This is an optimization exercise on Yosys and OpenROAD, whose aim is small area and a short achievable clock period, not a production implementation.
RTL that was checked went through simulation tests only; none was proved equivalent to the original.
The series may have gaps, and a smaller design here may also do less where the tests do not look.
No functional check of the RTL was part of run 2.

$ cat design.v
`timescale 1ns / 1ps
module ProgCount(
    input PC_CLK,
    input PC_RST,
    input PC_LD,
    input logic [31:0] PC_DIN,
    output logic [31:0] PC_COUNT
    );
    always_ff @(posedge PC_CLK)
    begin
        if (PC_RST == 1'b1)
            PC_COUNT <= '0;
        else if (PC_LD == 1'b1)
            PC_COUNT <= PC_DIN;
    end
endmodule
`timescale 1ns / 1ps
module Mult7to1(In1, In2, In3, In4, In5, In6, In7, Sel, Out);
    input [31:0] In1, In2, In3, In4, In5, In6, In7;  
    input [3:0] Sel;  
    output logic [31:0] Out;  
    always_comb
        case (Sel)  
            0: Out <= In1; 
            1: Out <= In2; 
            2: Out <= In3;
            3: Out <= In4;
            4: Out <= In5;
            5: Out <= In6;
            6: Out <= In7;
            default: Out <= In1; 
        endcase
endmodule
module Mult6to1(In1, In2, In3, In4, In5, In6, Sel, Out);
    input [31:0] In1, In2, In3, In4, In5, In6;  
    input [3:0] Sel;  
    output logic [31:0] Out;  
    always_comb
        case (Sel)  
            0: Out <= In1; 
            1: Out <= In2; 
            2: Out <= In3;
            3: Out <= In4;
            4: Out <= In5;
            5: Out <= In6;
            default: Out <= In1; 
        endcase
endmodule
module Mult5to1(In1, In2, In3, In4, In5, Sel, Out);
    input [31:0] In1, In2, In3, In4, In5;  
    input [2:0] Sel;  
    output logic [31:0] Out;  
    always_comb
        case (Sel)  
            0: Out <= In1; 
            1: Out <= In2; 
            2: Out <= In3;
            3: Out <= In4;
            4: Out <= In5;
            default: Out <= In1; 
        endcase
endmodule
module Mult4to1(In1, In2, In3, In4, Sel, Out);
    input [31:0] In1, In2, In3, In4;  
    input [1:0] Sel;  
    output logic [31:0] Out;  
    always_comb
        case (Sel)  
            0: Out <= In1; 
            1: Out <= In2; 
            2: Out <= In3;
            default: Out <= In4; 
        endcase
endmodule
module Mult2to1(In1, In2, Sel, Out);
    input [31:0] In1, In2;  
    input Sel;  
    output logic [31:0] Out;  
    always_comb
        case (Sel)  
            0: Out <= In1;            
            default: Out <= In2; 
        endcase
endmodule
`timescale 1ns / 1ps
module OTTER_ALU(ALU_fun, A, B, ALUOut);
        input [3:0] ALU_fun;   
        input [31:0] A,B;
        output logic [31:0] ALUOut; 
        always_comb
        begin  
            case(ALU_fun)
                0:  ALUOut = A + B;      
                8:  ALUOut = A - B;      
                6:  ALUOut = A | B;      
                7:  ALUOut = A & B;      
                4:  ALUOut = A ^ B;      
                5:  ALUOut =  A >> B[4:0];     
                1:  ALUOut =  A << B[4:0];     
               13:  ALUOut =  $signed(A) >>> B[4:0];     
                2:  ALUOut = $signed(A) < $signed(B) ? 1: 0;        
                3:  ALUOut = A < B ? 1: 0;       
                9:  ALUOut = A;  
                10: ALUOut = A * B;
                default: ALUOut = 0; 
            endcase
        end
    endmodule
`timescale 1ns / 1ps
module OTTER_registerFile(Read1,Read2,WriteReg,WriteData,RegWrite,Data1,Data2,clock,
                          Read1_2,Read2_2,WriteReg_2,WriteData_2,RegWrite_2,Data1_2,Data2_2
                          );
    input [4:0] Read1,Read2,WriteReg;  
    input [4:0] Read1_2, Read2_2, WriteReg_2;
    input [31:0] WriteData;  
    input [31:0] WriteData_2;
    input RegWrite,  
          RegWrite_2,
          clock;   
    output logic [31:0] Data1, Data2;  
    output logic [31:0] Data1_2, Data2_2;
    logic [31:0] RF [31:0];  
    always_comb
    begin
        if(Read1==0) Data1 =0;
        else Data1 = RF[Read1];
        if(Read1_2==0) Data1_2 =0;
        else Data1_2 = RF[Read1_2];
    end
    always_comb
    begin
        if(Read2==0) Data2 =0;
        else Data2 = RF[Read2];
        if(Read2_2==0) Data2_2 =0;
        else Data2_2 = RF[Read2_2];
    end
    always@(negedge clock) begin  
        if(RegWrite && WriteReg!=0) RF[WriteReg] <= WriteData;
        if(RegWrite_2 && WriteReg_2 !=0) RF[WriteReg_2] <= WriteData_2;
    end
 endmodule
`timescale 1ns / 1ps
module OTTER_CU_DECODER_PIPE(
        input [6:0] CU_OPCODE,
        input [2:0] CU_FUNC3,
        input [6:0] CU_FUNC7,
        input CU_BR_EQ,
        input CU_BR_LT,
        input CU_BR_LTU,
        input intTaken,
        output logic CU_ALU_SRCA,
        output logic [1:0] CU_ALU_SRCB,
        output logic [3:0] CU_ALU_FUN,
        output logic [1:0] CU_RF_WR_SEL,   
        output logic [3:0] CU_PCSOURCE,
        output logic CU_PCWRITE,
        output logic CU_REGWRITE,    
        output logic CU_MEMWRITE,
        output logic CU_MEMREAD1,
        output logic CU_MEMREAD2
    );
    typedef enum logic [6:0] {
               LUI      = 7'b0110111,
               AUIPC    = 7'b0010111,
               JAL      = 7'b1101111,
               JALR     = 7'b1100111,
               BRANCH   = 7'b1100011,
               LOAD     = 7'b0000011,
               STORE    = 7'b0100011,
               OP_IMM   = 7'b0010011,
               OP       = 7'b0110011,
               SYSTEM   = 7'b1110011
    } opcode_t;
    typedef enum logic [2:0] {
            Func3_CSRRW  = 3'b001,
            Func3_CSRRS  = 3'b010,
            Func3_CSRRC  = 3'b011,
            Func3_CSRRWI = 3'b101,
            Func3_CSRRSI = 3'b110,
            Func3_CSRRCI = 3'b111,
            Func3_PRIV   = 3'b000        
    } funct3_system_t;
     logic brn_cond;
     always_comb
         case(CU_OPCODE)
             AUIPC: begin
                     CU_ALU_FUN = 4'b0;
                     CU_ALU_SRCA = 1;
                     CU_ALU_SRCB = 3;
                     CU_MEMREAD2 = 0;  
                     CU_MEMWRITE = 0;
                     CU_PCSOURCE=3'b000;
                     CU_REGWRITE = 1;  
                     CU_RF_WR_SEL = 0;
                    end
             BRANCH: begin
                     CU_ALU_FUN = 4'b0;
                     CU_ALU_SRCA = 0;
                     CU_ALU_SRCB = 0;
                     CU_PCSOURCE=(brn_cond)?3'b010:2'b000;
                     CU_REGWRITE=0;
                     CU_MEMREAD2 = 0;  
                     CU_MEMWRITE = 0;  
                     CU_RF_WR_SEL = 3;
                     end
             OP_IMM: begin
                     CU_ALU_FUN= (CU_FUNC3==3'b101)?{CU_FUNC7[5],CU_FUNC3}:{1'b0,CU_FUNC3};
                     CU_ALU_SRCA = 0;
                     CU_ALU_SRCB = 1;
                     CU_MEMREAD2 = 0;  
                     CU_MEMWRITE = 0;  
                     CU_PCSOURCE=3'b000;
                     CU_REGWRITE = 1;  
                     CU_RF_WR_SEL = 3;
                     end
             OP: begin
                  CU_ALU_FUN = {CU_FUNC7[5],CU_FUNC3};
                  CU_ALU_SRCA = 0;
                  CU_ALU_SRCB = 0;
                  CU_MEMREAD2 = 0;  
                  CU_MEMWRITE = 0; 
                  CU_PCSOURCE=3'b000; 
                  CU_REGWRITE = 1;  
                  CU_RF_WR_SEL = 3;
                 end
             LUI: begin
                  CU_ALU_FUN = 4'b1001;
                  CU_ALU_SRCA = 1;
                  CU_ALU_SRCB = 1;
                  CU_MEMREAD2 = 0;  
                  CU_MEMWRITE = 0;  
                  CU_REGWRITE = 1;
                  CU_PCSOURCE=3'b000;
                  CU_RF_WR_SEL = 3;  
                  end
             JAL: begin
                  CU_ALU_FUN = 4'b0;
                  CU_ALU_SRCA = 0;
                  CU_ALU_SRCB = 1;
                  CU_RF_WR_SEL=0;
                  CU_PCSOURCE =3'b011;
                  CU_MEMREAD2 = 0;  
                  CU_MEMWRITE = 0;  
                  CU_REGWRITE = 1;  
                  end
             JALR: begin
                   CU_ALU_FUN = 4'b0;
                   CU_ALU_SRCA = 0;
                   CU_ALU_SRCB = 0;
                   CU_RF_WR_SEL = 0;
                   CU_PCSOURCE=3'b001;
                   CU_MEMREAD2 = 0;  
                   CU_MEMWRITE = 0; 
                   CU_REGWRITE = 1;  
                   end
             LOAD: begin
                   CU_ALU_FUN = 4'b0;
                   CU_ALU_SRCA = 0;
                   CU_ALU_SRCB = 1;
                   CU_RF_WR_SEL = 2;
                   CU_MEMREAD2 = 1;
                   CU_MEMWRITE = 0;  
                   CU_PCSOURCE=3'b000;
                   CU_REGWRITE = 1;  
                   end
             STORE: begin 
                    CU_ALU_SRCA = 0;
                    CU_ALU_SRCB = 2; 
                    CU_MEMWRITE = 1;
                    CU_ALU_FUN = 4'b0;
                    CU_REGWRITE = 0;
                    CU_MEMREAD2 = 0;  
                    CU_PCSOURCE=3'b000;
                    CU_RF_WR_SEL = 3;
                    end
             SYSTEM: begin
                     CU_ALU_FUN = 4'b1001;
                     CU_ALU_SRCA = 0;
                     CU_ALU_SRCB = 0;
                     CU_RF_WR_SEL=1;
                     CU_PCSOURCE = (CU_FUNC3==Func3_PRIV)? 3'b101:3'b000;
                     CU_MEMREAD2 = 0;  
                     CU_MEMWRITE = 0;  
                     CU_REGWRITE = 1;  
                     end
             default: begin
                      CU_ALU_FUN = 4'b0;
                      CU_RF_WR_SEL=3;
                      CU_ALU_SRCA = 0;
                      CU_ALU_SRCB=0; 
                      CU_PCSOURCE=3'b000; 
                      CU_MEMREAD2 = 0;  
                      CU_MEMWRITE = 0;  
                      CU_REGWRITE = 1;  
                      end
         endcase
         always_comb begin
         case(CU_FUNC3)
                     3'b000: brn_cond = CU_BR_EQ;      
                     3'b001: brn_cond = ~CU_BR_EQ;     
                     3'b100: brn_cond = CU_BR_LT;      
                     3'b101: brn_cond = ~CU_BR_LT;     
                     3'b110: brn_cond = CU_BR_LTU;     
                     3'b111: brn_cond = ~CU_BR_LTU;    
                     default: brn_cond =0;
         endcase
         end
    assign CU_MEMREAD1 = 1'b1;
    assign CU_PCWRITE = 1'b1;
endmodule
`timescale 1ns / 1ps
 module OTTER_mem_byte(MEM_ADDR2, MEM_ADDR2_2, MEM_DIN2, MEM_DIN2_2, MEM_WRITE2, MEM_WRITE2_2,
                               MEM_RDATA2, MEM_RDATA2_2, MEM_DOUT2, MEM_DOUT2_2,
                               MEM_BE2, MEM_BE2_2, MEM_WDATA2, MEM_WDATA2_2,
                               IO_WR, IO_WR_2,MEM_SIZE, MEM_SIZE_2, MEM_SIGN, MEM_SIGN_2);
    parameter NUM_COL = 4;
    parameter COL_WIDTH = 8;
    input [31:0] MEM_ADDR2, MEM_ADDR2_2;      
    input [31:0] MEM_DIN2, MEM_DIN2_2;
    input MEM_WRITE2, MEM_WRITE2_2;
    input [31:0] MEM_RDATA2, MEM_RDATA2_2;
    input [1:0] MEM_SIZE, MEM_SIZE_2;
    input MEM_SIGN, MEM_SIGN_2;
    output logic [31:0] MEM_DOUT2, MEM_DOUT2_2;
    output logic [NUM_COL-1:0] MEM_BE2, MEM_BE2_2;
    output logic [31:0] MEM_WDATA2, MEM_WDATA2_2;
    output logic IO_WR, IO_WR_2;
    logic memWrite2, memWrite2_2;  
    logic [31:0] memOut2, memOut2_2;
    logic [NUM_COL-1:0] weA, weA_2;
    assign memOut2 = MEM_RDATA2;
    assign memOut2_2 = MEM_RDATA2_2;
    always_comb
    begin
        case(MEM_SIZE)
                0:  weA = 4'b1 << MEM_ADDR2[1:0];    
                1:  weA =4'b0011 << MEM_ADDR2[1:0];   
                2:  weA=4'b1111;                     
                default: weA=4'b0000;
        endcase
    end
    always_comb
    begin
        case(MEM_SIZE_2)
                0:  weA_2 = 4'b1 << MEM_ADDR2_2[1:0];    
                1:  weA_2 =4'b0011 << MEM_ADDR2_2[1:0];   
                2:  weA_2 =4'b1111;                     
                default: weA_2 =4'b0000;
        endcase
    end
    assign MEM_BE2 = memWrite2 ? weA : 4'b0000;
    assign MEM_BE2_2 = memWrite2_2 ? weA_2 : 4'b0000;
    assign MEM_WDATA2 = (MEM_SIZE == 2) ? MEM_DIN2 : (MEM_DIN2 << {MEM_ADDR2[1:0], 3'b000});
    assign MEM_WDATA2_2 = (MEM_SIZE_2 == 2) ? MEM_DIN2_2 : (MEM_DIN2_2 << {MEM_ADDR2_2[1:0], 3'b000});
    logic [31:0] memOut2_sliced;
    logic [31:0] memOut2_2_sliced;
    always_comb
    begin
            memOut2_sliced=32'b0;
            case({MEM_SIGN,MEM_SIZE})
                0: case(MEM_ADDR2[1:0])
                        3:  memOut2_sliced = {{24{memOut2[31]}},memOut2[31:24]};       
                        2:  memOut2_sliced = {{24{memOut2[23]}},memOut2[23:16]};
                        1:  memOut2_sliced = {{24{memOut2[15]}},memOut2[15:8]};
                        0:  memOut2_sliced = {{24{memOut2[7]}},memOut2[7:0]};
                   endcase
                1: case(MEM_ADDR2[1:0])
                        3: memOut2_sliced = {{16{memOut2[31]}},memOut2[31:24]};       
                        2: memOut2_sliced = {{16{memOut2[31]}},memOut2[31:16]};
                        1: memOut2_sliced = {{16{memOut2[23]}},memOut2[23:8]};
                        0: memOut2_sliced = {{16{memOut2[15]}},memOut2[15:0]};
                   endcase
                2: case(MEM_ADDR2[1:0])
                        1: memOut2_sliced = memOut2[31:8];    
                        0: memOut2_sliced = memOut2;       
                   endcase
                4: case(MEM_ADDR2[1:0])
                        3:  memOut2_sliced = {24'd0,memOut2[31:24]};       
                        2:  memOut2_sliced = {24'd0,memOut2[23:16]};
                        1:  memOut2_sliced = {24'd0,memOut2[15:8]};
                        0:  memOut2_sliced = {24'd0,memOut2[7:0]};
                   endcase
                5: case(MEM_ADDR2[1:0])
                        3: memOut2_sliced = {16'd0,memOut2};       
                        2: memOut2_sliced = {16'd0,memOut2[31:16]};
                        1: memOut2_sliced = {16'd0,memOut2[23:8]};
                        0: memOut2_sliced = {16'd0,memOut2[15:0]};
                   endcase
            endcase
    end
     always_comb
     begin
               memOut2_2_sliced=32'b0;
               case({MEM_SIGN_2,MEM_SIZE_2})
                   0: case(MEM_ADDR2_2[1:0])
                           3:  memOut2_2_sliced = {{24{memOut2_2[31]}},memOut2_2[31:24]};       
                           2:  memOut2_2_sliced = {{24{memOut2_2[23]}},memOut2_2[23:16]};
                           1:  memOut2_2_sliced = {{24{memOut2_2[15]}},memOut2_2[15:8]};
                           0:  memOut2_2_sliced = {{24{memOut2_2[7]}},memOut2_2[7:0]};
                      endcase
                   1: case(MEM_ADDR2_2[1:0])
                           3: memOut2_2_sliced = {{16{memOut2_2[31]}},memOut2_2[31:24]};       
                           2: memOut2_2_sliced = {{16{memOut2_2[31]}},memOut2_2[31:16]};
                           1: memOut2_2_sliced = {{16{memOut2_2[23]}},memOut2_2[23:8]};
                           0: memOut2_2_sliced = {{16{memOut2_2[15]}},memOut2_2[15:0]};
                      endcase
                   2: case(MEM_ADDR2_2[1:0])
                           1: memOut2_2_sliced = memOut2_2[31:8];    
                           0: memOut2_2_sliced = memOut2_2;          
                      endcase
                   4: case(MEM_ADDR2_2[1:0])
                           3:  memOut2_2_sliced = {24'd0,memOut2_2[31:24]};       
                           2:  memOut2_2_sliced = {24'd0,memOut2_2[23:16]};
                           1:  memOut2_2_sliced = {24'd0,memOut2_2[15:8]};
                           0:  memOut2_2_sliced = {24'd0,memOut2_2[7:0]};
                      endcase
                   5: case(MEM_ADDR2_2[1:0])
                           3: memOut2_2_sliced = {16'd0,memOut2_2};       
                           2: memOut2_2_sliced = {16'd0,memOut2_2[31:16]};
                           1: memOut2_2_sliced = {16'd0,memOut2_2[23:8]};
                           0: memOut2_2_sliced = {16'd0,memOut2_2[15:0]};
                      endcase
               endcase
       end
    always_comb
    begin
        IO_WR=0;
        IO_WR_2=0;
        if(MEM_ADDR2 >= 32'h11000000)
        begin       
            if(MEM_WRITE2) IO_WR = 1;
            memWrite2=0;
            MEM_DOUT2 = 0;  
        end
        else begin 
            memWrite2=MEM_WRITE2;
            MEM_DOUT2 = memOut2_sliced;
        end    
        if(MEM_ADDR2_2 >= 32'h11000000)
        begin       
            if(MEM_WRITE2_2) IO_WR_2 = 1;
            memWrite2_2=0;
            MEM_DOUT2_2 = 0;  
        end
        else begin 
            memWrite2_2 = MEM_WRITE2_2;
            MEM_DOUT2_2 = memOut2_2_sliced;
        end
    end 
 endmodule
`timescale 1ns / 1ps
  typedef enum logic [6:0] {
           LUI      = 7'b0110111,
           AUIPC    = 7'b0010111,
           JAL      = 7'b1101111,
           JALR     = 7'b1100111,
           BRANCH   = 7'b1100011,
           LOAD     = 7'b0000011,
           STORE    = 7'b0100011,
           OP_IMM   = 7'b0010011,
           OP       = 7'b0110011,
           SYSTEM   = 7'b1110011
 } opcode_t;
typedef struct packed{
    opcode_t opcode, opcode_2;
    logic [4:0] rs1_addr, rs1_addr_2;
    logic [4:0] rs2_addr, rs2_addr_2;
    logic [4:0] rd_addr, rd_addr_2;
    logic rs1_used;
    logic rs2_used;
    logic rd_used;
    logic [3:0] alu_fun, alu_fun_2;
    logic memWrite, memWrite_2;
    logic memRead1, memRead1_2;
    logic memRead2, memRead2_2;
    logic regWrite, regWrite_2;
    logic [1:0] rf_wr_sel, rf_wr_sel_2;
    logic [2:0] mem_type;   
    logic [31:0] pc;
    logic [31:0] pc_2;
    logic [31:0] next_pc, next_pc_2;
    logic pcWrite;
    logic [3:0]  pc_sel, pc_sel_2;
    logic [31:0] rs1, rs1_2;
    logic [31:0] rs2, rs2_2;
    logic [31:0] aluRes, aluRes_2;
    logic [31:0] IR, IR_2;
    logic [31:0] I_immed, I_immed_2;
} instr_t;
module OTTER_MCU(input CLK,
                input RESET,
                output [31:0] IMEM_ADDR,
                input [31:0] IMEM_RDATA1,
                input [31:0] IMEM_RDATA2,
                output [31:0] DMEM_ADDR1,
                output [31:0] DMEM_WDATA1,
                output [3:0] DMEM_BE1,
                input [31:0] DMEM_RDATA1,
                output [31:0] DMEM_ADDR2,
                output [31:0] DMEM_WDATA2,
                output [3:0] DMEM_BE2,
                input [31:0] DMEM_RDATA2,
                output [31:0] IOBUS_OUT,
                output [31:0] IOBUS_ADDR,
                output logic IOBUS_WR 
);           
    wire [6:0] opcode;
    wire [31:0] pc, pc_2, pc_value, next_pc, jalr_pc, branch_pc, jump_pc, int_pc,A,B, A_2, B_2,
        I_immed,S_immed,U_immed, I_immed_2,S_immed_2,U_immed_2, aluBin,aluAin,aluResult, aluBin_2,aluAin_2,aluResult_2,
        rfIn, rfIn_2, csr_reg, mem_data, mem_data_2;
    wire [31:0] IR, IR_2;
    assign IR = IMEM_RDATA1;
    assign IR_2 = IMEM_RDATA2;
    assign IMEM_ADDR = pc;
    wire memRead1,memRead2, memRead1_2,memRead2_2;
    wire pcWrite,regWrite,memWrite, op1_sel,mem_op,IorD,pcWriteCond,memRead;
    wire regWrite_2, memWrite_2;
    wire [1:0] opB_sel, opB_sel_2, rf_wr_sel, rf_wr_sel_2, wb_sel, mSize;
    logic [3:0] pc_sel, ex_pc_sel, pc_sel_2;
    wire [3:0]alu_fun, alu_fun_2;
    wire opA_sel, opA_sel_2;
    wire mepcWrite, csrWrite,intCLR, mie, intTaken;
    wire [31:0] mepc, mtvec;
    logic br_lt, br_eq, br_ltu;
    logic br_lt_2, br_eq_2, br_ltu_2;
    logic [31:0] ex_jalr_pc, ex_branch_pc, ex_jump_pc, ex_next_pc;
    logic [31:0] ex_jalr_pc_2, ex_branch_pc_2, ex_jump_pc_2, ex_next_pc_2;
    logic  [31:0] wb_rfIn, wb_rfIn_2;
    logic wb_regWrite, wb_regWrite_2;
    logic [4:0] wb_rd_addr, wb_rd_addr_2;
     instr_t if_de_inst;
     assign next_pc = pc + 8;
     always_ff @(posedge CLK) begin
               if_de_inst.pc <= pc;
               if_de_inst.pc_2 <= pc + 4;
               if_de_inst.next_pc <= next_pc;
               if_de_inst.next_pc_2 <= next_pc + 4;
     end
     Mult7to1 PCdatasrc (next_pc, ex_jalr_pc, ex_branch_pc, ex_jump_pc, ex_jalr_pc_2, ex_branch_pc_2, ex_jump_pc_2, ex_pc_sel, pc_value);    
    ProgCount PC (.PC_CLK(CLK), .PC_RST(RESET), .PC_LD(de_ex_inst.pcWrite),
             .PC_DIN(pc_value), .PC_COUNT(pc)); 
    logic de_br_lt, de_br_eq, de_br_ltu;
    logic [31:0] de_ex_opA, de_ex_opB;
    logic [31:0] de_ex_opA_2, de_ex_opB_2;
    logic [31:0] de_ex_I_immed;
    logic [31:0] de_ex_I_immed_2;
    instr_t de_ex_inst, de_inst;
    opcode_t OPCODE, OPCODE_2;
    assign OPCODE = opcode_t'(IR[6:0]);
    assign OPCODE_2 = opcode_t'(IR_2[6:0]);
    assign de_inst.pc = if_de_inst.pc;
    assign de_inst.next_pc = if_de_inst.next_pc;
    assign de_inst.pc_2 = if_de_inst.pc_2;
    assign de_inst.next_pc_2 = if_de_inst.next_pc_2;
    assign de_inst.IR = IR;
    assign de_inst.rs1_addr = IR[19:15];
    assign de_inst.rs2_addr = IR[24:20];
    assign de_inst.rd_addr  = IR[11:7];
    assign de_inst.opcode   = OPCODE;
    assign de_inst.IR_2 = IR_2;
    assign de_inst.rs1_addr_2 = IR_2[19:15];
    assign de_inst.rs2_addr_2 = IR_2[24:20];
    assign de_inst.rd_addr_2  = IR_2[11:7];
    assign de_inst.opcode_2   = OPCODE_2;
    assign de_inst.rs1_used=    de_inst.rs1 != 0
                                && de_inst.opcode != LUI
                                && de_inst.opcode != AUIPC
                                && de_inst.opcode != JAL;
    always_ff @(posedge CLK)
    begin
        de_ex_inst    <= de_inst;
        de_ex_inst.pcWrite <= pcWrite;
        de_ex_inst.memRead1 <= memRead1;
        de_ex_opA <= aluAin;
        de_ex_opB <= aluBin;
        de_ex_inst.rs1 <= A;
        de_ex_inst.rs2 <= B;
        de_ex_opA_2 <= aluAin_2;
        de_ex_opB_2 <= aluBin_2;
        de_ex_inst.rs1_2 <= A_2;
        de_ex_inst.rs2_2 <= B_2;
        de_ex_inst.I_immed <= I_immed;
        de_ex_inst.I_immed_2 <= I_immed_2;
        de_ex_inst.regWrite  <= regWrite;
        de_ex_inst.memWrite  <= memWrite;
        de_ex_inst.memRead2  <= memRead2;
        de_ex_inst.alu_fun   <= alu_fun;
        de_ex_inst.rf_wr_sel <= rf_wr_sel;
        de_ex_inst.pc_sel    <= pc_sel;
        de_ex_inst.pc_sel_2    <= pc_sel_2;
        de_ex_inst.regWrite_2  <= regWrite_2;
        de_ex_inst.memWrite_2  <= memWrite_2;
        de_ex_inst.memRead2_2  <= memRead2_2;
        de_ex_inst.alu_fun_2   <= alu_fun_2;
        de_ex_inst.rf_wr_sel_2 <= rf_wr_sel_2;
    end
     always_comb
     begin
         br_lt = 0; br_eq = 0; br_ltu = 0;
         if($signed(A) < $signed(B)) br_lt=1;
         if(A == B) br_eq=1;
         if(A < B) br_ltu=1;
     end
      always_comb
      begin
          br_lt_2 = 0; br_eq_2 = 0; br_ltu_2 = 0;
          if($signed(A_2) < $signed(B_2)) br_lt_2=1;
          if(A_2 == B_2) br_eq_2=1;
          if(A_2 < B_2) br_ltu_2=1;
      end
     assign S_immed = {{20{de_inst.IR[31]}},de_inst.IR[31:25],de_inst.IR[11:7]};
     assign I_immed = {{20{de_inst.IR[31]}},de_inst.IR[31:20]};
     assign U_immed = {de_inst.IR[31:12],{12{1'b0}}};
     assign S_immed_2 = {{20{de_inst.IR_2[31]}},de_inst.IR_2[31:25],de_inst.IR_2[11:7]};
     assign I_immed_2 = {{20{de_inst.IR_2[31]}},de_inst.IR_2[31:20]};
     assign U_immed_2 = {de_inst.IR_2[31:12],{12{1'b0}}};
     OTTER_CU_DECODER_PIPE CU_DECODER_PIPE(.CU_OPCODE(de_inst.opcode), .CU_FUNC3(de_inst.IR[14:12]),.CU_FUNC7(de_inst.IR[31:25]), 
                 .CU_BR_EQ(br_eq),.CU_BR_LT(br_lt),.CU_BR_LTU(br_ltu),.CU_PCSOURCE(pc_sel),
                 .CU_ALU_SRCA(opA_sel),.CU_ALU_SRCB(opB_sel),.CU_ALU_FUN(alu_fun),.CU_RF_WR_SEL(rf_wr_sel),.intTaken(intTaken),
                 .CU_PCWRITE(pcWrite), .CU_REGWRITE(regWrite), .CU_MEMWRITE(memWrite), .CU_MEMREAD1(memRead1), .CU_MEMREAD2(memRead2));
     OTTER_CU_DECODER_PIPE CU_DECODER_PIPE_2(.CU_OPCODE(de_inst.opcode_2), .CU_FUNC3(de_inst.IR_2[14:12]),.CU_FUNC7(de_inst.IR_2[31:25]), 
                                 .CU_BR_EQ(br_lt_2),.CU_BR_LT(br_lt_2),.CU_BR_LTU(br_ltu_2),.CU_PCSOURCE(pc_sel_2),
                                 .CU_ALU_SRCA(opA_sel_2),.CU_ALU_SRCB(opB_sel_2),.CU_ALU_FUN(alu_fun_2),.CU_RF_WR_SEL(rf_wr_sel_2),.intTaken(intTaken),
                                 .CU_PCWRITE(), .CU_REGWRITE(regWrite_2), .CU_MEMWRITE(memWrite_2), .CU_MEMREAD1(memRead1_2), .CU_MEMREAD2(memRead2_2));
     OTTER_registerFile RF (.Read1(de_inst.rs1_addr), .Read2(de_inst.rs2_addr), 
                            .WriteReg(wb_rd_addr), .WriteData(wb_rfIn), .RegWrite(wb_regWrite), 
                            .Data1(A), .Data2(B), .clock(CLK),
                            .Read1_2(de_inst.rs1_addr_2) , .Read2_2(de_inst.rs2_addr_2), 
                            .WriteReg_2(wb_rd_addr_2), .WriteData_2(wb_rfIn_2), .RegWrite_2(wb_regWrite_2),
                            .Data1_2(A_2), .Data2_2(B_2) );  
     Mult2to1 ALUAinput (A, U_immed, opA_sel, aluAin);
     Mult4to1 ALUBinput (B, I_immed, S_immed, de_inst.pc, opB_sel, aluBin);
     Mult2to1 ALUAinput_2 (A_2, U_immed_2, opA_sel_2, aluAin_2);
     Mult4to1 ALUBinput_2 (B_2, I_immed_2, S_immed_2, de_inst.pc_2, opB_sel_2, aluBin_2);
     logic [31:0] ex_opA_forwarded;
     logic [31:0] ex_opB_forwarded;
     logic [31:0] ex_opA, ex_opB, ex_opA_2, ex_opB_2;
     logic [31:0] ex_I_immed, ex_I_immed_2; 
     instr_t ex_mem_inst, ex_inst;
     assign ex_inst = de_ex_inst;
     assign ex_I_immed = de_ex_inst.I_immed;
     assign ex_I_immed_2 = de_ex_inst.I_immed_2;
     assign ex_opA = de_ex_opA;
     assign ex_opB = de_ex_opB;
     assign ex_opA_2 = de_ex_opA_2;
     assign ex_opB_2 = de_ex_opB_2;
     always_comb
     begin
     if(de_ex_inst.pc_sel_2 == 0)
       ex_pc_sel = de_ex_inst.pc_sel;
     else if((de_ex_inst.pc_sel == 0) && (de_ex_inst.pc_sel_2 != 0))
        ex_pc_sel = 3 + de_ex_inst.pc_sel_2;
     else
        ex_pc_sel = 0;
     end
     always_ff @(posedge CLK)
     begin       
        ex_mem_inst <= ex_inst;
        ex_mem_inst.aluRes <= aluResult;
        ex_mem_inst.aluRes_2 <= aluResult_2;
     end
    assign ex_jalr_pc = ex_I_immed + ex_inst.rs1;
    assign ex_branch_pc = ex_inst.pc + {{20{ex_inst.IR[31]}},ex_inst.IR[7],ex_inst.IR[30:25],ex_inst.IR[11:8],1'b0};    
    assign ex_jump_pc = de_inst.pc + {{12{ex_inst.IR[31]}}, ex_inst.IR[19:12], ex_inst.IR[20], ex_inst.IR[30:21],1'b0};
    assign int_pc = 0;
    assign ex_jalr_pc_2 = ex_I_immed_2 + ex_inst.rs1_2;
    assign ex_branch_pc_2 = ex_inst.pc_2 + {{20{ex_inst.IR_2[31]}},ex_inst.IR_2[7],ex_inst.IR_2[30:25],ex_inst.IR_2[11:8],1'b0};    
    assign ex_jump_pc_2 = de_inst.pc_2 + {{12{ex_inst.IR_2[31]}}, ex_inst.IR_2[19:12], ex_inst.IR_2[20], ex_inst.IR_2[30:21],1'b0};
     OTTER_ALU ALU (ex_inst.alu_fun, ex_opA, ex_opB, aluResult);
     OTTER_ALU ALU_2 (ex_inst.alu_fun_2, ex_opA_2, ex_opB_2, aluResult_2);
      logic [31:0] mem_rs2, mem_rs2_2;
      logic [31:0] mem_aluRes, mem_aluRes_2;
      instr_t mem_inst, mem_wb_inst;
      logic [31:0] mem_wb_dout2, mem_wb_dout2_2;
      assign mem_inst = ex_mem_inst;
      assign mem_rs2 = mem_inst.rs2;
      assign mem_aluRes = ex_mem_inst.aluRes;
      assign mem_rs2_2 = mem_inst.rs2_2;
      assign mem_aluRes_2 = ex_mem_inst.aluRes_2;
     always_ff @(posedge CLK)
     begin
         mem_wb_dout2 <= mem_data;
         mem_wb_dout2_2 <= mem_data_2;
         mem_wb_inst <= mem_inst;
     end
        assign IOBUS_ADDR = mem_inst.aluRes;
        assign IOBUS_OUT = mem_rs2;
     assign DMEM_ADDR1 = mem_aluRes;
     assign DMEM_ADDR2 = mem_aluRes_2;
     OTTER_mem_byte memory  (.MEM_ADDR2(mem_aluRes), .MEM_ADDR2_2(mem_aluRes_2),
                                       .MEM_DIN2(mem_rs2), .MEM_DIN2_2(mem_rs2_2),
                                       .MEM_WRITE2(mem_inst.memWrite), .MEM_WRITE2_2(mem_inst.memWrite_2),
                                       .MEM_RDATA2(DMEM_RDATA1), .MEM_RDATA2_2(DMEM_RDATA2),
                                       .MEM_DOUT2(mem_data), .MEM_DOUT2_2(mem_data_2), 
                                       .MEM_BE2(DMEM_BE1), .MEM_BE2_2(DMEM_BE2),
                                       .MEM_WDATA2(DMEM_WDATA1), .MEM_WDATA2_2(DMEM_WDATA2),
                                       .IO_WR(IOBUS_WR), .IO_WR_2(),
                                       .MEM_SIZE(mem_inst.IR[13:12]),.MEM_SIZE_2(mem_inst.IR_2[13:12]),
                                       .MEM_SIGN(mem_inst.IR[14]), .MEM_SIGN_2(mem_inst.IR_2[14])
                                       );
     logic [31:0] wb_dout2, wb_dout2_2;
     logic [31:0] wb_aluResult, wb_aluResult_2;
     logic [1:0] wb_rf_wr_sel, wb_rf_wr_sel_2;
     logic [31:0] wb_next_pc, wb_next_pc_2;
     assign wb_dout2 = mem_wb_dout2;
     assign wb_regWrite = mem_wb_inst.regWrite;
     assign wb_aluResult = mem_wb_inst.aluRes;
     assign wb_rf_wr_sel = mem_wb_inst.rf_wr_sel;
     assign wb_next_pc = mem_wb_inst.next_pc;
     assign wb_rd_addr = mem_wb_inst.rd_addr;
     assign wb_rfIn = rfIn;
     assign wb_dout2_2 = mem_wb_dout2_2;
     assign wb_regWrite_2 = mem_wb_inst.regWrite_2;
     assign wb_aluResult_2 = mem_wb_inst.aluRes_2;
     assign wb_rf_wr_sel_2 = mem_wb_inst.rf_wr_sel_2;
     assign wb_next_pc_2 = mem_wb_inst.next_pc_2;
     assign wb_rd_addr_2 = mem_wb_inst.rd_addr_2;
     assign wb_rfIn_2 = rfIn_2;
    Mult4to1 regWriteback (wb_next_pc, csr_reg, wb_dout2 , wb_aluResult, wb_rf_wr_sel, rfIn); 
    Mult4to1 regWriteback_2 (wb_next_pc_2, csr_reg, wb_dout2_2 , wb_aluResult_2, wb_rf_wr_sel_2, rfIn_2);     
    assign csr_reg = 32'd0;
    assign intTaken = 1'b0;
endmodule
$ cat run.sh
#!/bin/bash
# synth_recipe.tcl (not shown) runs the flow's synth.tcl, then flattens the netlist and writes it again
# the make line also repeats each setting of config.mk as NAME=value (left out here)
make -C /OpenROAD-flow-scripts/flow DESIGN_CONFIG=/design/flow/config.mk WORK_HOME=/design/flow/orfs CLKGATE_MAP_FILE= SYNTH_SCRIPT=/design/flow/synth_recipe.tcl finish
$ cat config.mk
export PLATFORM = sky130hd
export DESIGN_NAME = OTTER_MCU
export DESIGN_NICKNAME = OTTER_MCU
export VERILOG_FILES = /design/flow/design.v
export SDC_FILE = /design/flow/constraint.sdc
export NUM_CORES = 8
export LEC_CHECK = 0
export CAP_MARGIN = 20
export CORE_MARGIN = 2
export CORE_UTILIZATION = 40
export SLEW_MARGIN = 20
$ cat constraint.sdc
create_clock -name core_clock -period 11.0 [get_ports {CLK}]
set_input_delay 2.2000 -clock core_clock [delete_from_list [all_inputs] [get_ports {CLK}]]
set_output_delay 2.2000 -clock core_clock [all_outputs]
set_load 0.01 [all_outputs]
==> flow_summary.yaml, run 1 <==
outcome:
  status: "complete, no violations"
cts:
  ctsHoldBuffers: 0
  cts_buffer_depth: 4
  cts_tree: "yes"
  post-cts-setup-buffers: 0
  clk_latency_ps: 970
  clkSinkCount: 2044
  numCtsBuffers: 227
  cts_root_buf: "clkbuf_16"
  path_clk_slew_ps: 70
  htree_levels: 4
  cts_resized: 0
run:
  maxCapViolCount: 0
detailed_routing:
  dr.pass1.iters: 10
  wl_per_cell_um: 32.92
  drtIter0Drc: 21231
  viasPerCell: 6.342
  drc_errors: 0
  antenna_left: 0
timing:
  hold_violations: 0
  worst_pin_slew_ps: 1319
  setup_viol: 0
  slew_headroom_pct: 11.62
  fin_skew_ps: 97.89
  drv_slew: 0
  rsz0062_at_grt: "no"
  finalSetupTns_ps: 0
  whs_ps: 298.9
worst_setup_path:
  r2r_start: "RF.RF[2][24]$_DFFE_NP_"
  crit_type: "reg -> reg"
  crit_start: "RF.RF[2][24]$_DFFE_NP_"
  worstPathArrival_ps: 11180
  r2r_cells: 14
  r2r-end: "de_ex_inst[325]$_DFF_P_"
  r2r_slack_ps: 650
  required_ps: 11830
  cp-endpoint: "de_ex_inst[325]$_DFF_P_"
  path_max_fanout: 4
  startpoint_type: "flop"
  cp-end-kind: "flop"
global_route:
  grt_pass1_vias: 136398
  grt.overflow.total: 0
  grt_pass1_wl_mm: 1015
  grtUsageTotal_pct: 34.85
  antenna_found_initial: 53
  grt_max_degree: 106
synth:
  synth_area_leaders: "edfxtp_1, mux4_2, dfxtp_1"
  synth_warnings: 111
  ys_types: 107
  syn_area_per_cell_um2: 10.27
  synth_top_area_cell: "edfxtp_1"
  async_reset_ff_share_pct: 0
  ys.flop_type: "edfxtp_1"
  ys_ff_latch: 2044
  netlist_area_um2: 161800
  synth_top_area_share_pct: 19.00
  synthTopCellsByCount: "nor2_1, a21oi_1, mux4_2, inv_1, nand2_1"
  syn_inst: 15762
  yosysMostFrequentCell: "nor2_1"
  synth-edff-count: 1024
  yosysSeqAreaShare_pct: 31.62
min_path:
  hold_path.class: "reg -> reg"
  hold_depth: 0
  min_to: "mem_wb_inst[355]$_DFF_P_"
  worst_hold_startpoint: "ex_mem_inst[355]$_DFF_P_"
placement:
  io_buffers: 362
  dp_hpwl_mm: 505.3
  finalWeightedCongestion: 1.031
floorplan:
  ios: 363
  die_x_um: 640.1
  die_area_um2: 409700
  fp.dieH_um: 640.1
  coreArea_um2: 402900
  core.rowCount: 233
  start_util_pct: 40.17
cells_and_area:
  final_nets: 18161
  syn_to_final_growth_pct: 13.38
  drive_above_1_share_pct: 15.36
## run 1: cells in the final DEF (no fill, tap or decap), drive strengths merged, types with 158 or more instances in the layout
cell type,count
a21oi,1663
edfxtp,1024
ha,691
a21o,158
dfxtp,1020
clkdlybuf4s50,342
nand2,1044
nor2,2229
xnor2,333
inv,2154
clkbuf,257
o21ai,542
fa,826
mux2i,246
buf,511
mux4,1289
## run 1: stage by stage
step,std cells,util (%),worst slack (ps),instance area (um2)
finish,22143,45.54,649.9,183500
global route,22115,45.53,547.4,183400
CTS,22098,45.49,872.5,183300
detailed placement,20664,42.63,900.8,171800
global placement,20660,42.61,959.8,171700
floorplan,15793,-,1963,161900
## run 1: worst max-delay path: stages (launching register included)
cell and delay (ps):
edfxtp_1 420, mux4_2 500, mux4_2 530, mux2i_1 570, nor2_1 290, inv_1 230
ha_1 170, nand4_1 120, nor4_1 530, nand2_1 170, or4_1 620, a21oi_1 170
o221ai_1 140, a21o_1 170, o21ai_0 120
## run 1: final cells by class
cell class	count	area [um2]
Antenna cell	42	105.1
Clock buffer	256	6033
Clock inverter	1179	5495
Fill cell	37846	219400
Inverter	1102	4136
Multi-Input combinational cell	11261	101900
Sequential cell	2044	51200
Tap cell	5405	6763
Timing Repair Buffer	854	7853
## run 1: cell families after synthesis
logic type | after synthesis | synth area share [%]
XOR/XNOR | 455 | 2.467
buffers and inverters | 2488 | 6.148
flip-flops | 2044 | 31.62
other | 1 | 0.002317
AND/OR/NAND/NOR | 4110 | 10.81
multiplexers | 1673 | 20.42
AO/OA/AOI/OAI | 3474 | 12.98
adder cells (fa/ha/maj) | 1517 | 15.56
## run 1: state kept, by name (all words and copies together) (netlist names)
register and count:
de_ex_opA 32, de_ex_opB 32, RF.RF 1024, mem_wb_dout2 32, ex_mem_inst 214, PC.PC_COUNT 32, de_ex_inst 320, de_ex_opA_2 32
mem_wb_dout2_2 32, mem_wb_inst 142, de_ex_opB_2 32, if_de_inst 120
## run 1: per-layer routing
layer	routed length (um)	up-vias	GRT usage, %
met2	306600	11078	50.61
li1	-	58210	-
met3	100100	2819	11.97
met4	69830	32	27.44
met1	251900	68294	42.22
met5	574	-	0
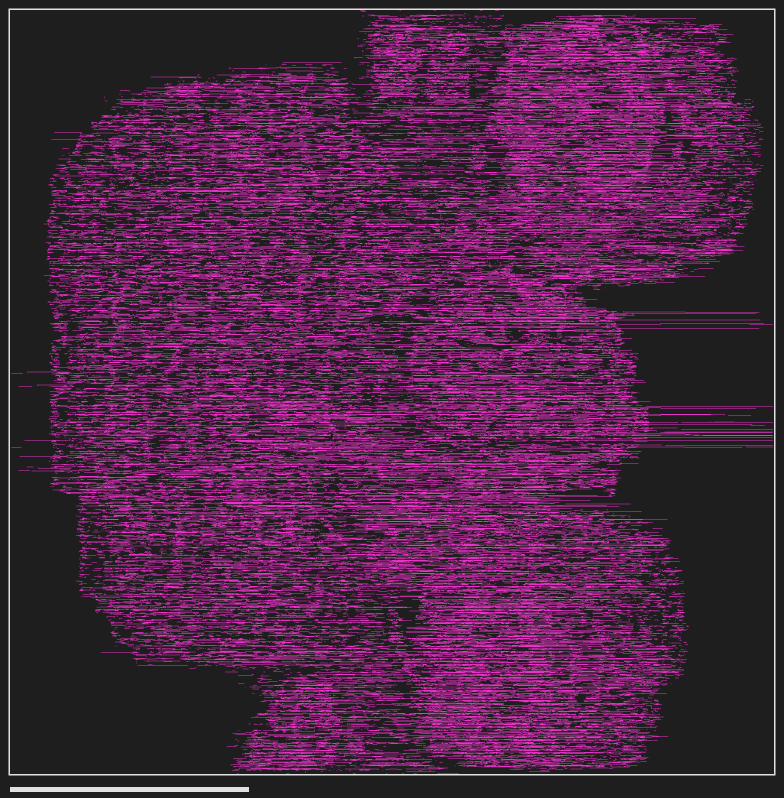
Run 1: M1 wires
Bar = 200 um.
nets with wire on the layer	17156
wire length on this layer	252 mm
main direction	horizontal
WL final: 729.0 mm
met1 usage: 42.22%
DR vias: 140433

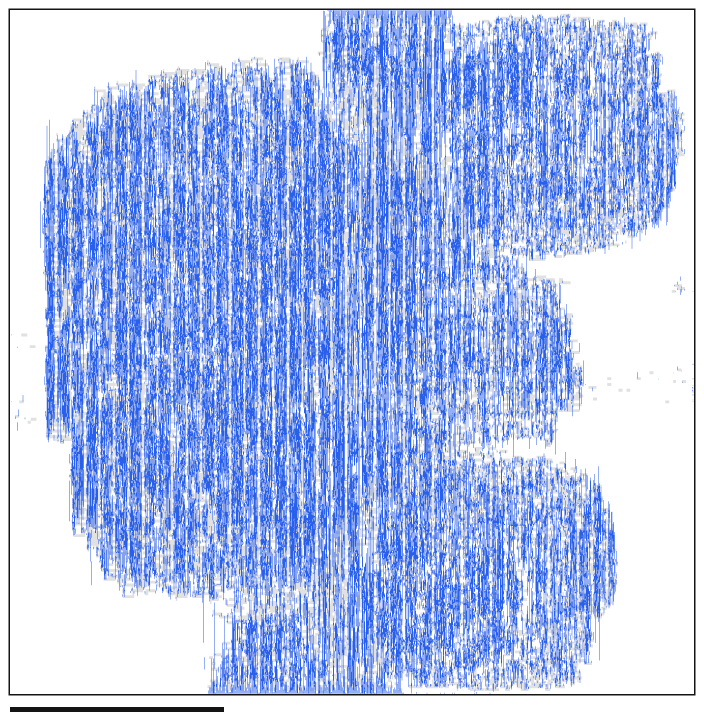
Run 1: met2 routing
Bar = 200 um. Cells faint in the background.
share of all routed wire	42%
main direction	vertical
longest straight run	176 um
GR met2 Demand/Resource: 50.61%

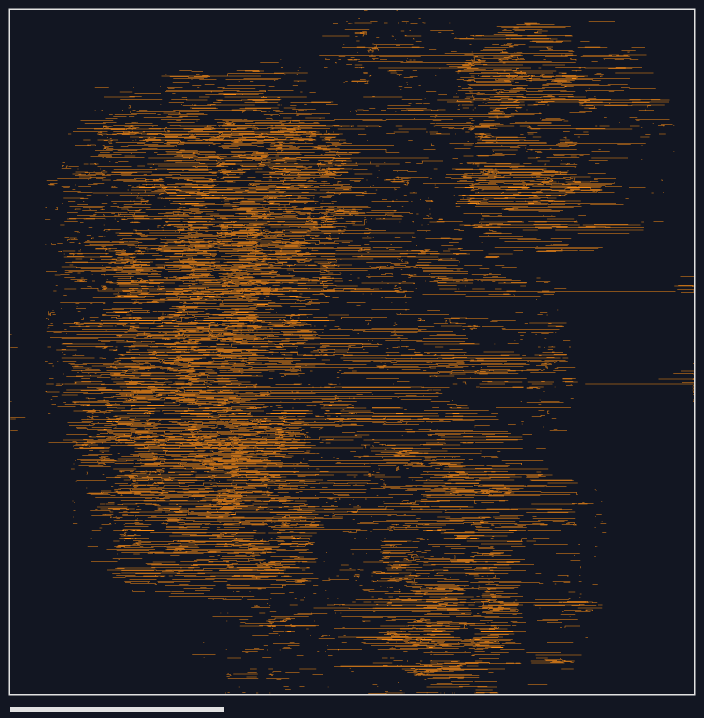
Run 1: M3 wires
Bar = 200 um.
wire length on this layer	100 mm
nets with wire on the layer	2199
share of all routed wire	14%
met3 Usage GRT: 11.97%

--- run 2: outline of the changes from run 1 ---
design.v: 723 -> 2043 lines; modules unchanged: 0
  OTTER_MUL_E: new, 1574 lines
  OTTER_MUL_M: new, 123 lines
  OTTER_ALU: edited, 23 -> 37 lines
  OTTER_registerFile: edited, 32 -> 29 lines
  OTTER_CU_DECODER_PIPE: edited, 168 -> 72 lines
  OTTER_mem_store: new, 25 lines
  OTTER_mem_load: new, 46 lines
  OTTER_MCU: edited, 234 -> 136 lines
  removed: ProgCount, Mult7to1, Mult6to1, Mult5to1, Mult4to1, Mult2to1, OTTER_mem_byte
==> module OTTER_MCU as of run 2 <==
module OTTER_MCU(input CLK,
                input RESET,
                output [31:0] IMEM_ADDR,
                input [31:0] IMEM_RDATA1,
                input [31:0] IMEM_RDATA2,
                output [31:0] DMEM_ADDR1,
                output [31:0] DMEM_WDATA1,
                output [3:0] DMEM_BE1,
                input [31:0] DMEM_RDATA1,
                output [31:0] DMEM_ADDR2,
                output [31:0] DMEM_WDATA2,
                output [3:0] DMEM_BE2,
                input [31:0] DMEM_RDATA2,
                output [31:0] IOBUS_OUT,
                output [31:0] IOBUS_ADDR,
                output logic IOBUS_WR
);
    logic [31:0] pc, prev_pc;
    wire [31:0] IR = IMEM_RDATA1;
    wire [31:0] IR_2 = IMEM_RDATA2;
    assign IMEM_ADDR = pc;
    wire [31:0] A, B, A_2, B_2;
    logic [4:0] m_rd, m_rd_2;
    logic m_we, m_we_2;
    wire [31:0] wd, wd_2;
    OTTER_registerFile RF (.clock(CLK),
        .Read1(IR[19:15]), .Read2(IR[24:20]), .Read1_2(IR_2[19:15]), .Read2_2(IR_2[24:20]),
        .WriteReg(m_rd), .WriteReg_2(m_rd_2), .RegWrite(m_we), .RegWrite_2(m_we_2),
        .WriteData(wd), .WriteData_2(wd_2),
        .Data1(A), .Data2(B), .Data1_2(A_2), .Data2_2(B_2));
    wire [31:0] d_imm, d_tgt, d_imm_2, d_tgt_2;
    wire d_useA, d_useB, d_useA_2, d_useB_2;
    wire [3:0] d_fun, d_fun_2;
    wire d_we, d_we_2, d_ld, d_ld_2, d_st, d_st_2;
    wire [4:0] d_rd, d_rd_2;
    wire [2:0] d_f3, d_f3_2;
    wire d_rs, d_rs_2, d_jalr, d_jalr_2, d_sys, d_sys_2;
    wire d_beq, d_blt, d_bltu, d_binv, d_beq_2, d_blt_2, d_bltu_2, d_binv_2;
    OTTER_CU_DECODER_PIPE #(.LANE2(0)) DEC (.IR(IR), .P(pc), .Q(prev_pc),
        .UseA(d_useA), .UseB(d_useB), .Imm(d_imm), .Tgt(d_tgt), .AluFun(d_fun), .RegWrite(d_we), .Rd(d_rd),
        .IsLoad(d_ld), .IsStore(d_st), .Func3(d_f3), .RedirStatic(d_rs), .IsJalr(d_jalr),
        .IsSys(d_sys), .BrEq(d_beq), .BrLt(d_blt), .BrLtu(d_bltu), .BrInv(d_binv));
    OTTER_CU_DECODER_PIPE #(.LANE2(1)) DEC_2 (.IR(IR_2), .P(pc), .Q(prev_pc),
        .UseA(d_useA_2), .UseB(d_useB_2), .Imm(d_imm_2), .Tgt(d_tgt_2), .AluFun(d_fun_2), .RegWrite(d_we_2), .Rd(d_rd_2),
        .IsLoad(d_ld_2), .IsStore(d_st_2), .Func3(d_f3_2), .RedirStatic(d_rs_2), .IsJalr(d_jalr_2),
        .IsSys(d_sys_2), .BrEq(d_beq_2), .BrLt(d_blt_2), .BrLtu(d_bltu_2), .BrInv(d_binv_2));
    logic [31:0] e_A, e_B, e_imm, e_tgt, e_A_2, e_B_2, e_imm_2, e_tgt_2;
    logic e_useA, e_useB, e_useA_2, e_useB_2;
    logic [3:0] e_fun, e_fun_2;
    logic e_we, e_we_2, e_ld, e_ld_2, e_st, e_st_2;
    logic [4:0] e_rd, e_rd_2;
    logic [2:0] e_f3, e_f3_2;
    logic e_rs, e_rs_2, e_jalr, e_jalr_2, e_sys, e_sys_2;
    logic e_beq, e_blt, e_bltu, e_binv, e_beq_2, e_blt_2, e_bltu_2, e_binv_2;
    always_ff @(posedge CLK) begin
        prev_pc <= pc;
        e_A <= A; e_B <= B; e_imm <= d_imm; e_useA <= d_useA; e_useB <= d_useB;
        e_tgt <= d_tgt; e_fun <= d_fun;
        e_we <= d_we; e_rd <= d_rd; e_ld <= d_ld; e_st <= d_st; e_f3 <= d_f3;
        e_rs <= d_rs; e_jalr <= d_jalr; e_sys <= d_sys;
        e_beq <= d_beq; e_blt <= d_blt; e_bltu <= d_bltu; e_binv <= d_binv;
        e_A_2 <= A_2; e_B_2 <= B_2; e_imm_2 <= d_imm_2; e_useA_2 <= d_useA_2; e_useB_2 <= d_useB_2;
        e_tgt_2 <= d_tgt_2; e_fun_2 <= d_fun_2;
        e_we_2 <= d_we_2; e_rd_2 <= d_rd_2; e_ld_2 <= d_ld_2; e_st_2 <= d_st_2; e_f3_2 <= d_f3_2;
        e_rs_2 <= d_rs_2; e_jalr_2 <= d_jalr_2; e_sys_2 <= d_sys_2;
        e_beq_2 <= d_beq_2; e_blt_2 <= d_blt_2; e_bltu_2 <= d_bltu_2; e_binv_2 <= d_binv_2;
    end
    localparam NB = 92;      
    wire [31:0] alu, alu_2, sum, sum_2;
    wire [NB-1:0] mrow, mrow_2;
    OTTER_ALU #(.NB(NB)) ALU (.ALU_fun(e_fun), .RS1(e_A), .RS2(e_B), .Imm(e_imm), .UseA(e_useA), .UseB(e_useB), .ALUOut(alu), .MulRows(mrow), .Sum(sum));
    OTTER_ALU #(.NB(NB)) ALU_2 (.ALU_fun(e_fun_2), .RS1(e_A_2), .RS2(e_B_2), .Imm(e_imm_2), .UseA(e_useA_2), .UseB(e_useB_2), .ALUOut(alu_2), .MulRows(mrow_2), .Sum(sum_2));
    wire ltu = e_A < e_B;
    wire lt = (e_A[31] ^ e_B[31]) ? e_A[31] : ltu;
    wire eq = e_A == e_B;
    wire ltu_2 = e_A_2 < e_B_2;
    wire lt_2 = (e_A_2[31] ^ e_B_2[31]) ? e_A_2[31] : ltu_2;
    wire r1 = e_rs | (((e_beq & eq) | (e_blt & lt) | (e_bltu & ltu)) ^ e_binv);
    wire r2 = e_rs_2 | (((e_blt_2 & lt_2) | (e_bltu_2 & ltu_2)) ^ e_binv_2);
    logic [31:0] pc_value;
    always_comb begin
        if (r1 & ~r2) pc_value = e_jalr ? sum : (e_sys ? e_tgt_2 : e_tgt);
        else if (r2 & ~r1) pc_value = e_jalr_2 ? sum_2 : (e_sys_2 ? pc + 32'd8 : e_tgt_2);
        else pc_value = pc + 32'd8;
    end
    always_ff @(posedge CLK) begin
        if (RESET) pc <= 32'd0;
        else pc <= pc_value;
    end
    wire io = sum[31:24] >= 8'h11;
    wire io_2 = sum_2[31:24] >= 8'h11;
    wire [3:0] be, be_2;
    wire [31:0] wdat, wdat_2;
    OTTER_mem_store ST (.OFF(sum[1:0]), .DIN(e_B), .WRITE(e_st), .IO(io), .WIDE(io | e_f3[1:0] == 2'd2),
        .SIZE(e_f3[1:0]), .BE(be), .WDATA(wdat));
    OTTER_mem_store ST_2 (.OFF(sum_2[1:0]), .DIN(e_B_2), .WRITE(e_st_2), .IO(io_2), .WIDE(e_f3_2[1:0] == 2'd2),
        .SIZE(e_f3_2[1:0]), .BE(be_2), .WDATA(wdat_2));
    wire mul = e_fun == 4'd10;
    wire mul_2 = e_fun_2 == 4'd10;
    logic [31:0] m_res, m_res_2, m_wd, m_wd_2;
    logic m_ld, m_ld_2, m_mul, m_mul_2, m_io, m_io_2, m_iowr;
    logic [3:0] m_be, m_be_2;
    logic [NB-1:64] m_mx, m_mx_2;
    logic [2:0] m_f3, m_f3_2;
    always_ff @(posedge CLK) begin
        m_res <= mul ? mrow[31:0] : (e_jalr ? e_tgt : alu);
        m_res_2 <= mul_2 ? mrow_2[31:0] : (e_jalr_2 ? e_tgt_2 : alu_2);
        m_wd <= mul ? mrow[63:32] : wdat;
        m_wd_2 <= mul_2 ? mrow_2[63:32] : wdat_2;
        m_mx <= mrow[NB-1:64]; m_mx_2 <= mrow_2[NB-1:64];
        m_mul <= mul; m_mul_2 <= mul_2;
        m_be <= be; m_be_2 <= be_2;
        m_iowr <= e_st & io;
        m_io <= io; m_io_2 <= io_2;
        m_we <= e_we; m_we_2 <= e_we_2; m_rd <= e_rd; m_rd_2 <= e_rd_2;
        m_ld <= e_ld; m_ld_2 <= e_ld_2;
        m_f3 <= e_f3; m_f3_2 <= e_f3_2;
    end
    assign DMEM_ADDR1 = m_res;
    assign DMEM_ADDR2 = m_res_2;
    assign DMEM_BE1 = m_be;
    assign DMEM_BE2 = m_be_2;
    assign DMEM_WDATA1 = m_wd;
    assign DMEM_WDATA2 = m_wd_2;
    assign IOBUS_ADDR = m_res;
    assign IOBUS_OUT = m_wd;
    assign IOBUS_WR = m_iowr;
    wire [31:0] dout, dout_2;
    OTTER_mem_load LD (.OFF(m_res[1:0]), .Func3(m_f3), .IO(m_io), .RDATA(DMEM_RDATA1), .DOUT(dout));
    OTTER_mem_load LD_2 (.OFF(m_res_2[1:0]), .Func3(m_f3_2), .IO(m_io_2), .RDATA(DMEM_RDATA2), .DOUT(dout_2));
    wire [31:0] prod, prod_2;
    OTTER_MUL_M MULM (.r({m_mx, m_wd, m_res}), .p(prod));
    OTTER_MUL_M MULM_2 (.r({m_mx_2, m_wd_2, m_res_2}), .p(prod_2));
    assign wd = m_mul ? prod : (m_ld ? dout : m_res);
    assign wd_2 = m_mul_2 ? prod_2 : (m_ld_2 ? dout_2 : m_res_2);
endmodule
==> module OTTER_registerFile as of run 2 <==
module OTTER_registerFile(
    input clock,
    input [4:0] Read1, Read2, Read1_2, Read2_2,
    input [4:0] WriteReg, WriteReg_2,
    input RegWrite, RegWrite_2,
    input [31:0] WriteData, WriteData_2,
    output logic [31:0] Data1, Data2, Data1_2, Data2_2
);
    logic [31:0] RF [1:31];
    logic [31:1] s1, s2, h;
    always_comb
        for (int i = 1; i < 32; i++) begin
            s2[i] = RegWrite_2 & (WriteReg_2 == i);
            s1[i] = RegWrite & (WriteReg == i) & ~s2[i];
            h[i] = ~(s1[i] | s2[i]);
        end
    always_ff @(posedge clock)
        for (int i = 1; i < 32; i++)
            RF[i] <= ({32{s2[i]}} & WriteData_2) | ({32{s1[i]}} & WriteData) | ({32{h[i]}} & RF[i]);
    always_comb begin
        Data1 = 0; Data2 = 0; Data1_2 = 0; Data2_2 = 0;
        for (int i = 1; i < 32; i++) begin
            Data1 = Data1 | ({32{Read1 == i}} & RF[i]);
            Data2 = Data2 | ({32{Read2 == i}} & RF[i]);
            Data1_2 = Data1_2 | ({32{Read1_2 == i}} & RF[i]);
            Data2_2 = Data2_2 | ({32{Read2_2 == i}} & RF[i]);
        end
    end
endmodule
==> module OTTER_MUL_M as of run 2 <==
module OTTER_MUL_M(input [91:0] r, output [31:0] p);
wire s421;
wire c422;
wire s423;
wire c424;
wire s425;
wire c426;
wire s427;
wire c428;
wire s429;
wire c430;
wire s431;
wire c432;
wire s433;
wire c434;
wire s435;
wire c436;
wire s437;
wire c438;
wire s439;
wire c440;
wire s441;
wire c442;
wire s443;
wire c444;
wire s445;
wire c446;
wire s447;
wire c448;
wire s449;
wire c450;
wire s451;
wire c452;
wire s453;
wire c454;
wire s455;
wire c456;
wire s457;
wire c458;
wire s459;
wire c460;
wire s461;
wire c462;
wire s463;
wire c464;
wire s465;
wire c466;
wire s467;
wire c468;
wire s469;
wire c470;
wire s471;
wire c472;
wire s473;
wire c474;
wire s475;
wire c476;
wire s477;
wire c478;
wire s479;
wire c480;
assign s421 = r[3] ^ r[4];
assign c422 = r[3] & r[4];
assign s423 = r[6] ^ r[7];
assign c424 = r[6] & r[7];
assign s425 = r[8] ^ r[9] ^ r[10];
assign c426 = (r[8] & r[9]) | (r[8] & r[10]) | (r[9] & r[10]);
assign s427 = r[11] ^ r[12] ^ r[13];
assign c428 = (r[11] & r[12]) | (r[11] & r[13]) | (r[12] & r[13]);
assign s429 = r[14] ^ r[15] ^ r[16];
assign c430 = (r[14] & r[15]) | (r[14] & r[16]) | (r[15] & r[16]);
assign s431 = r[17] ^ r[18] ^ r[19];
assign c432 = (r[17] & r[18]) | (r[17] & r[19]) | (r[18] & r[19]);
assign s433 = r[20] ^ r[21] ^ r[22];
assign c434 = (r[20] & r[21]) | (r[20] & r[22]) | (r[21] & r[22]);
assign s435 = r[23] ^ r[24] ^ r[25];
assign c436 = (r[23] & r[24]) | (r[23] & r[25]) | (r[24] & r[25]);
assign s437 = r[26] ^ r[27] ^ r[28];
assign c438 = (r[26] & r[27]) | (r[26] & r[28]) | (r[27] & r[28]);
assign s439 = r[29] ^ r[30] ^ r[31];
assign c440 = (r[29] & r[30]) | (r[29] & r[31]) | (r[30] & r[31]);
assign s441 = r[32] ^ r[33] ^ r[34];
assign c442 = (r[32] & r[33]) | (r[32] & r[34]) | (r[33] & r[34]);
assign s443 = r[35] ^ r[36] ^ r[37];
assign c444 = (r[35] & r[36]) | (r[35] & r[37]) | (r[36] & r[37]);
assign s445 = r[38] ^ r[39] ^ r[40];
assign c446 = (r[38] & r[39]) | (r[38] & r[40]) | (r[39] & r[40]);
assign s447 = r[41] ^ r[42] ^ r[43];
assign c448 = (r[41] & r[42]) | (r[41] & r[43]) | (r[42] & r[43]);
assign s449 = r[44] ^ r[45] ^ r[46];
assign c450 = (r[44] & r[45]) | (r[44] & r[46]) | (r[45] & r[46]);
assign s451 = r[47] ^ r[48] ^ r[49];
assign c452 = (r[47] & r[48]) | (r[47] & r[49]) | (r[48] & r[49]);
assign s453 = r[50] ^ r[51] ^ r[52];
assign c454 = (r[50] & r[51]) | (r[50] & r[52]) | (r[51] & r[52]);
assign s455 = r[53] ^ r[54] ^ r[55];
assign c456 = (r[53] & r[54]) | (r[53] & r[55]) | (r[54] & r[55]);
assign s457 = r[56] ^ r[57] ^ r[58];
assign c458 = (r[56] & r[57]) | (r[56] & r[58]) | (r[57] & r[58]);
assign s459 = r[59] ^ r[60] ^ r[61];
assign c460 = (r[59] & r[60]) | (r[59] & r[61]) | (r[60] & r[61]);
assign s461 = r[62] ^ r[63] ^ r[64];
assign c462 = (r[62] & r[63]) | (r[62] & r[64]) | (r[63] & r[64]);
assign s463 = r[65] ^ r[66] ^ r[67];
assign c464 = (r[65] & r[66]) | (r[65] & r[67]) | (r[66] & r[67]);
assign s465 = r[68] ^ r[69] ^ r[70];
assign c466 = (r[68] & r[69]) | (r[68] & r[70]) | (r[69] & r[70]);
assign s467 = r[71] ^ r[72] ^ r[73];
assign c468 = (r[71] & r[72]) | (r[71] & r[73]) | (r[72] & r[73]);
assign s469 = r[74] ^ r[75] ^ r[76];
assign c470 = (r[74] & r[75]) | (r[74] & r[76]) | (r[75] & r[76]);
assign s471 = r[77] ^ r[78] ^ r[79];
assign c472 = (r[77] & r[78]) | (r[77] & r[79]) | (r[78] & r[79]);
assign s473 = r[80] ^ r[81] ^ r[82];
assign c474 = (r[80] & r[81]) | (r[80] & r[82]) | (r[81] & r[82]);
assign s475 = r[83] ^ r[84] ^ r[85];
assign c476 = (r[83] & r[84]) | (r[83] & r[85]) | (r[84] & r[85]);
assign s477 = r[86] ^ r[87] ^ r[88];
assign c478 = (r[86] & r[87]) | (r[86] & r[88]) | (r[87] & r[88]);
assign s479 = r[89] ^ r[90] ^ r[91];
assign c480 = (r[89] & r[90]) | (r[89] & r[91]) | (r[90] & r[91]);
assign p = {s479, s477, s475, s473, s471, s469, s467, s465, s463, s461, s459, s457, s455, s453, s451, s449, s447, s445, s443, s441, s439, s437, s435, s433, s431, s429, s427, s425, s423, r[5], r[2], r[0]} + {c478, c476, c474, c472, c470, c468, c466, c464, c462, c460, c458, c456, c454, c452, c450, c448, c446, c444, c442, c440, c438, c436, c434, c432, c430, c428, c426, c424, c422, s421, 1'b0, r[1]};
endmodule
==> module OTTER_mem_load as of run 2 <==
module OTTER_mem_load(
    input [1:0] OFF,
    input [2:0] Func3,
    input IO,
    input [31:0] RDATA,
    output logic [31:0] DOUT
);
    logic [31:0] m;
    assign m = RDATA;
    always_comb begin
        DOUT = 32'd0;
        if (!IO)
            case (Func3)
                3'd0: case (OFF)
                        2'd3: DOUT = {{24{m[31]}}, m[31:24]};
                        2'd2: DOUT = {{24{m[23]}}, m[23:16]};
                        2'd1: DOUT = {{24{m[15]}}, m[15:8]};
                        2'd0: DOUT = {{24{m[7]}}, m[7:0]};
                      endcase
                3'd1: case (OFF)
                        2'd3: DOUT = {8'd0, {16{m[31]}}, m[31:24]};
                        2'd2: DOUT = {{16{m[31]}}, m[31:16]};
                        2'd1: DOUT = {{16{m[23]}}, m[23:8]};
                        2'd0: DOUT = {{16{m[15]}}, m[15:0]};
                      endcase
                3'd2: case (OFF)
                        2'd1: DOUT = {8'd0, m[31:8]};
                        2'd0: DOUT = m;
                        default: DOUT = 32'd0;
                      endcase
                3'd4: case (OFF)
                        2'd3: DOUT = {24'd0, m[31:24]};
                        2'd2: DOUT = {24'd0, m[23:16]};
                        2'd1: DOUT = {24'd0, m[15:8]};
                        2'd0: DOUT = {24'd0, m[7:0]};
                      endcase
                3'd5: case (OFF)
                        2'd3: DOUT = m;
                        2'd2: DOUT = {16'd0, m[31:16]};
                        2'd1: DOUT = {16'd0, m[23:8]};
                        2'd0: DOUT = {16'd0, m[15:0]};
                      endcase
                default: DOUT = 32'd0;
            endcase
    end
endmodule
==> module OTTER_mem_store as of run 2 <==
module OTTER_mem_store(
    input [1:0] OFF,            
    input [31:0] DIN,           
    input WRITE,                
    input IO,
    input WIDE,
    input [1:0] SIZE,
    output [3:0] BE,
    output [31:0] WDATA
);
    logic [3:0] weA;
    always_comb
        case (SIZE)
            2'd0: weA = 4'b0001 << OFF;
            2'd1: weA = 4'b0011 << OFF;
            2'd2: weA = 4'b1111;
            default: weA = 4'b0000;
        endcase
    assign BE = (WRITE & ~IO) ? weA : 4'b0000;
    wire sh = SIZE == 2'd1;
    assign WDATA[7:0]   = DIN[7:0];
    assign WDATA[15:8]  = (WIDE | (sh & OFF == 2'd0)) ? DIN[15:8] : DIN[7:0];
    assign WDATA[23:16] = WIDE ? DIN[23:16] : (sh & OFF == 2'd1) ? DIN[15:8] : DIN[7:0];
    assign WDATA[31:24] = WIDE ? DIN[31:24] : (sh & OFF == 2'd2) ? DIN[15:8] : DIN[7:0];
endmodule
==> flow/run.sh (new file) <==
#!/bin/bash
set -euo pipefail
MARGIN=6.0
FLOWDIR=$(cd "$(dirname "$0")" && pwd)
R=orfs/results/sky130hd/OTTER_MCU/base

bash standard.sh synth > std_synth.log 2>&1
cp $R/1_2_yosys.v std_1_2_yosys.v

bash standard.sh SYNTH_SCRIPT=$FLOWDIR/synth_area.tcl do-yosys > synth_area.log 2>&1
python3 $FLOWDIR/check_regs.py std_1_2_yosys.v $R/1_2_yosys.v > check_regs.log 2>&1
bash standard.sh do-1_synth > synth_odb.log 2>&1

bash standard.sh SETUP_SLACK_MARGIN=$MARGIN "BUFFER_PORTS_ARGS=-buffer_cell sky130_fd_sc_hd__buf_1" finish > layout.log 2>&1
==> flow/abc_area.script (new file) <==
&get -n
&st
&dch
&nf -R 0 -p
&put
buffer -c
topo
stime -c
dnsize -c
==> flow/check_regs.py (new file) <==
#!/usr/bin/env python3
"""Compare the registers (flip-flop instances: name and cell type) of two netlists.
Exit 1 if they differ."""
import re, sys
def regs(path):
    s = open(path).read()
    out = {}
    for cell, name in re.findall(r'^\s*(sky130_fd_sc_hd__\w+)\s+(\S+)\s*\(', s, re.M):
        base = cell.replace('sky130_fd_sc_hd__', '')
        if re.match(r'(s?e?df|dfb|dfr|dfs|dfx|edf|sdf|dl)', base):
            out[name] = re.sub(r'_\d+$', '', base)
    return out
a, b = regs(sys.argv[1]), regs(sys.argv[2])
print(f"standard: {len(a)} registers, this synthesis: {len(b)} registers")
bad = [n for n in set(a) | set(b) if a.get(n) != b.get(n)]
for n in sorted(bad)[:50]:
    print("differs:", n, a.get(n), b.get(n))
sys.exit(1 if bad else 0)
==> flow/synth_area.tcl (new file) <==
# The standard flow's synthesis script (synth_recipe.tcl), with ABC's mapping script replaced by
# abc_area.script from this folder
set abc_area_script [file join [file dirname [file normalize [info script]]] abc_area.script]
proc synth {args} { yosys synth -nofsm -noshare {*}$args }
proc abc {args} {
  set i [lsearch $args -script]
  if {$i >= 0} { lset args [expr {$i + 1}] $::abc_area_script }
  yosys abc {*}$args
}
source $::env(SCRIPTS_DIR)/synth.tcl
# left out here: clear keep_hierarchy, flatten, clean up, hide names made inside functions, write 1_2_yosys.v
==> standard.sh (new file) <==
#!/bin/bash
# synth_recipe.tcl (not shown) runs the flow's synth.tcl, then flattens the netlist and writes it again
# the make line also repeats each setting of config.mk as NAME=value (left out here)
make -C /OpenROAD-flow-scripts/flow DESIGN_CONFIG=/design/flow/config.mk WORK_HOME=/design/flow/orfs CLKGATE_MAP_FILE= SYNTH_SCRIPT=/design/flow/synth_recipe.tcl "${@:-finish}"
--- a/config.mk
+++ b/config.mk
@@ -7,5 +7,8 @@
 export LEC_CHECK = 0
 export CAP_MARGIN = 20
+export CELL_PAD_IN_SITES_DETAIL_PLACEMENT = 1
+export CELL_PAD_IN_SITES_GLOBAL_PLACEMENT = 2
 export CORE_MARGIN = 2
-export CORE_UTILIZATION = 40
+export CORE_UTILIZATION = 30
+export PLACE_DENSITY = 0.45
 export SLEW_MARGIN = 20
removed: run.sh
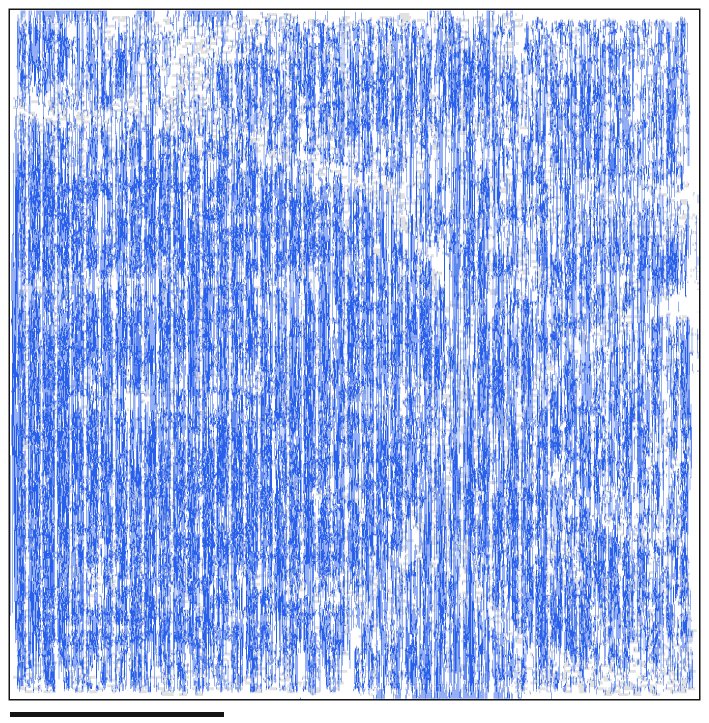
Run 2: met2 routing
Bar = 200 um. Cells faint in the background.
share of all routed wire	40%
wire length on this layer	405 mm
longest straight run	292 um
main direction	vertical
nets with wire on the layer	14243
WL final: 1005 mm
DR vias: 149437
GR met2 Demand/Resource: 65.91%

==> run 2 against run 1 <==
  * Still clean on timing, DRC and antenna
  * Synthesized cell count down 0.50%
  * Cell area fell by 23%
  * Utilization is 11 points lower
  * First-iteration DRC count is 26% higher
  * Worst setup slack improved by 5000 ps
  * Sequential cell count shrank 468
  * Largest cell class unchanged
==> flow_summary.yaml, run 2 <==
cts:
  clk_latency_ps: 1030
  clkSinkCount: 1576
  htree_levels: 4
  path_clk_slew_ps: 60
  ctsHoldBuffers: 0
  numCtsBuffers: 209
  cts_buffer_depth: 4
  cts_root_buf: "clkbuf_16"
  cts_tree: "yes"
synth:
  ys_ff_latch: 1576
  ys_types: 81
  synth_top_area_cell: "dfxtp_1"
  netlist_area_um2: 123200
  ys.flop_type: "dfxtp_1"
  synth_area_leaders: "dfxtp_1, a22oi_1, nand2_1"
  synth_top_area_share_pct: 25.62
  synthTopCellsByCount: "nand2_1, dfxtp_1, a22oi_1, clkbuf_1, a21oi_1"
  synth_warnings: 8
  syn_inst: 15683
  syn_area_per_cell_um2: 7.854
  async_reset_ff_share_pct: 0
  yosysMostFrequentCell: "nand2_1"
  synth-edff-count: 0
  yosysSeqAreaShare_pct: 25.62
timing:
  fin_skew_ps: 129.1
  finalSetupTns_ps: 0
  rsz0062_at_grt: "yes"
  whs_ps: 328.3
  hold_violations: 0
  fin_crit_ps: 5306
  max_freq_ghz: 0.1885
  drv_slew: 0
  post-route-period-util_pct: 48.24
  slew_headroom_pct: 10.87
  setup_viol: 0
  worst_pin_slew_ps: 1337
floorplan:
  die_area_um2: 415700
  core.rowCount: 235
  start_util_pct: 30.09
  ios: 363
  fp.dieH_um: 644.8
  coreArea_um2: 409300
  die_x_um: 644.8
placement:
  finalWeightedCongestion: 1.085
  io_buffers: 362
  dp_hpwl_mm: 722.8
  place_area_um2: 131400
worst_setup_path:
  required_ps: 11720
  path_max_fanout: 29
  r2r_slack_ps: 5950
  cp-end-kind: "flop"
  path_cells: "clkbuf_2 > buf_4 > or3_1 > nor2_4 > buf_4 > a222oi_1 > buf_4 > nand4_1 > nor2_1 > nand2_1"
  crit_type: "in -> reg"
  path_buf_inv: 4
  r2r_cells: 15
  crit_cells: 10
  crit_start: "IMEM_RDATA1[24]"
  startpoint_type: "input port"
  r2r_start: "e_A[7]$_DFF_P_"
  cp_common_cell: "buf_4"
  cp_top_family: "simple AND/OR/NAND/NOR gates"
  slowest_stage: "nor2_1"
  cpPeakStageDelay_ps: 690
  worstPathArrival_ps: 6030
detailed_routing:
  drc_errors: 0
  drtIter0Drc: 26787
  antenna_left: 0
  dr.pass1.iters: 13
  wl_per_cell_um: 47.79
  viasPerCell: 7.106
cells_and_area:
  drive_above_1_share_pct: 11.45
  postLayoutCellArea_um2: 141500
  largest_reg_flops: 992
  final_cell_mix: "nand2_1, dfxtp_1, a22oi_1, a21oi_1, nor2_1"
  final_nets: 16222
  fillers: 48085
  regArea_um2: 31700
  multi_input_area_um2: 85350
  layout_commonest_cell: "nand2_1"
  syn_to_final_growth_pct: 14.88
  regMostFlops: "RF.RF"
min_path:
  hold_depth: 0
  hold_path.class: "reg -> reg"
  worst_hold_startpoint: "e_rd_2[0]$_DFF_P_"
outcome:
  status: "complete, no violations"
global_route:
  grt.overflow.total: 0
  grt_max_degree: 76
  grt_pass1_wl_mm: 1326
  grtUsageTotal_pct: 46.07
  antenna_found_initial: 166
  grt_pass1_vias: 142843
run:
  maxCapViolCount: 0
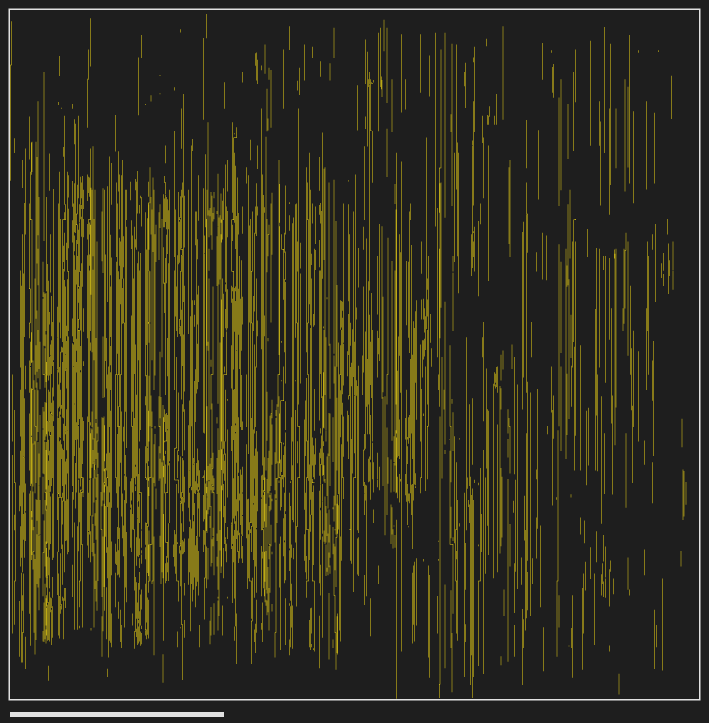
Run 2: met4 routing
Bar = 200 um.
longest straight run	458 um
nets with wire on the layer	889
share of all routed wire	9.0%

## run 2: changes by cell type after synthesis, sizes merged, moves of 629 or more
cell    delta
nor2    -1341
o221ai   +629
nand2   +1099
a222oi   +711
edfxtp  -1024
mux4    -1289
a21oi    -656
a22oi   +1320
## run 2: final cells by class
class	instances	area share (%)
multi-input combinational	11812	60.32
sequential	1576	22.40
timing repair buffer	1161	5.746
tap	5451	4.820
clock buffer	302	4.380
inverter	507	1.372
clock inverter	78	0.7091
antenna	144	0.2547
## run 2: path summary, 6_finish.rpt
kind                                           to
worst max register to register   m_res[8]$_DFF_P_
worst min register to register  m_rd_2[0]$_DFF_P_
worst min-delay path            m_rd_2[0]$_DFF_P_
worst max-delay path              e_B[15]$_DFF_P_
## run 2: through the flow
stage          utilization (%)  instances  setup slack [ps]
6_report                 34.57      21031              5694
3_3_place_gp             32.06      20407              4222
5_1_grt                  34.50      20914              5924
3_5_place_dp             32.11      20415              4426
4_1_cts                  34.16      20834              6001
2_1_floorplan                -      15683              5685
## run 2: per-layer routing
layer  vias up  GRT usage, %  part of all wire, %
li1      58284             -                    -
met1     76150         56.35                   38
met2     11657         65.91                   40
met3      3246         17.15                   13
met4       100         33.39                  9.0
met5         -        0.5088                0.099
## run 2: cell families (layout without fill, tap and decap cells)
group                    after synthesis  in the layout  synth area share (%)
adder cells (fa/ha/maj)              825            825                 10.68
buffers and inverters               2302           2048                 7.603
other                                  0            144                     0
AND/OR/NAND/NOR                     4353           4360                 15.60
XOR/XNOR                             963            963                 6.848
AO/OA/AOI/OAI                       5557           5557                 32.77
multiplexers                         107            107                0.8767
flip-flops                          1576           1576                 25.62
## run 2: what timing repair did
item / 4_1_cts / 5_1_grt
pin swaps: 20 / 28
setup buffers: 31 / 39
gates cloned: 8 / 8
resized for setup: 214 / 193
endpoints found under the setup margin: 220 / 388
## run 2: worst register-to-register path, delay by kind of cell (launching register included)
kind | cells | cell delay, ps
flip-flops | 1 | 380
buffers and inverters | 4 | 1140
AND/OR/NAND/NOR | 3 | 770
adder cells (fa/ha/maj) | 1 | 330
XOR/XNOR | 1 | 450
AO/OA/AOI/OAI | 6 | 1680
--- run 3 (diff from run 2) ---
--- a/design.v
+++ b/design.v
@@ -1697,19 +1697,20 @@
 endmodule
 module OTTER_ALU #(parameter NB = 92) (
     input [3:0] ALU_fun,
-    input [31:0] RS1, RS2, Imm,
-    input UseA, UseB,
+    input [31:0] RS1, RS2, OpB,
     output logic [31:0] ALUOut,
     output [NB-1:0] MulRows,
     output [31:0] Sum
 );
-    wire [31:0] A = {32{UseA}} & RS1;
-    wire [31:0] B = UseB ? RS2 : Imm;
+    wire [31:0] A = RS1;
+    wire [31:0] B = OpB;
     wire sub = ALU_fun[3] | ALU_fun[1];
-    wire [32:0] s = {1'b0, A} + {1'b0, sub ? ~B : B} + {32'd0, sub};
+    wire [33:0] t = {1'b0, A, 1'b1} + {{1'b0, B} ^ {33{sub}}, sub};
+    wire [32:0] s = t[33:1];
     assign Sum = s[31:0];
-    wire LTU = ~s[32];
+    wire LTU = s[32];
     wire LT = (A[31] ^ B[31]) ? A[31] : s[31];
+    wire [31:0] x = A ^ B;
     OTTER_MUL_E MUL (.a(RS1), .b(RS2), .r(MulRows));
     wire left = ~ALU_fun[2];
     logic [31:0] Arev, shr, shl;
@@ -1725,7 +1726,7 @@
             4'd5, 4'd13: ALUOut = shr;
             4'd2:  ALUOut = {31'd0, LT};
             4'd3:  ALUOut = {31'd0, LTU};
-            4'd4:  ALUOut = A ^ B;
+            4'd4:  ALUOut = x;
             4'd6:  ALUOut = A | B;
             4'd7:  ALUOut = A & B;
             default: ALUOut = 32'd0;
@@ -1764,15 +1765,17 @@
 module OTTER_CU_DECODER_PIPE #(parameter LANE2 = 0) (
     input [31:0] IR,
     input [31:0] P, Q,
-    output UseA, UseB,         
-    output [31:0] Imm, Tgt,
+    output UseA, UseB,
+    output [31:0] AltA, Imm, Tgt,
     output logic [3:0] AluFun,
     output RegWrite,           
     output [4:0] Rd,
     output IsLoad, IsStore,
     output [2:0] Func3,
     output RedirStatic,        
-    output IsJalr, IsSys,
+    output IsJump,             
+    output IsLink,             
+    output IsSys,
     output BrEq, BrLt, BrLtu, BrInv
 );
     wire [6:0] op = IR[6:0];
@@ -1789,6 +1792,7 @@
     wire isOP    = op == 7'b0110011;
     wire isSYS   = op == 7'b1110011;
     wire isOther = ~(isLUI | isAUIPC | isJAL | isJALR | isBR | isLD | isST | isOPI | isOP | isSYS);
+    wire auipcAlu = isAUIPC & (LANE2 != 0);
     wire opCopy = isOP & f7b5 & (f3 == 3'b001);
     wire opZero = isOP & f7b5 & (f3 == 3'b011 || f3 == 3'b100 || f3 == 3'b110 || f3 == 3'b111);
     always_comb begin
@@ -1810,22 +1814,30 @@
     wire [31:0] LINK = Qb + 32'd8;
     wire useA = ~(isLUI | isSYS | isJAL | isAUIPC | opZero);
     wire useB = (isOP & ~opZero & ~opCopy) | isBR | isOther;
-    wire [31:0] imm = ({32{isOPI | isLD | isJALR}} & I_imm)
-                    | ({32{isST}} & S_imm)
-                    | ({32{isLUI}} & U_imm)
-                    | ({32{isJAL | isAUIPC}} & LINK);
     assign UseA = useA;
     assign UseB = useB;
-    assign Imm = imm;
-    wire [31:0] base = ({32{isJAL}} & Pb) | ({32{~isJAL}} & Qb);
-    wire [31:0] off = isJAL ? J_imm : (isJALR ? 32'd8 : B_imm);
-    assign Tgt = base + off;
+    assign AltA = ({32{isJAL}} & Pb) | ({32{auipcAlu}} & Qb);
+    assign Imm = ({32{isOPI | isLD | isJALR}} & I_imm)
+               | ({32{isST}} & S_imm)
+               | ({32{isLUI}} & U_imm)
+               | ({32{isJAL}} & J_imm)
+               | ({32{auipcAlu}} & 32'd8);
+    wire [13:0] bl = {1'b0, Qb[12:0]} + {1'b0, B_imm[12:0]};
+    wire [18:0] qh = Qb[31:13];
+    wire [18:0] qh_p = qh + 19'd1;
+    wire [18:0] qh_m = qh - 19'd1;
+    wire b_up = bl[13] & ~IR[31], b_dn = ~bl[13] & IR[31];
+    wire [18:0] bh = ({19{b_up}} & qh_p) | ({19{b_dn}} & qh_m) | ({19{~(b_up | b_dn)}} & qh);
+    wire [31:0] tgtB = {bh, bl[12:0]};
+    wire link = isJAL | isJALR | (isAUIPC & (LANE2 == 0));
+    assign Tgt = ({32{link}} & LINK) | ({32{~link}} & tgtB);
     assign RegWrite = ~(isBR | isST) & (IR[11:7] != 5'd0);
     assign Rd = IR[11:7];
     assign IsLoad = isLD;
     assign IsStore = isST;
     assign Func3 = f3;
-    assign IsJalr = isJALR;
+    assign IsJump = isJAL | isJALR;
+    assign IsLink = link;
     assign IsSys = isSYS & (f3 == 3'b000);
     assign RedirStatic = isJAL | isJALR | IsSys;
     assign BrEq  = isBR & ~f3[2] & ~f3[1] & (LANE2 == 0);
@@ -1904,6 +1916,23 @@
             endcase
     end
 endmodule
+module OTTER_io_detect(
+    input [31:0] A,
+    input [31:0] IMM,
+    output IO
+);
+    wire s = IMM[11];
+    wire [12:0] lo = {1'b0, A[11:0]} + {1'b0, IMM[11:0]};
+    wire c12 = lo[12];
+    wire mid_ones = &A[23:12];
+    wire mid_zero = ~|A[23:12];
+    wire c24 = s ? (c12 | ~mid_zero) : (c12 & mid_ones);
+    wire [7:0] hi = A[31:24];
+    wire io_0 = hi >= 8'h11;
+    wire io_p = (hi + 8'd1) >= 8'h11;
+    wire io_m = (hi - 8'd1) >= 8'h11;
+    assign IO = (c24 & ~s) ? io_p : (~c24 & s) ? io_m : io_0;
+endmodule
 `timescale 1ns / 1ps
 module OTTER_MCU(input CLK,
                 input RESET,
@@ -1935,48 +1964,47 @@
         .WriteReg(m_rd), .WriteReg_2(m_rd_2), .RegWrite(m_we), .RegWrite_2(m_we_2),
         .WriteData(wd), .WriteData_2(wd_2),
         .Data1(A), .Data2(B), .Data1_2(A_2), .Data2_2(B_2));
-    wire [31:0] d_imm, d_tgt, d_imm_2, d_tgt_2;
+    wire [31:0] d_imm, d_tgt, d_alta, d_imm_2, d_tgt_2, d_alta_2;
     wire d_useA, d_useB, d_useA_2, d_useB_2;
     wire [3:0] d_fun, d_fun_2;
     wire d_we, d_we_2, d_ld, d_ld_2, d_st, d_st_2;
     wire [4:0] d_rd, d_rd_2;
     wire [2:0] d_f3, d_f3_2;
-    wire d_rs, d_rs_2, d_jalr, d_jalr_2, d_sys, d_sys_2;
+    wire d_rs, d_rs_2, d_jump, d_jump_2, d_link, d_link_2, d_sys, d_sys_2;
     wire d_beq, d_blt, d_bltu, d_binv, d_beq_2, d_blt_2, d_bltu_2, d_binv_2;
     OTTER_CU_DECODER_PIPE #(.LANE2(0)) DEC (.IR(IR), .P(pc), .Q(prev_pc),
-        .UseA(d_useA), .UseB(d_useB), .Imm(d_imm), .Tgt(d_tgt), .AluFun(d_fun), .RegWrite(d_we), .Rd(d_rd),
-        .IsLoad(d_ld), .IsStore(d_st), .Func3(d_f3), .RedirStatic(d_rs), .IsJalr(d_jalr),
+        .UseA(d_useA), .UseB(d_useB), .AltA(d_alta), .Imm(d_imm), .Tgt(d_tgt), .AluFun(d_fun), .RegWrite(d_we), .Rd(d_rd),
+        .IsLoad(d_ld), .IsStore(d_st), .Func3(d_f3), .RedirStatic(d_rs), .IsJump(d_jump), .IsLink(d_link),
         .IsSys(d_sys), .BrEq(d_beq), .BrLt(d_blt), .BrLtu(d_bltu), .BrInv(d_binv));
     OTTER_CU_DECODER_PIPE #(.LANE2(1)) DEC_2 (.IR(IR_2), .P(pc), .Q(prev_pc),
-        .UseA(d_useA_2), .UseB(d_useB_2), .Imm(d_imm_2), .Tgt(d_tgt_2), .AluFun(d_fun_2), .RegWrite(d_we_2), .Rd(d_rd_2),
-        .IsLoad(d_ld_2), .IsStore(d_st_2), .Func3(d_f3_2), .RedirStatic(d_rs_2), .IsJalr(d_jalr_2),
+        .UseA(d_useA_2), .UseB(d_useB_2), .AltA(d_alta_2), .Imm(d_imm_2), .Tgt(d_tgt_2), .AluFun(d_fun_2), .RegWrite(d_we_2), .Rd(d_rd_2),
+        .IsLoad(d_ld_2), .IsStore(d_st_2), .Func3(d_f3_2), .RedirStatic(d_rs_2), .IsJump(d_jump_2), .IsLink(d_link_2),
         .IsSys(d_sys_2), .BrEq(d_beq_2), .BrLt(d_blt_2), .BrLtu(d_bltu_2), .BrInv(d_binv_2));
-    logic [31:0] e_A, e_B, e_imm, e_tgt, e_A_2, e_B_2, e_imm_2, e_tgt_2;
-    logic e_useA, e_useB, e_useA_2, e_useB_2;
+    logic [31:0] e_A, e_B, e_opB, e_tgt, e_A_2, e_B_2, e_opB_2, e_tgt_2;
     logic [3:0] e_fun, e_fun_2;
     logic e_we, e_we_2, e_ld, e_ld_2, e_st, e_st_2;
     logic [4:0] e_rd, e_rd_2;
     logic [2:0] e_f3, e_f3_2;
-    logic e_rs, e_rs_2, e_jalr, e_jalr_2, e_sys, e_sys_2;
+    logic e_rs, e_rs_2, e_jump, e_jump_2, e_link, e_link_2, e_sys, e_sys_2;
     logic e_beq, e_blt, e_bltu, e_binv, e_beq_2, e_blt_2, e_bltu_2, e_binv_2;
     always_ff @(posedge CLK) begin
         prev_pc <= pc;
-        e_A <= A; e_B <= B; e_imm <= d_imm; e_useA <= d_useA; e_useB <= d_useB;
+        e_A <= ({32{d_useA}} & A) | d_alta; e_B <= B; e_opB <= d_useB ? B : d_imm;
         e_tgt <= d_tgt; e_fun <= d_fun;
         e_we <= d_we; e_rd <= d_rd; e_ld <= d_ld; e_st <= d_st; e_f3 <= d_f3;
-        e_rs <= d_rs; e_jalr <= d_jalr; e_sys <= d_sys;
+        e_rs <= d_rs; e_jump <= d_jump; e_link <= d_link; e_sys <= d_sys;
         e_beq <= d_beq; e_blt <= d_blt; e_bltu <= d_bltu; e_binv <= d_binv;
-        e_A_2 <= A_2; e_B_2 <= B_2; e_imm_2 <= d_imm_2; e_useA_2 <= d_useA_2; e_useB_2 <= d_useB_2;
+        e_A_2 <= ({32{d_useA_2}} & A_2) | d_alta_2; e_B_2 <= B_2; e_opB_2 <= d_useB_2 ? B_2 : d_imm_2;
         e_tgt_2 <= d_tgt_2; e_fun_2 <= d_fun_2;
         e_we_2 <= d_we_2; e_rd_2 <= d_rd_2; e_ld_2 <= d_ld_2; e_st_2 <= d_st_2; e_f3_2 <= d_f3_2;
-        e_rs_2 <= d_rs_2; e_jalr_2 <= d_jalr_2; e_sys_2 <= d_sys_2;
+        e_rs_2 <= d_rs_2; e_jump_2 <= d_jump_2; e_link_2 <= d_link_2; e_sys_2 <= d_sys_2;
         e_beq_2 <= d_beq_2; e_blt_2 <= d_blt_2; e_bltu_2 <= d_bltu_2; e_binv_2 <= d_binv_2;
     end
     localparam NB = 92;      
     wire [31:0] alu, alu_2, sum, sum_2;
     wire [NB-1:0] mrow, mrow_2;
-    OTTER_ALU #(.NB(NB)) ALU (.ALU_fun(e_fun), .RS1(e_A), .RS2(e_B), .Imm(e_imm), .UseA(e_useA), .UseB(e_useB), .ALUOut(alu), .MulRows(mrow), .Sum(sum));
-    OTTER_ALU #(.NB(NB)) ALU_2 (.ALU_fun(e_fun_2), .RS1(e_A_2), .RS2(e_B_2), .Imm(e_imm_2), .UseA(e_useA_2), .UseB(e_useB_2), .ALUOut(alu_2), .MulRows(mrow_2), .Sum(sum_2));
+    OTTER_ALU #(.NB(NB)) ALU (.ALU_fun(e_fun), .RS1(e_A), .RS2(e_B), .OpB(e_opB), .ALUOut(alu), .MulRows(mrow), .Sum(sum));
+    OTTER_ALU #(.NB(NB)) ALU_2 (.ALU_fun(e_fun_2), .RS1(e_A_2), .RS2(e_B_2), .OpB(e_opB_2), .ALUOut(alu_2), .MulRows(mrow_2), .Sum(sum_2));
     wire ltu = e_A < e_B;
     wire lt = (e_A[31] ^ e_B[31]) ? e_A[31] : ltu;
     wire eq = e_A == e_B;
@@ -1986,16 +2014,17 @@
     wire r2 = e_rs_2 | (((e_blt_2 & lt_2) | (e_bltu_2 & ltu_2)) ^ e_binv_2);
     logic [31:0] pc_value;
     always_comb begin
-        if (r1 & ~r2) pc_value = e_jalr ? sum : (e_sys ? e_tgt_2 : e_tgt);
-        else if (r2 & ~r1) pc_value = e_jalr_2 ? sum_2 : (e_sys_2 ? pc + 32'd8 : e_tgt_2);
+        if (r1 & ~r2) pc_value = e_jump ? sum : (e_sys ? e_tgt_2 : e_tgt);
+        else if (r2 & ~r1) pc_value = e_jump_2 ? sum_2 : (e_sys_2 ? pc + 32'd8 : e_tgt_2);
         else pc_value = pc + 32'd8;
     end
     always_ff @(posedge CLK) begin
         if (RESET) pc <= 32'd0;
         else pc <= pc_value;
     end
-    wire io = sum[31:24] >= 8'h11;
-    wire io_2 = sum_2[31:24] >= 8'h11;
+    wire io, io_2;
+    OTTER_io_detect IOD (.A(e_A), .IMM(e_opB), .IO(io));
+    OTTER_io_detect IOD_2 (.A(e_A_2), .IMM(e_opB_2), .IO(io_2));
     wire [3:0] be, be_2;
     wire [31:0] wdat, wdat_2;
     OTTER_mem_store ST (.OFF(sum[1:0]), .DIN(e_B), .WRITE(e_st), .IO(io), .WIDE(io | e_f3[1:0] == 2'd2),
@@ -2010,8 +2039,8 @@
     logic [NB-1:64] m_mx, m_mx_2;
     logic [2:0] m_f3, m_f3_2;
     always_ff @(posedge CLK) begin
-        m_res <= mul ? mrow[31:0] : (e_jalr ? e_tgt : alu);
-        m_res_2 <= mul_2 ? mrow_2[31:0] : (e_jalr_2 ? e_tgt_2 : alu_2);
+        m_res <= mul ? mrow[31:0] : (e_link ? e_tgt : alu);
+        m_res_2 <= mul_2 ? mrow_2[31:0] : (e_link_2 ? e_tgt_2 : alu_2);
         m_wd <= mul ? mrow[63:32] : wdat;
         m_wd_2 <= mul_2 ? mrow_2[63:32] : wdat_2;
         m_mx <= mrow[NB-1:64]; m_mx_2 <= mrow_2[NB-1:64];
--- a/config.mk
+++ b/config.mk
@@ -10,5 +10,6 @@
 export CELL_PAD_IN_SITES_GLOBAL_PLACEMENT = 2
 export CORE_MARGIN = 2
 export CORE_UTILIZATION = 30
+export CTS_BUF_LIST = sky130_fd_sc_hd__clkbuf_8
 export PLACE_DENSITY = 0.45
 export SLEW_MARGIN = 20
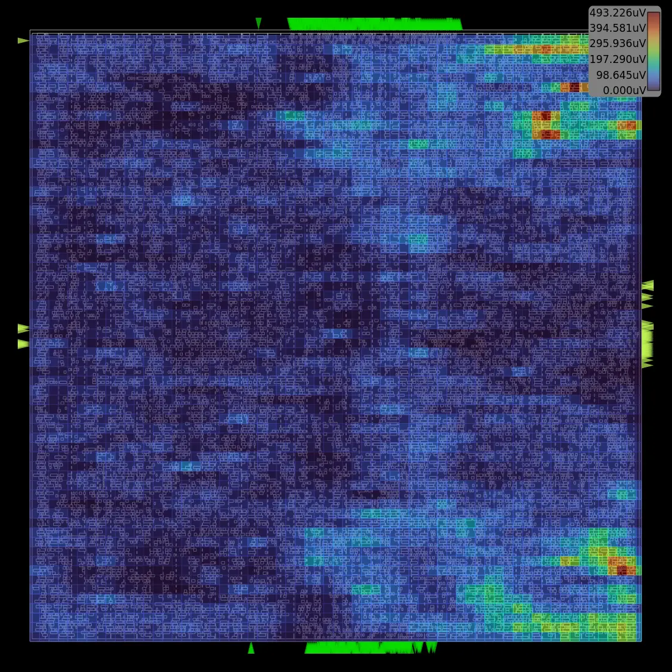
Run 3: static IR drop

==> run 3 against run 2 <==
  * Critical endpoint is now e_A_2[12]$_DFF_P_
  * Highest routed layer unchanged
  * Synthesized cell count is 0.93% lower
  * Critical path depth is 2 higher
  * Still clean on timing, DRC and antenna
==> flow_summary.yaml, run 3 <==
outcome:
  status: "complete, no violations"
detailed_routing:
  viasPerCell: 7.135
  antenna_left: 0
  vias: 150850
  drc_errors: 0
  dr.pass1.iters: 12
  wl_per_cell_um: 49.53
  drtIter0Drc: 28337
synth:
  synthAdderAreaFrac_pct: 10.37
  ys_ff_latch: 1573
  netlist_area_um2: 123400
  synth_warnings: 8
  yosysMostFrequentCell: "nand2_1"
  async_reset_ff_share_pct: 0
  syn_area_per_cell_um2: 7.943
  synth_top_area_cell: "dfxtp_1"
  synth_top_family_by_area: "compound AO/OA/AOI/OAI gates"
  synthTopCellsByCount: "nand2_1, a22oi_1, dfxtp_1, clkbuf_1, nor2_1"
  yosys.area_share.simple_pct: 16.18
  synth_top_area_share_pct: 25.52
  synth_mux_area_share_pct: 2.854
  synth-edff-count: 0
  ys_types: 78
  ys.flop_type: "dfxtp_1"
  synth-xor-area-share_pct: 6.905
  synth_area_leaders: "dfxtp_1, a22oi_1, nand2_1"
  yosysSeqAreaShare_pct: 25.52
  synth_compound_area_share_pct: 30.86
  syn_inst: 15537
timing:
  worst_pin_slew_ps: 1389
  setup_viol: 0
  hold_violations: 0
  fin_skew_ps: 184.5
  max_freq_ghz: 0.1867
  drv_slew: 0
  fin_crit_ps: 5357
  fin_ws_ps: 5643
  post-route-period-util_pct: 48.70
  slew_headroom_pct: 7.392
  finalSetupTns_ps: 0
  rsz0062_at_grt: "yes"
cells_and_area:
  regMostFlops: "RF.RF"
  finish.utilization_pct: 34.68
  layout_commonest_cell: "nand2_1"
  syn_to_final_growth_pct: 15.11
  final_cell_mix: "nand2_1, a22oi_1, dfxtp_1, xnor2_1, a21oi_1"
  final_nets: 16283
  stdcell_count: 21143
  drive_above_1_share_pct: 13.39
  largest_reg_flops: 992
cts:
  htree_levels: 5
  path_clk_slew_ps: 70
  ctsHoldBuffers: 0
  clk_latency_ps: 1280
  clkSinkCount: 1573
  numCtsBuffers: 331
  cts_root_buf: "clkbuf_8"
  cts_tree: "yes"
  cts_buffer_depth: 4
global_route:
  grt_pass1_wl_mm: 1376
  grtUsageTotal_pct: 48.13
  grt_max_degree: 73
  grt.overflow.total: 0
  antenna_found_initial: 167
  grt_pass1_vias: 144640
floorplan:
  core.rowCount: 235
  coreArea_um2: 409600
  die_x_um: 645.4
  fp.dieH_um: 645.4
  ios: 363
  start_util_pct: 30.13
  die_area_um2: 416500
worst_setup_path:
  worstPathArrival_ps: 6280
  startpoint_type: "input port"
  path_max_fanout: 18
  cp-end-kind: "flop"
  crit_type: "in -> reg"
  required_ps: 11920
run:
  maxCapViolCount: 0
min_path:
  hold_path.class: "reg -> reg"
placement:
  dp.cells: 20415
  io_buffers: 362
  finalWeightedCongestion: 1.057
  dp_slack_ps: 3577
  dp_hpwl_mm: 760.5
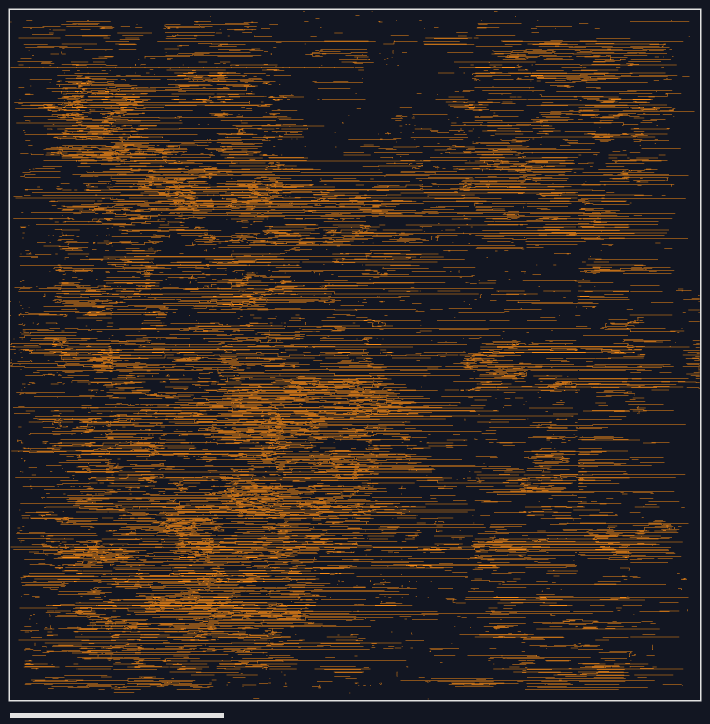
Run 3: M3 wires
Bar = 200 um.
wire length on this layer	131 mm
longest straight run	341 um
met3 Usage GRT: 18.37%
WL final: 1047 mm

[run 3: cell types whose count changed in the layout (fill, tap and decap cells not counted), sizes merged, moves of 95 or more]
cell	change
clkbuf	+99
o21ai	-158
a21oi	-214
inv	+95
nand2	+378
o221ai	-192
a22oi	+197
a221o	+96
[run 3: layer usage]
| metal | global-route usage, % | vias up | share of wire [%] |
|---|---|---|---|
| met4 | 36.90 | 84 | 9.5 |
| met3 | 18.37 | 3656 | 13 |
| met5 | 0.3932 | - | 0.059 |
| met1 | 57.20 | 77000 | 37 |
| met2 | 69.65 | 12140 | 41 |
| li1 | - | 57970 | - |
[run 3: worst paths after layout]
check | from | endpoint | slack (ps) | cells after the start
hold reg to reg | e_f3[2]$_DFF_P_ | m_f3[2]$_DFF_P_ | 300 | 0
setup reg to reg | m_res[22]$_DFF_P_ | RF.RF[16][29]$_DFF_P_ | 5990 | 13
setup / recovery | IMEM_RDATA2[16] | e_A_2[12]$_DFF_P_ | 5640 | 12
hold / removal | e_f3[2]$_DFF_P_ | m_f3[2]$_DFF_P_ | 300 | 0
[run 3: critical path, cell delays in order]
cell and delay, ps:
buf_1 410, nand2b_2 410, nor4_2 90, buf_4 290
buf_4 310, a222oi_1 310, nand3_1 140, a221o_1 390
a211oi_4 490, nand4_1 170, nor2_2 670, o21ai_0 340
[run 3: final cells by class]
class | instances | area [um2]
repair buffers | 1191 | 8222
flip-flops and latches | 1573 | 31570
diodes | 78 | 195.2
well taps | 5451 | 6820
inverters | 507 | 1939
clock buffers | 404 | 5560
multi-input cells | 11752 | 86090
fillers | 48123 | 267500
clock inverters | 187 | 1658
[run 3: per-stage QoR]
| stage | area, um2 | hold slack, ps |
|---|---|---|
| after detailed placement | 132600 | 313.5 |
| final | 142100 | 297.6 |
| after global routing | 141900 | 289.6 |
| after CTS | 140700 | 278.8 |
| after floorplan | 123400 | 309.6 |
| after global placement | 132400 | 317.1 |
[run 3: timing repair]
action / 4_1_cts / 5_1_grt
pin swaps: 15 / 33
buffers inserted: 9 / 33
resized for setup: 188 / 173
endpoints found under the setup margin: 249 / 206
gates cloned: 2 / 0
--- run 4 (diff from run 3) ---
==> flow/run.sh (replaced) <==
#!/bin/bash
set -euo pipefail
MARGIN=6.3
FLOWDIR=$(cd "$(dirname "$0")" && pwd)
R=orfs/results/sky130hd/OTTER_MCU/base

bash standard.sh synth > std_synth.log 2>&1
cp $R/1_2_yosys.v std_1_2_yosys.v

bash standard.sh SYNTH_SCRIPT=$FLOWDIR/synth_area.tcl do-yosys > synth_area.log 2>&1
python3 $FLOWDIR/check_regs.py std_1_2_yosys.v $R/1_2_yosys.v > check_regs.log 2>&1
bash standard.sh do-1_synth > synth_odb.log 2>&1

CTS="-sink_clustering_enable -repair_clock_nets -sink_clustering_size 24 -sink_clustering_max_diameter 120 -dont_use_dummy_load"
bash standard.sh SETUP_SLACK_MARGIN=$MARGIN "BUFFER_PORTS_ARGS=-buffer_cell sky130_fd_sc_hd__buf_1" "CTS_ARGS=$CTS" finish > layout.log 2>&1
--- a/config.mk
+++ b/config.mk
@@ -10,6 +10,5 @@
 export CELL_PAD_IN_SITES_GLOBAL_PLACEMENT = 2
 export CORE_MARGIN = 2
 export CORE_UTILIZATION = 30
-export CTS_BUF_LIST = sky130_fd_sc_hd__clkbuf_8
 export PLACE_DENSITY = 0.45
 export SLEW_MARGIN = 20
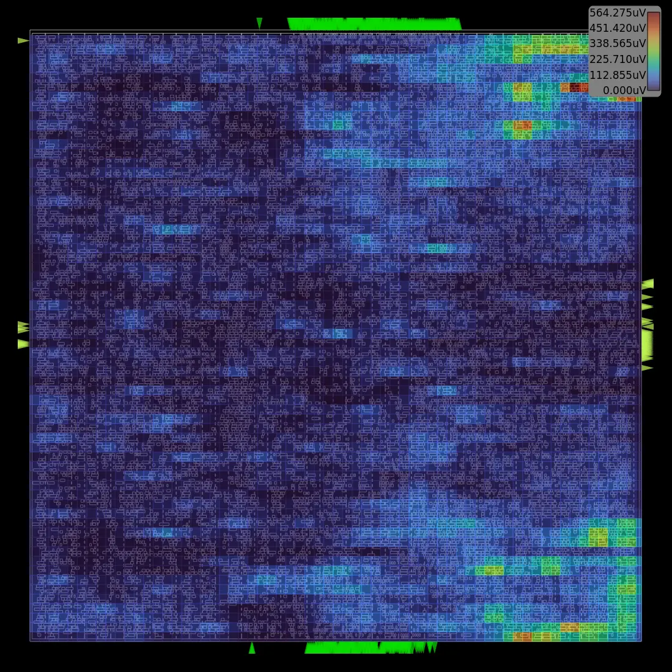
Run 4: static IR drop

==> run 4 against run 3 <==
  * Still clean on timing, DRC and antenna
  * Clock skew is 36 ps lower
  * Die area stayed put
  * Hold slack better by 22 ps
  * Sequential share of layout area is 0.31 points higher
  * Fmax is 5.7% higher
  * Utilization is 0.39 points lower
  * Via count is 1.8% lower
  * Synthesized area stayed put
  * Clock-buffer cell count is 304 lower
  * Sequential cell count stayed put
  * Critical endpoint is now e_A[17]$_DFF_P_
==> flow_summary.yaml, run 4 <==
synth:
  synth_warnings: 8
  synth_top_area_share_pct: 25.52
  syn_inst: 15537
  synth_top_area_cell: "dfxtp_1"
  synthTopCellsByCount: "nand2_1, a22oi_1, dfxtp_1, clkbuf_1, nor2_1"
  netlist_area_um2: 123400
  yosysSeqAreaShare_pct: 25.52
  yosysMostFrequentCell: "nand2_1"
  ys_ff_latch: 1573
  ys_types: 78
  syn_area_per_cell_um2: 7.943
  synth_area_leaders: "dfxtp_1, a22oi_1, nand2_1"
  async_reset_ff_share_pct: 0
  synth-edff-count: 0
  ys.flop_type: "dfxtp_1"
cells_and_area:
  stdcell_count: 20820
  final_nets: 16201
  regArea_um2: 31650
  syn_to_final_growth_pct: 13.82
  multi_input_area_um2: 86970
  drive_above_1_share_pct: 13.00
  finish.utilization_pct: 34.29
  largest_reg_flops: 992
  fillers: 48058
  regMostFlops: "RF.RF"
  postLayoutCellArea_um2: 140500
  final_cell_mix: "nand2_1, a22oi_1, dfxtp_1, buf_4, xnor2_1"
  layout_commonest_cell: "nand2_1"
timing:
  drv_slew: 0
  hold_violations: 0
  fin_crit_ps: 5066
  max_freq_ghz: 0.1974
  post-route-period-util_pct: 46.06
  rsz0062_at_grt: "yes"
  slew_headroom_pct: 8.600
  worst_pin_slew_ps: 1367
  fin_skew_ps: 148.2
  setup_viol: 0
  finalSetupTns_ps: 0
placement:
  io_buffers: 362
  finalWeightedCongestion: 1.049
  place_area_um2: 132600
  dp.cells: 20377
  dp_hpwl_mm: 740.4
floorplan:
  die_area_um2: 416500
  start_util_pct: 30.13
  coreArea_um2: 409600
  ios: 363
  fp.dieH_um: 645.4
  die_x_um: 645.4
  core.rowCount: 235
detailed_routing:
  dr.pass1.iters: 14
  wl_per_cell_um: 48.57
  drc_errors: 0
  antenna_left: 0
  drtIter0Drc: 27510
  viasPerCell: 7.116
cts:
  numCtsBuffers: 100
  clkSinkCount: 1573
  cts_tree: "yes"
  htree_levels: 3
  path_clk_slew_ps: 110
  cts_buffer_depth: 4
  clk_latency_ps: 1020
  cts_root_buf: "clkbuf_16"
worst_setup_path:
  cpPeakStageDelay_ps: 1060
  startpoint_type: "input port"
  cp_common_cell: "nand4_1"
  path_buf_inv: 2
  path_max_fanout: 17
  required_ps: 11840
  crit_type: "in -> reg"
  cp-end-kind: "flop"
  cp_top_family: "simple AND/OR/NAND/NOR gates"
  path_cells: "buf_4 > nand2b_4 > nor3_2 > buf_6 > a222oi_1 > nand4_1 > nor2_1 > nand4_1 > nor2_4 > o21ai_2"
  slowest_stage: "nand4_1"
  worstPathArrival_ps: 5910
run:
  maxCapViolCount: 0
global_route:
  antenna_found_initial: 163
  grt_pass1_vias: 139650
  grt.overflow.total: 0
  grt_pass1_wl_mm: 1324
  grtUsageTotal_pct: 46.14
  grt_max_degree: 70
min_path:
  hold_path.class: "reg -> reg"
outcome:
  status: "complete, no violations"
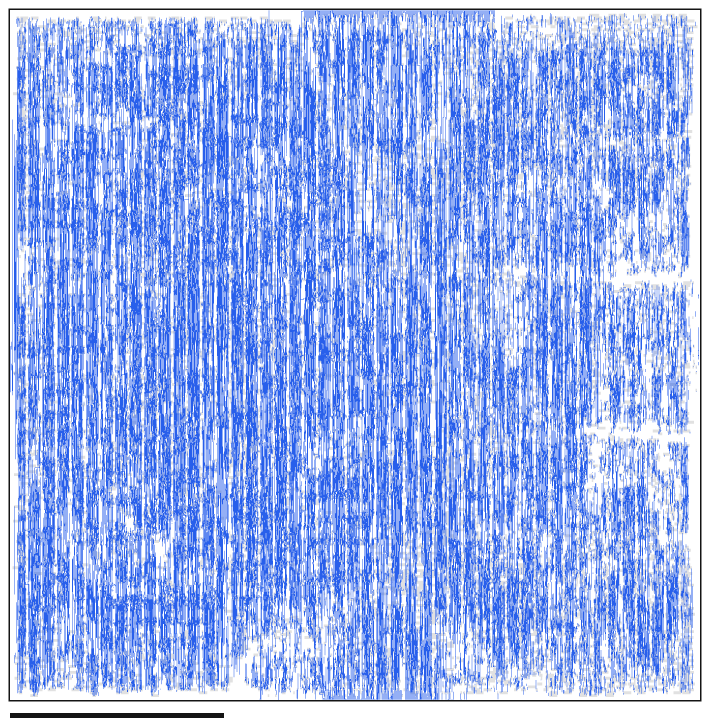
Run 4: met2 routing
Bar = 200 um. Cells faint in the background.
nets with wire on the layer	14054
share of all routed wire	41%
longest straight run	254 um
WL final: 1011 mm
DR vias: 148158
GR met2 Demand/Resource: 67.01%

run 4: kinds of logic after synthesis:
group | Yosys count | share of synthesized area, %
DFF | 1573 | 25.52
xor gates and xnor gates | 973 | 6.905
buffers and inverters | 2212 | 7.320
AOI/OAI and AO/OA | 5132 | 30.86
muxes | 255 | 2.854
and+or+nand+nor | 4595 | 16.18
adders and majority gates | 797 | 10.37
run 4: area by class of cell:
cell class | count | area share [%]
Antenna cell | 97 | 0.1728
Clock buffer | 100 | 1.781
Inverter | 507 | 1.412
Multi-Input combinational cell | 11752 | 61.91
Sequential cell | 1573 | 22.53
Tap cell | 5451 | 4.855
Timing Repair Buffer | 1340 | 7.335
run 4: through the flow:
stage / worst slack (ps) / hold slack (ps)
after floorplan: 6306 / 309.6
after global placement: 3444 / 313.2
after detailed placement: 3832 / 313.5
after CTS: 6252 / 317.5
after global routing: 6174 / 321.4
final: 5934 / 319.1
run 4: routing by layer:
| layer | part of all wire, % | GRT usage, % |
|---|---|---|
| met1 | 38 | 57.44 |
| met2 | 41 | 67.01 |
| met3 | 12 | 15.60 |
| met4 | 8.5 | 31.24 |
| met5 | 0.058 | 0.1966 |
run 4: worst paths after layout:
path | from | to | slack (ps) | depth (start not counted)
worst min-delay path | e_rd_2[2]$_DFF_P_ | m_rd_2[2]$_DFF_P_ | 320 | 0
worst max-delay path | IMEM_RDATA1[16] | e_A[17]$_DFF_P_ | 5930 | 10
worst min register to register | e_rd_2[2]$_DFF_P_ | m_rd_2[2]$_DFF_P_ | 320 | 0
worst max register to register | e_B[15]$_DFF_P_ | m_mx[90]$_DFF_P_ | 6250 | 17
run 4: timing repair:
| action | in CTS | in global routing |
|---|---|---|
| cloned | 9 | 9 |
| setup buffers | 103 | 118 |
| hold buffers | 0 | 0 |
| endpoints found under the setup margin | 530 | 343 |
| pin swaps | 73 | 108 |
| gates resized for setup | 464 | 263 |
| endpoints found under the hold margin | 0 | 0 |
--- run 5 (diff from run 4) ---
--- a/flow/run.sh
+++ b/flow/run.sh
@@ -11,5 +11,5 @@
 python3 $FLOWDIR/check_regs.py std_1_2_yosys.v $R/1_2_yosys.v > check_regs.log 2>&1
 bash standard.sh do-1_synth > synth_odb.log 2>&1
 
-CTS="-sink_clustering_enable -repair_clock_nets -sink_clustering_size 24 -sink_clustering_max_diameter 120 -dont_use_dummy_load"
+CTS="-sink_clustering_enable -repair_clock_nets -sink_clustering_size 20 -sink_clustering_max_diameter 100 -dont_use_dummy_load"
 bash standard.sh SETUP_SLACK_MARGIN=$MARGIN "BUFFER_PORTS_ARGS=-buffer_cell sky130_fd_sc_hd__buf_1" "CTS_ARGS=$CTS" finish > layout.log 2>&1
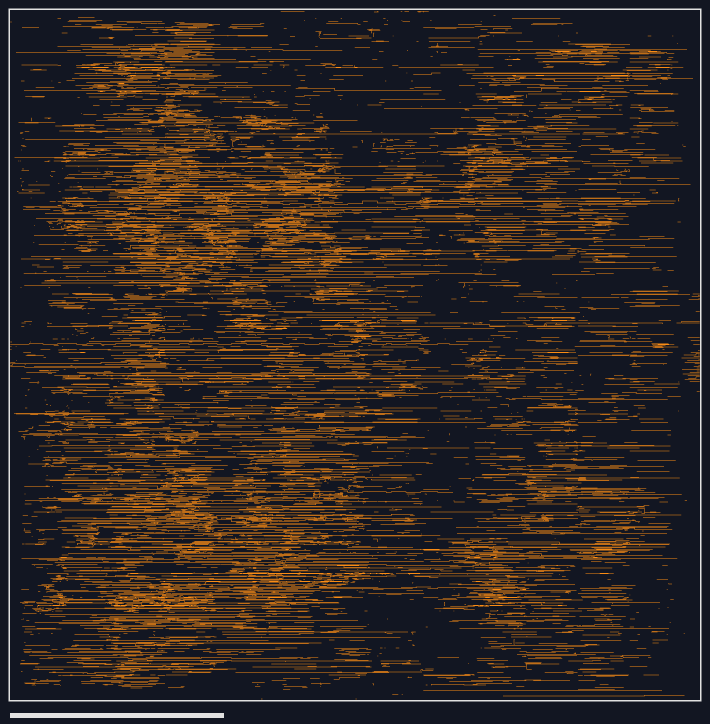
Run 5: M3 wires
Bar = 200 um.
nets with wire on the layer	2731
main direction	horizontal
longest straight run	294 um
met3 Usage GRT: 15.76%
DR vias: 147494
WL final: 1008 mm

==> run 5 against run 4 <==
  * Still clean on timing, DRC and antenna
  * Register-to-register slack is essentially flat
  * Non-clock buffer count shrank 25
  * Critical path depth grew 1
  * Hold slack gained 13 ps
  * Via count shrank 0.45%
  * Die area is the same
  * Clock-buffer cell count grew 23
  * Utilization is essentially flat
  * Synthesized area is the same
  * Highest routed layer unchanged
==> flow_summary.yaml, run 5 <==
placement:
  finalWeightedCongestion: 1.049
  place_area_um2: 132600
  dp_slack_ps: 3832
worst_setup_path:
  startpoint_type: "input port"
  r2r-end: "m_mx[90]$_DFF_P_"
  crit_type: "in -> reg"
  r2r_cells: 17
  cp-end-kind: "flop"
  worstPathArrival_ps: 6000
  path_max_fanout: 6
cells_and_area:
  drive_above_1_share_pct: 13.00
  final_nets: 16199
  layout_commonest_cell: "nand2_1"
  finish.utilization_pct: 34.30
  syn_to_final_growth_pct: 13.85
  postLayoutCellArea_um2: 140500
  regMostFlops: "RF.RF"
  largest_reg_flops: 992
  fillers: 48032
  stdcell_count: 20808
timing:
  fin_ws_ps: 5867
  slew_headroom_pct: 8.986
  post-route-period-util_pct: 46.67
  finalSetupTns_ps: 0
  drv_slew: 0
  setup_viol: 0
  whs_ps: 331.6
  fin_skew_ps: 135.9
  worst_pin_slew_ps: 1361
  rsz0062_at_grt: "yes"
floorplan:
  die_x_um: 645.4
  fp.dieH_um: 645.4
  start_util_pct: 30.13
  core.rowCount: 235
  coreArea_um2: 409600
  die_area_um2: 416500
synth:
  async_reset_ff_share_pct: 0
  netlist_area_um2: 123400
  synth_top_area_cell: "dfxtp_1"
  ys_types: 78
  synth_area_leaders: "dfxtp_1, a22oi_1, nand2_1"
  syn_inst: 15537
  syn_area_per_cell_um2: 7.943
  yosysMostFrequentCell: "nand2_1"
  synth_top_area_share_pct: 25.52
  synth-edff-count: 0
  synthTopCellsByCount: "nand2_1, a22oi_1, dfxtp_1, clkbuf_1, nor2_1"
cts:
  numCtsBuffers: 123
  cts_root_buf: "clkbuf_16"
  ctsHoldBuffers: 0
  clkSinkCount: 1573
  cts_buffer_depth: 4
outcome:
  status: "complete, no violations"
detailed_routing:
  wl_per_cell_um: 48.45
  drc_errors: 0
  antenna_left: 0
  dr.pass1.iters: 15
run:
  maxCapViolCount: 0
min_path:
  worst_hold_startpoint: "e_rd[4]$_DFF_P_"
  hold_depth: 0
  hold_path.class: "reg -> reg"
global_route:
  grt_max_degree: 70
  antenna_found_initial: 172
  grt_pass1_vias: 140059
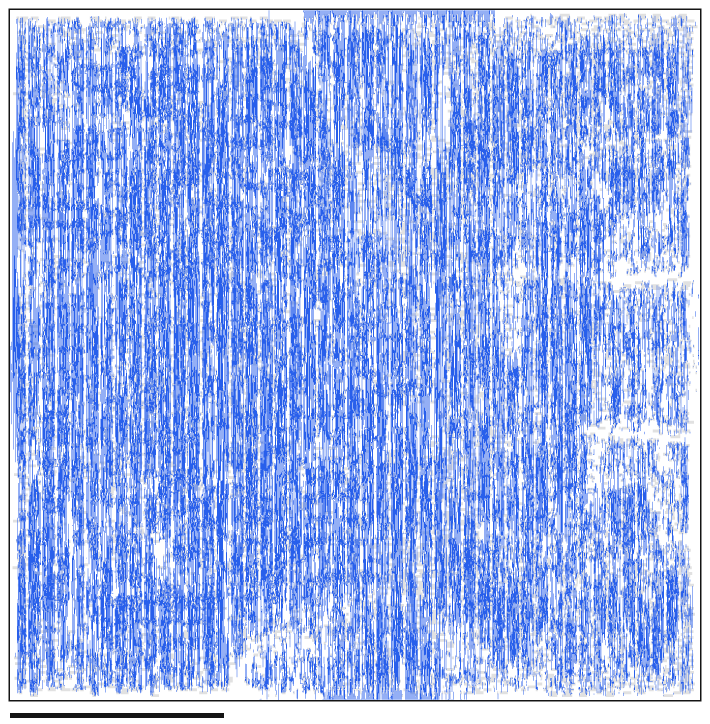
Run 5: met2 routing
Bar = 200 um. Cells faint in the background.
wire length on this layer	414 mm
nets with wire on the layer	14044
main direction	vertical
GR met2 Demand/Resource: 66.94%

run 5: cell counts after synthesis:
No cell type changed its count.
run 5: worst max-delay path by stage:
| stage | startpoint | slack [ps] | cells after the start | end |
|---|---|---|---|---|
| floorplan | IMEM_RDATA2[8] | 6310 | 18 | e_tgt_2[17]$_DFF_P_ |
| global placement | IMEM_RDATA2[17] | 3440 | 11 | e_A_2[14]$_DFF_P_ |
| detailed placement | IMEM_RDATA2[17] | 3830 | 12 | e_A_2[24]$_DFF_P_ |
| CTS | e_fun[3]$_DFF_P_ | 6270 | 14 | m_res[29]$_DFF_P_ |
| global route | e_B[15]$_DFF_P_ | 6140 | 18 | m_mx[90]$_DFF_P_ |
| finish | IMEM_RDATA1[18] | 5870 | 11 | e_A[17]$_DFF_P_ |
run 5: logic make-up (layout without fill, tap and decap cells):
kind of cell / after synthesis / count (layout) / share of synthesized area [%]
and+or+nand+nor: 4595 / 4595 / 16.18
muxes: 255 / 255 / 2.854
DFF: 1573 / 1573 / 25.52
adders and majority gates: 797 / 797 / 10.37
buffers and inverters: 2212 / 1945 / 7.320
xor gates and xnor gates: 973 / 973 / 6.905
other: 0 / 87 / 0
AOI/OAI and AO/OA: 5132 / 5132 / 30.86
run 5: critical path, cell delays in order:
cell	delay, ps
clkbuf_2	110
buf_12	160
nand2b_4	120
nor3_4	60
buf_6	170
a222oi_1	590
nand4_1	610
nor2_1	240
nand4_1	1060
nor2_4	520
o21ai_2	110
run 5: layer usage:
metal / GRT usage, % / wire length [um] / vias to the layer above
met5: 0.3238 / 825 / -
met4: 31.50 / 85540 / 88
met3: 15.76 / 120100 / 3083
met2: 66.94 / 414200 / 11219
met1: 57.15 / 387600 / 75558
li1: - / - / 57546
run 5: timing repair:
action	in CTS	in global routing
cloned	8	6
pin swaps	70	94
setup buffers	101	100
setup endpoints to repair	515	325
resized for setup	460	226
run 5: cell type report:
cell class / instances / area, um2 / share of cell area (%)
clock buffer: 123 / 3078 / 2.191
timing repair buffer: 1315 / 9827 / 6.994
tap: 5451 / 6820 / 4.854
inverter: 507 / 1986 / 1.413
antenna: 87 / 217.7 / 0.1549
sequential: 1573 / 31650 / 22.52
multi-input combinational: 11752 / 86930 / 61.87

==> gallery <==
Met4 routing.
Bar = 200 um.
shot_01.png
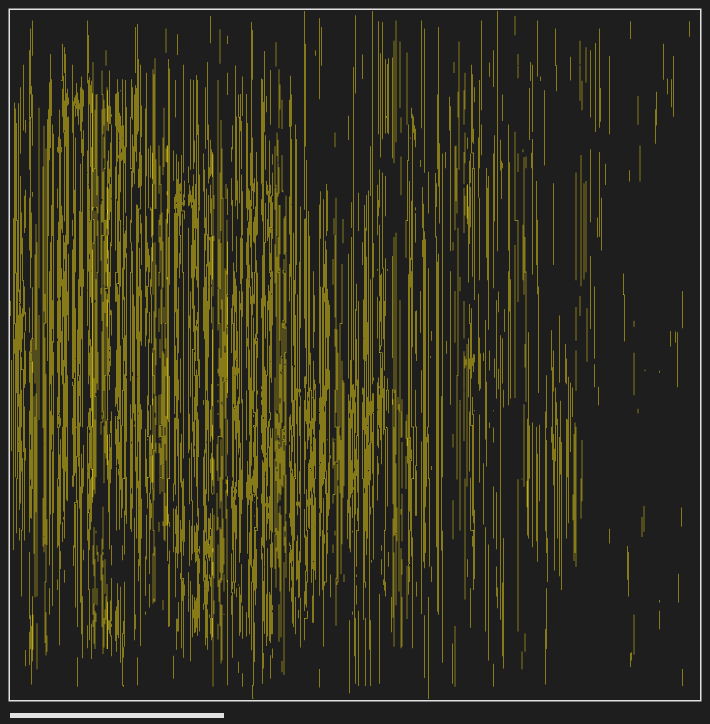
shot_02.png
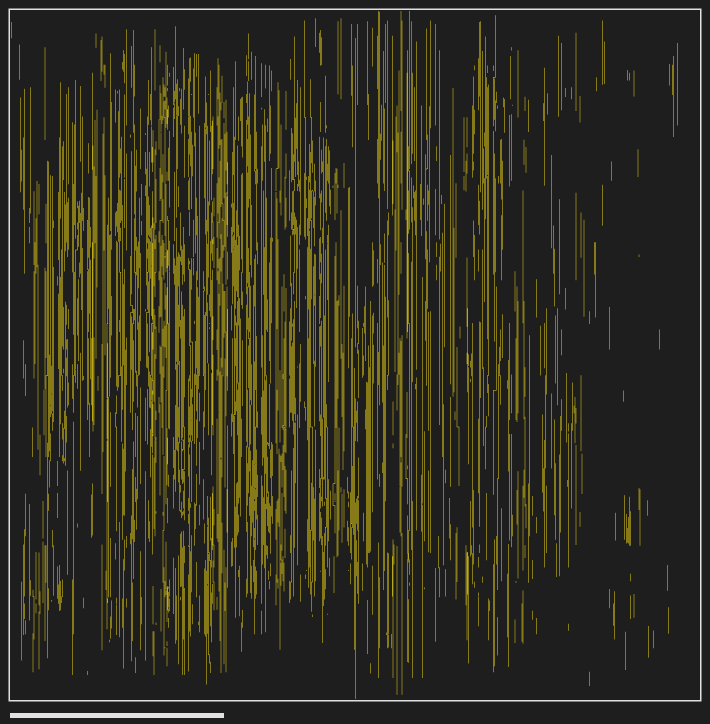
shot_03.png
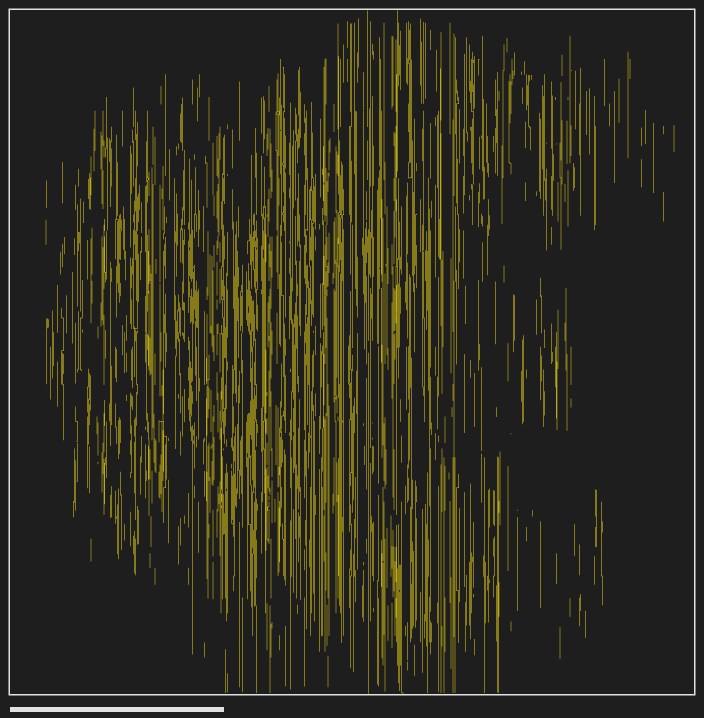
shot_02.png -> run 4
shot_03.png -> run 1
shot_01.png -> run 3

Key to shot_02.png:
longest straight run	368 um
wire length on this layer	85.7 mm
nets with wire on the layer	908
main direction	vertical
share of all routed wire	8.5%

==> what the ideal ports hide <==
How much do the figures lean on ideal ports? The routed layouts below were timed once more, with nothing changed but the port constraints.
Step 1: set_driving_cell puts a clkbuf_16 on CLK and a buf_2 on each other input, an assumption about the parent block.
Step 2 adds t to the input delays and takes it off the output delays; t is the mean of the earliest and latest rising clock arrival at the registers after step 1. Input paths then give back, and output paths get back, about the clock's delay inside the block.
a / b / c = no drivers / after step 1 / after step 2; a / b = the first two.
run	shift t [ns]	slack for setup (ns)	worst hold slack (ns)
run 2	1.094	5.694 / 5.768 / 4.674	0.328 / 0.328 / 0.328
run 3	1.312	5.643 / 5.567 / 4.256	0.298 / 0.298 / 0.298
run 4	1.076	5.934 / 5.815 / 4.739	0.319 / 0.319 / 0.319
run 5	1.103	5.867 / 5.794 / 4.691	0.332 / 0.332 / 0.332
After both steps every run listed still meets setup and hold. The setup slack of run 3, which loses most, moves by -0.076 ns with the drivers and by -1.387 ns with both steps.
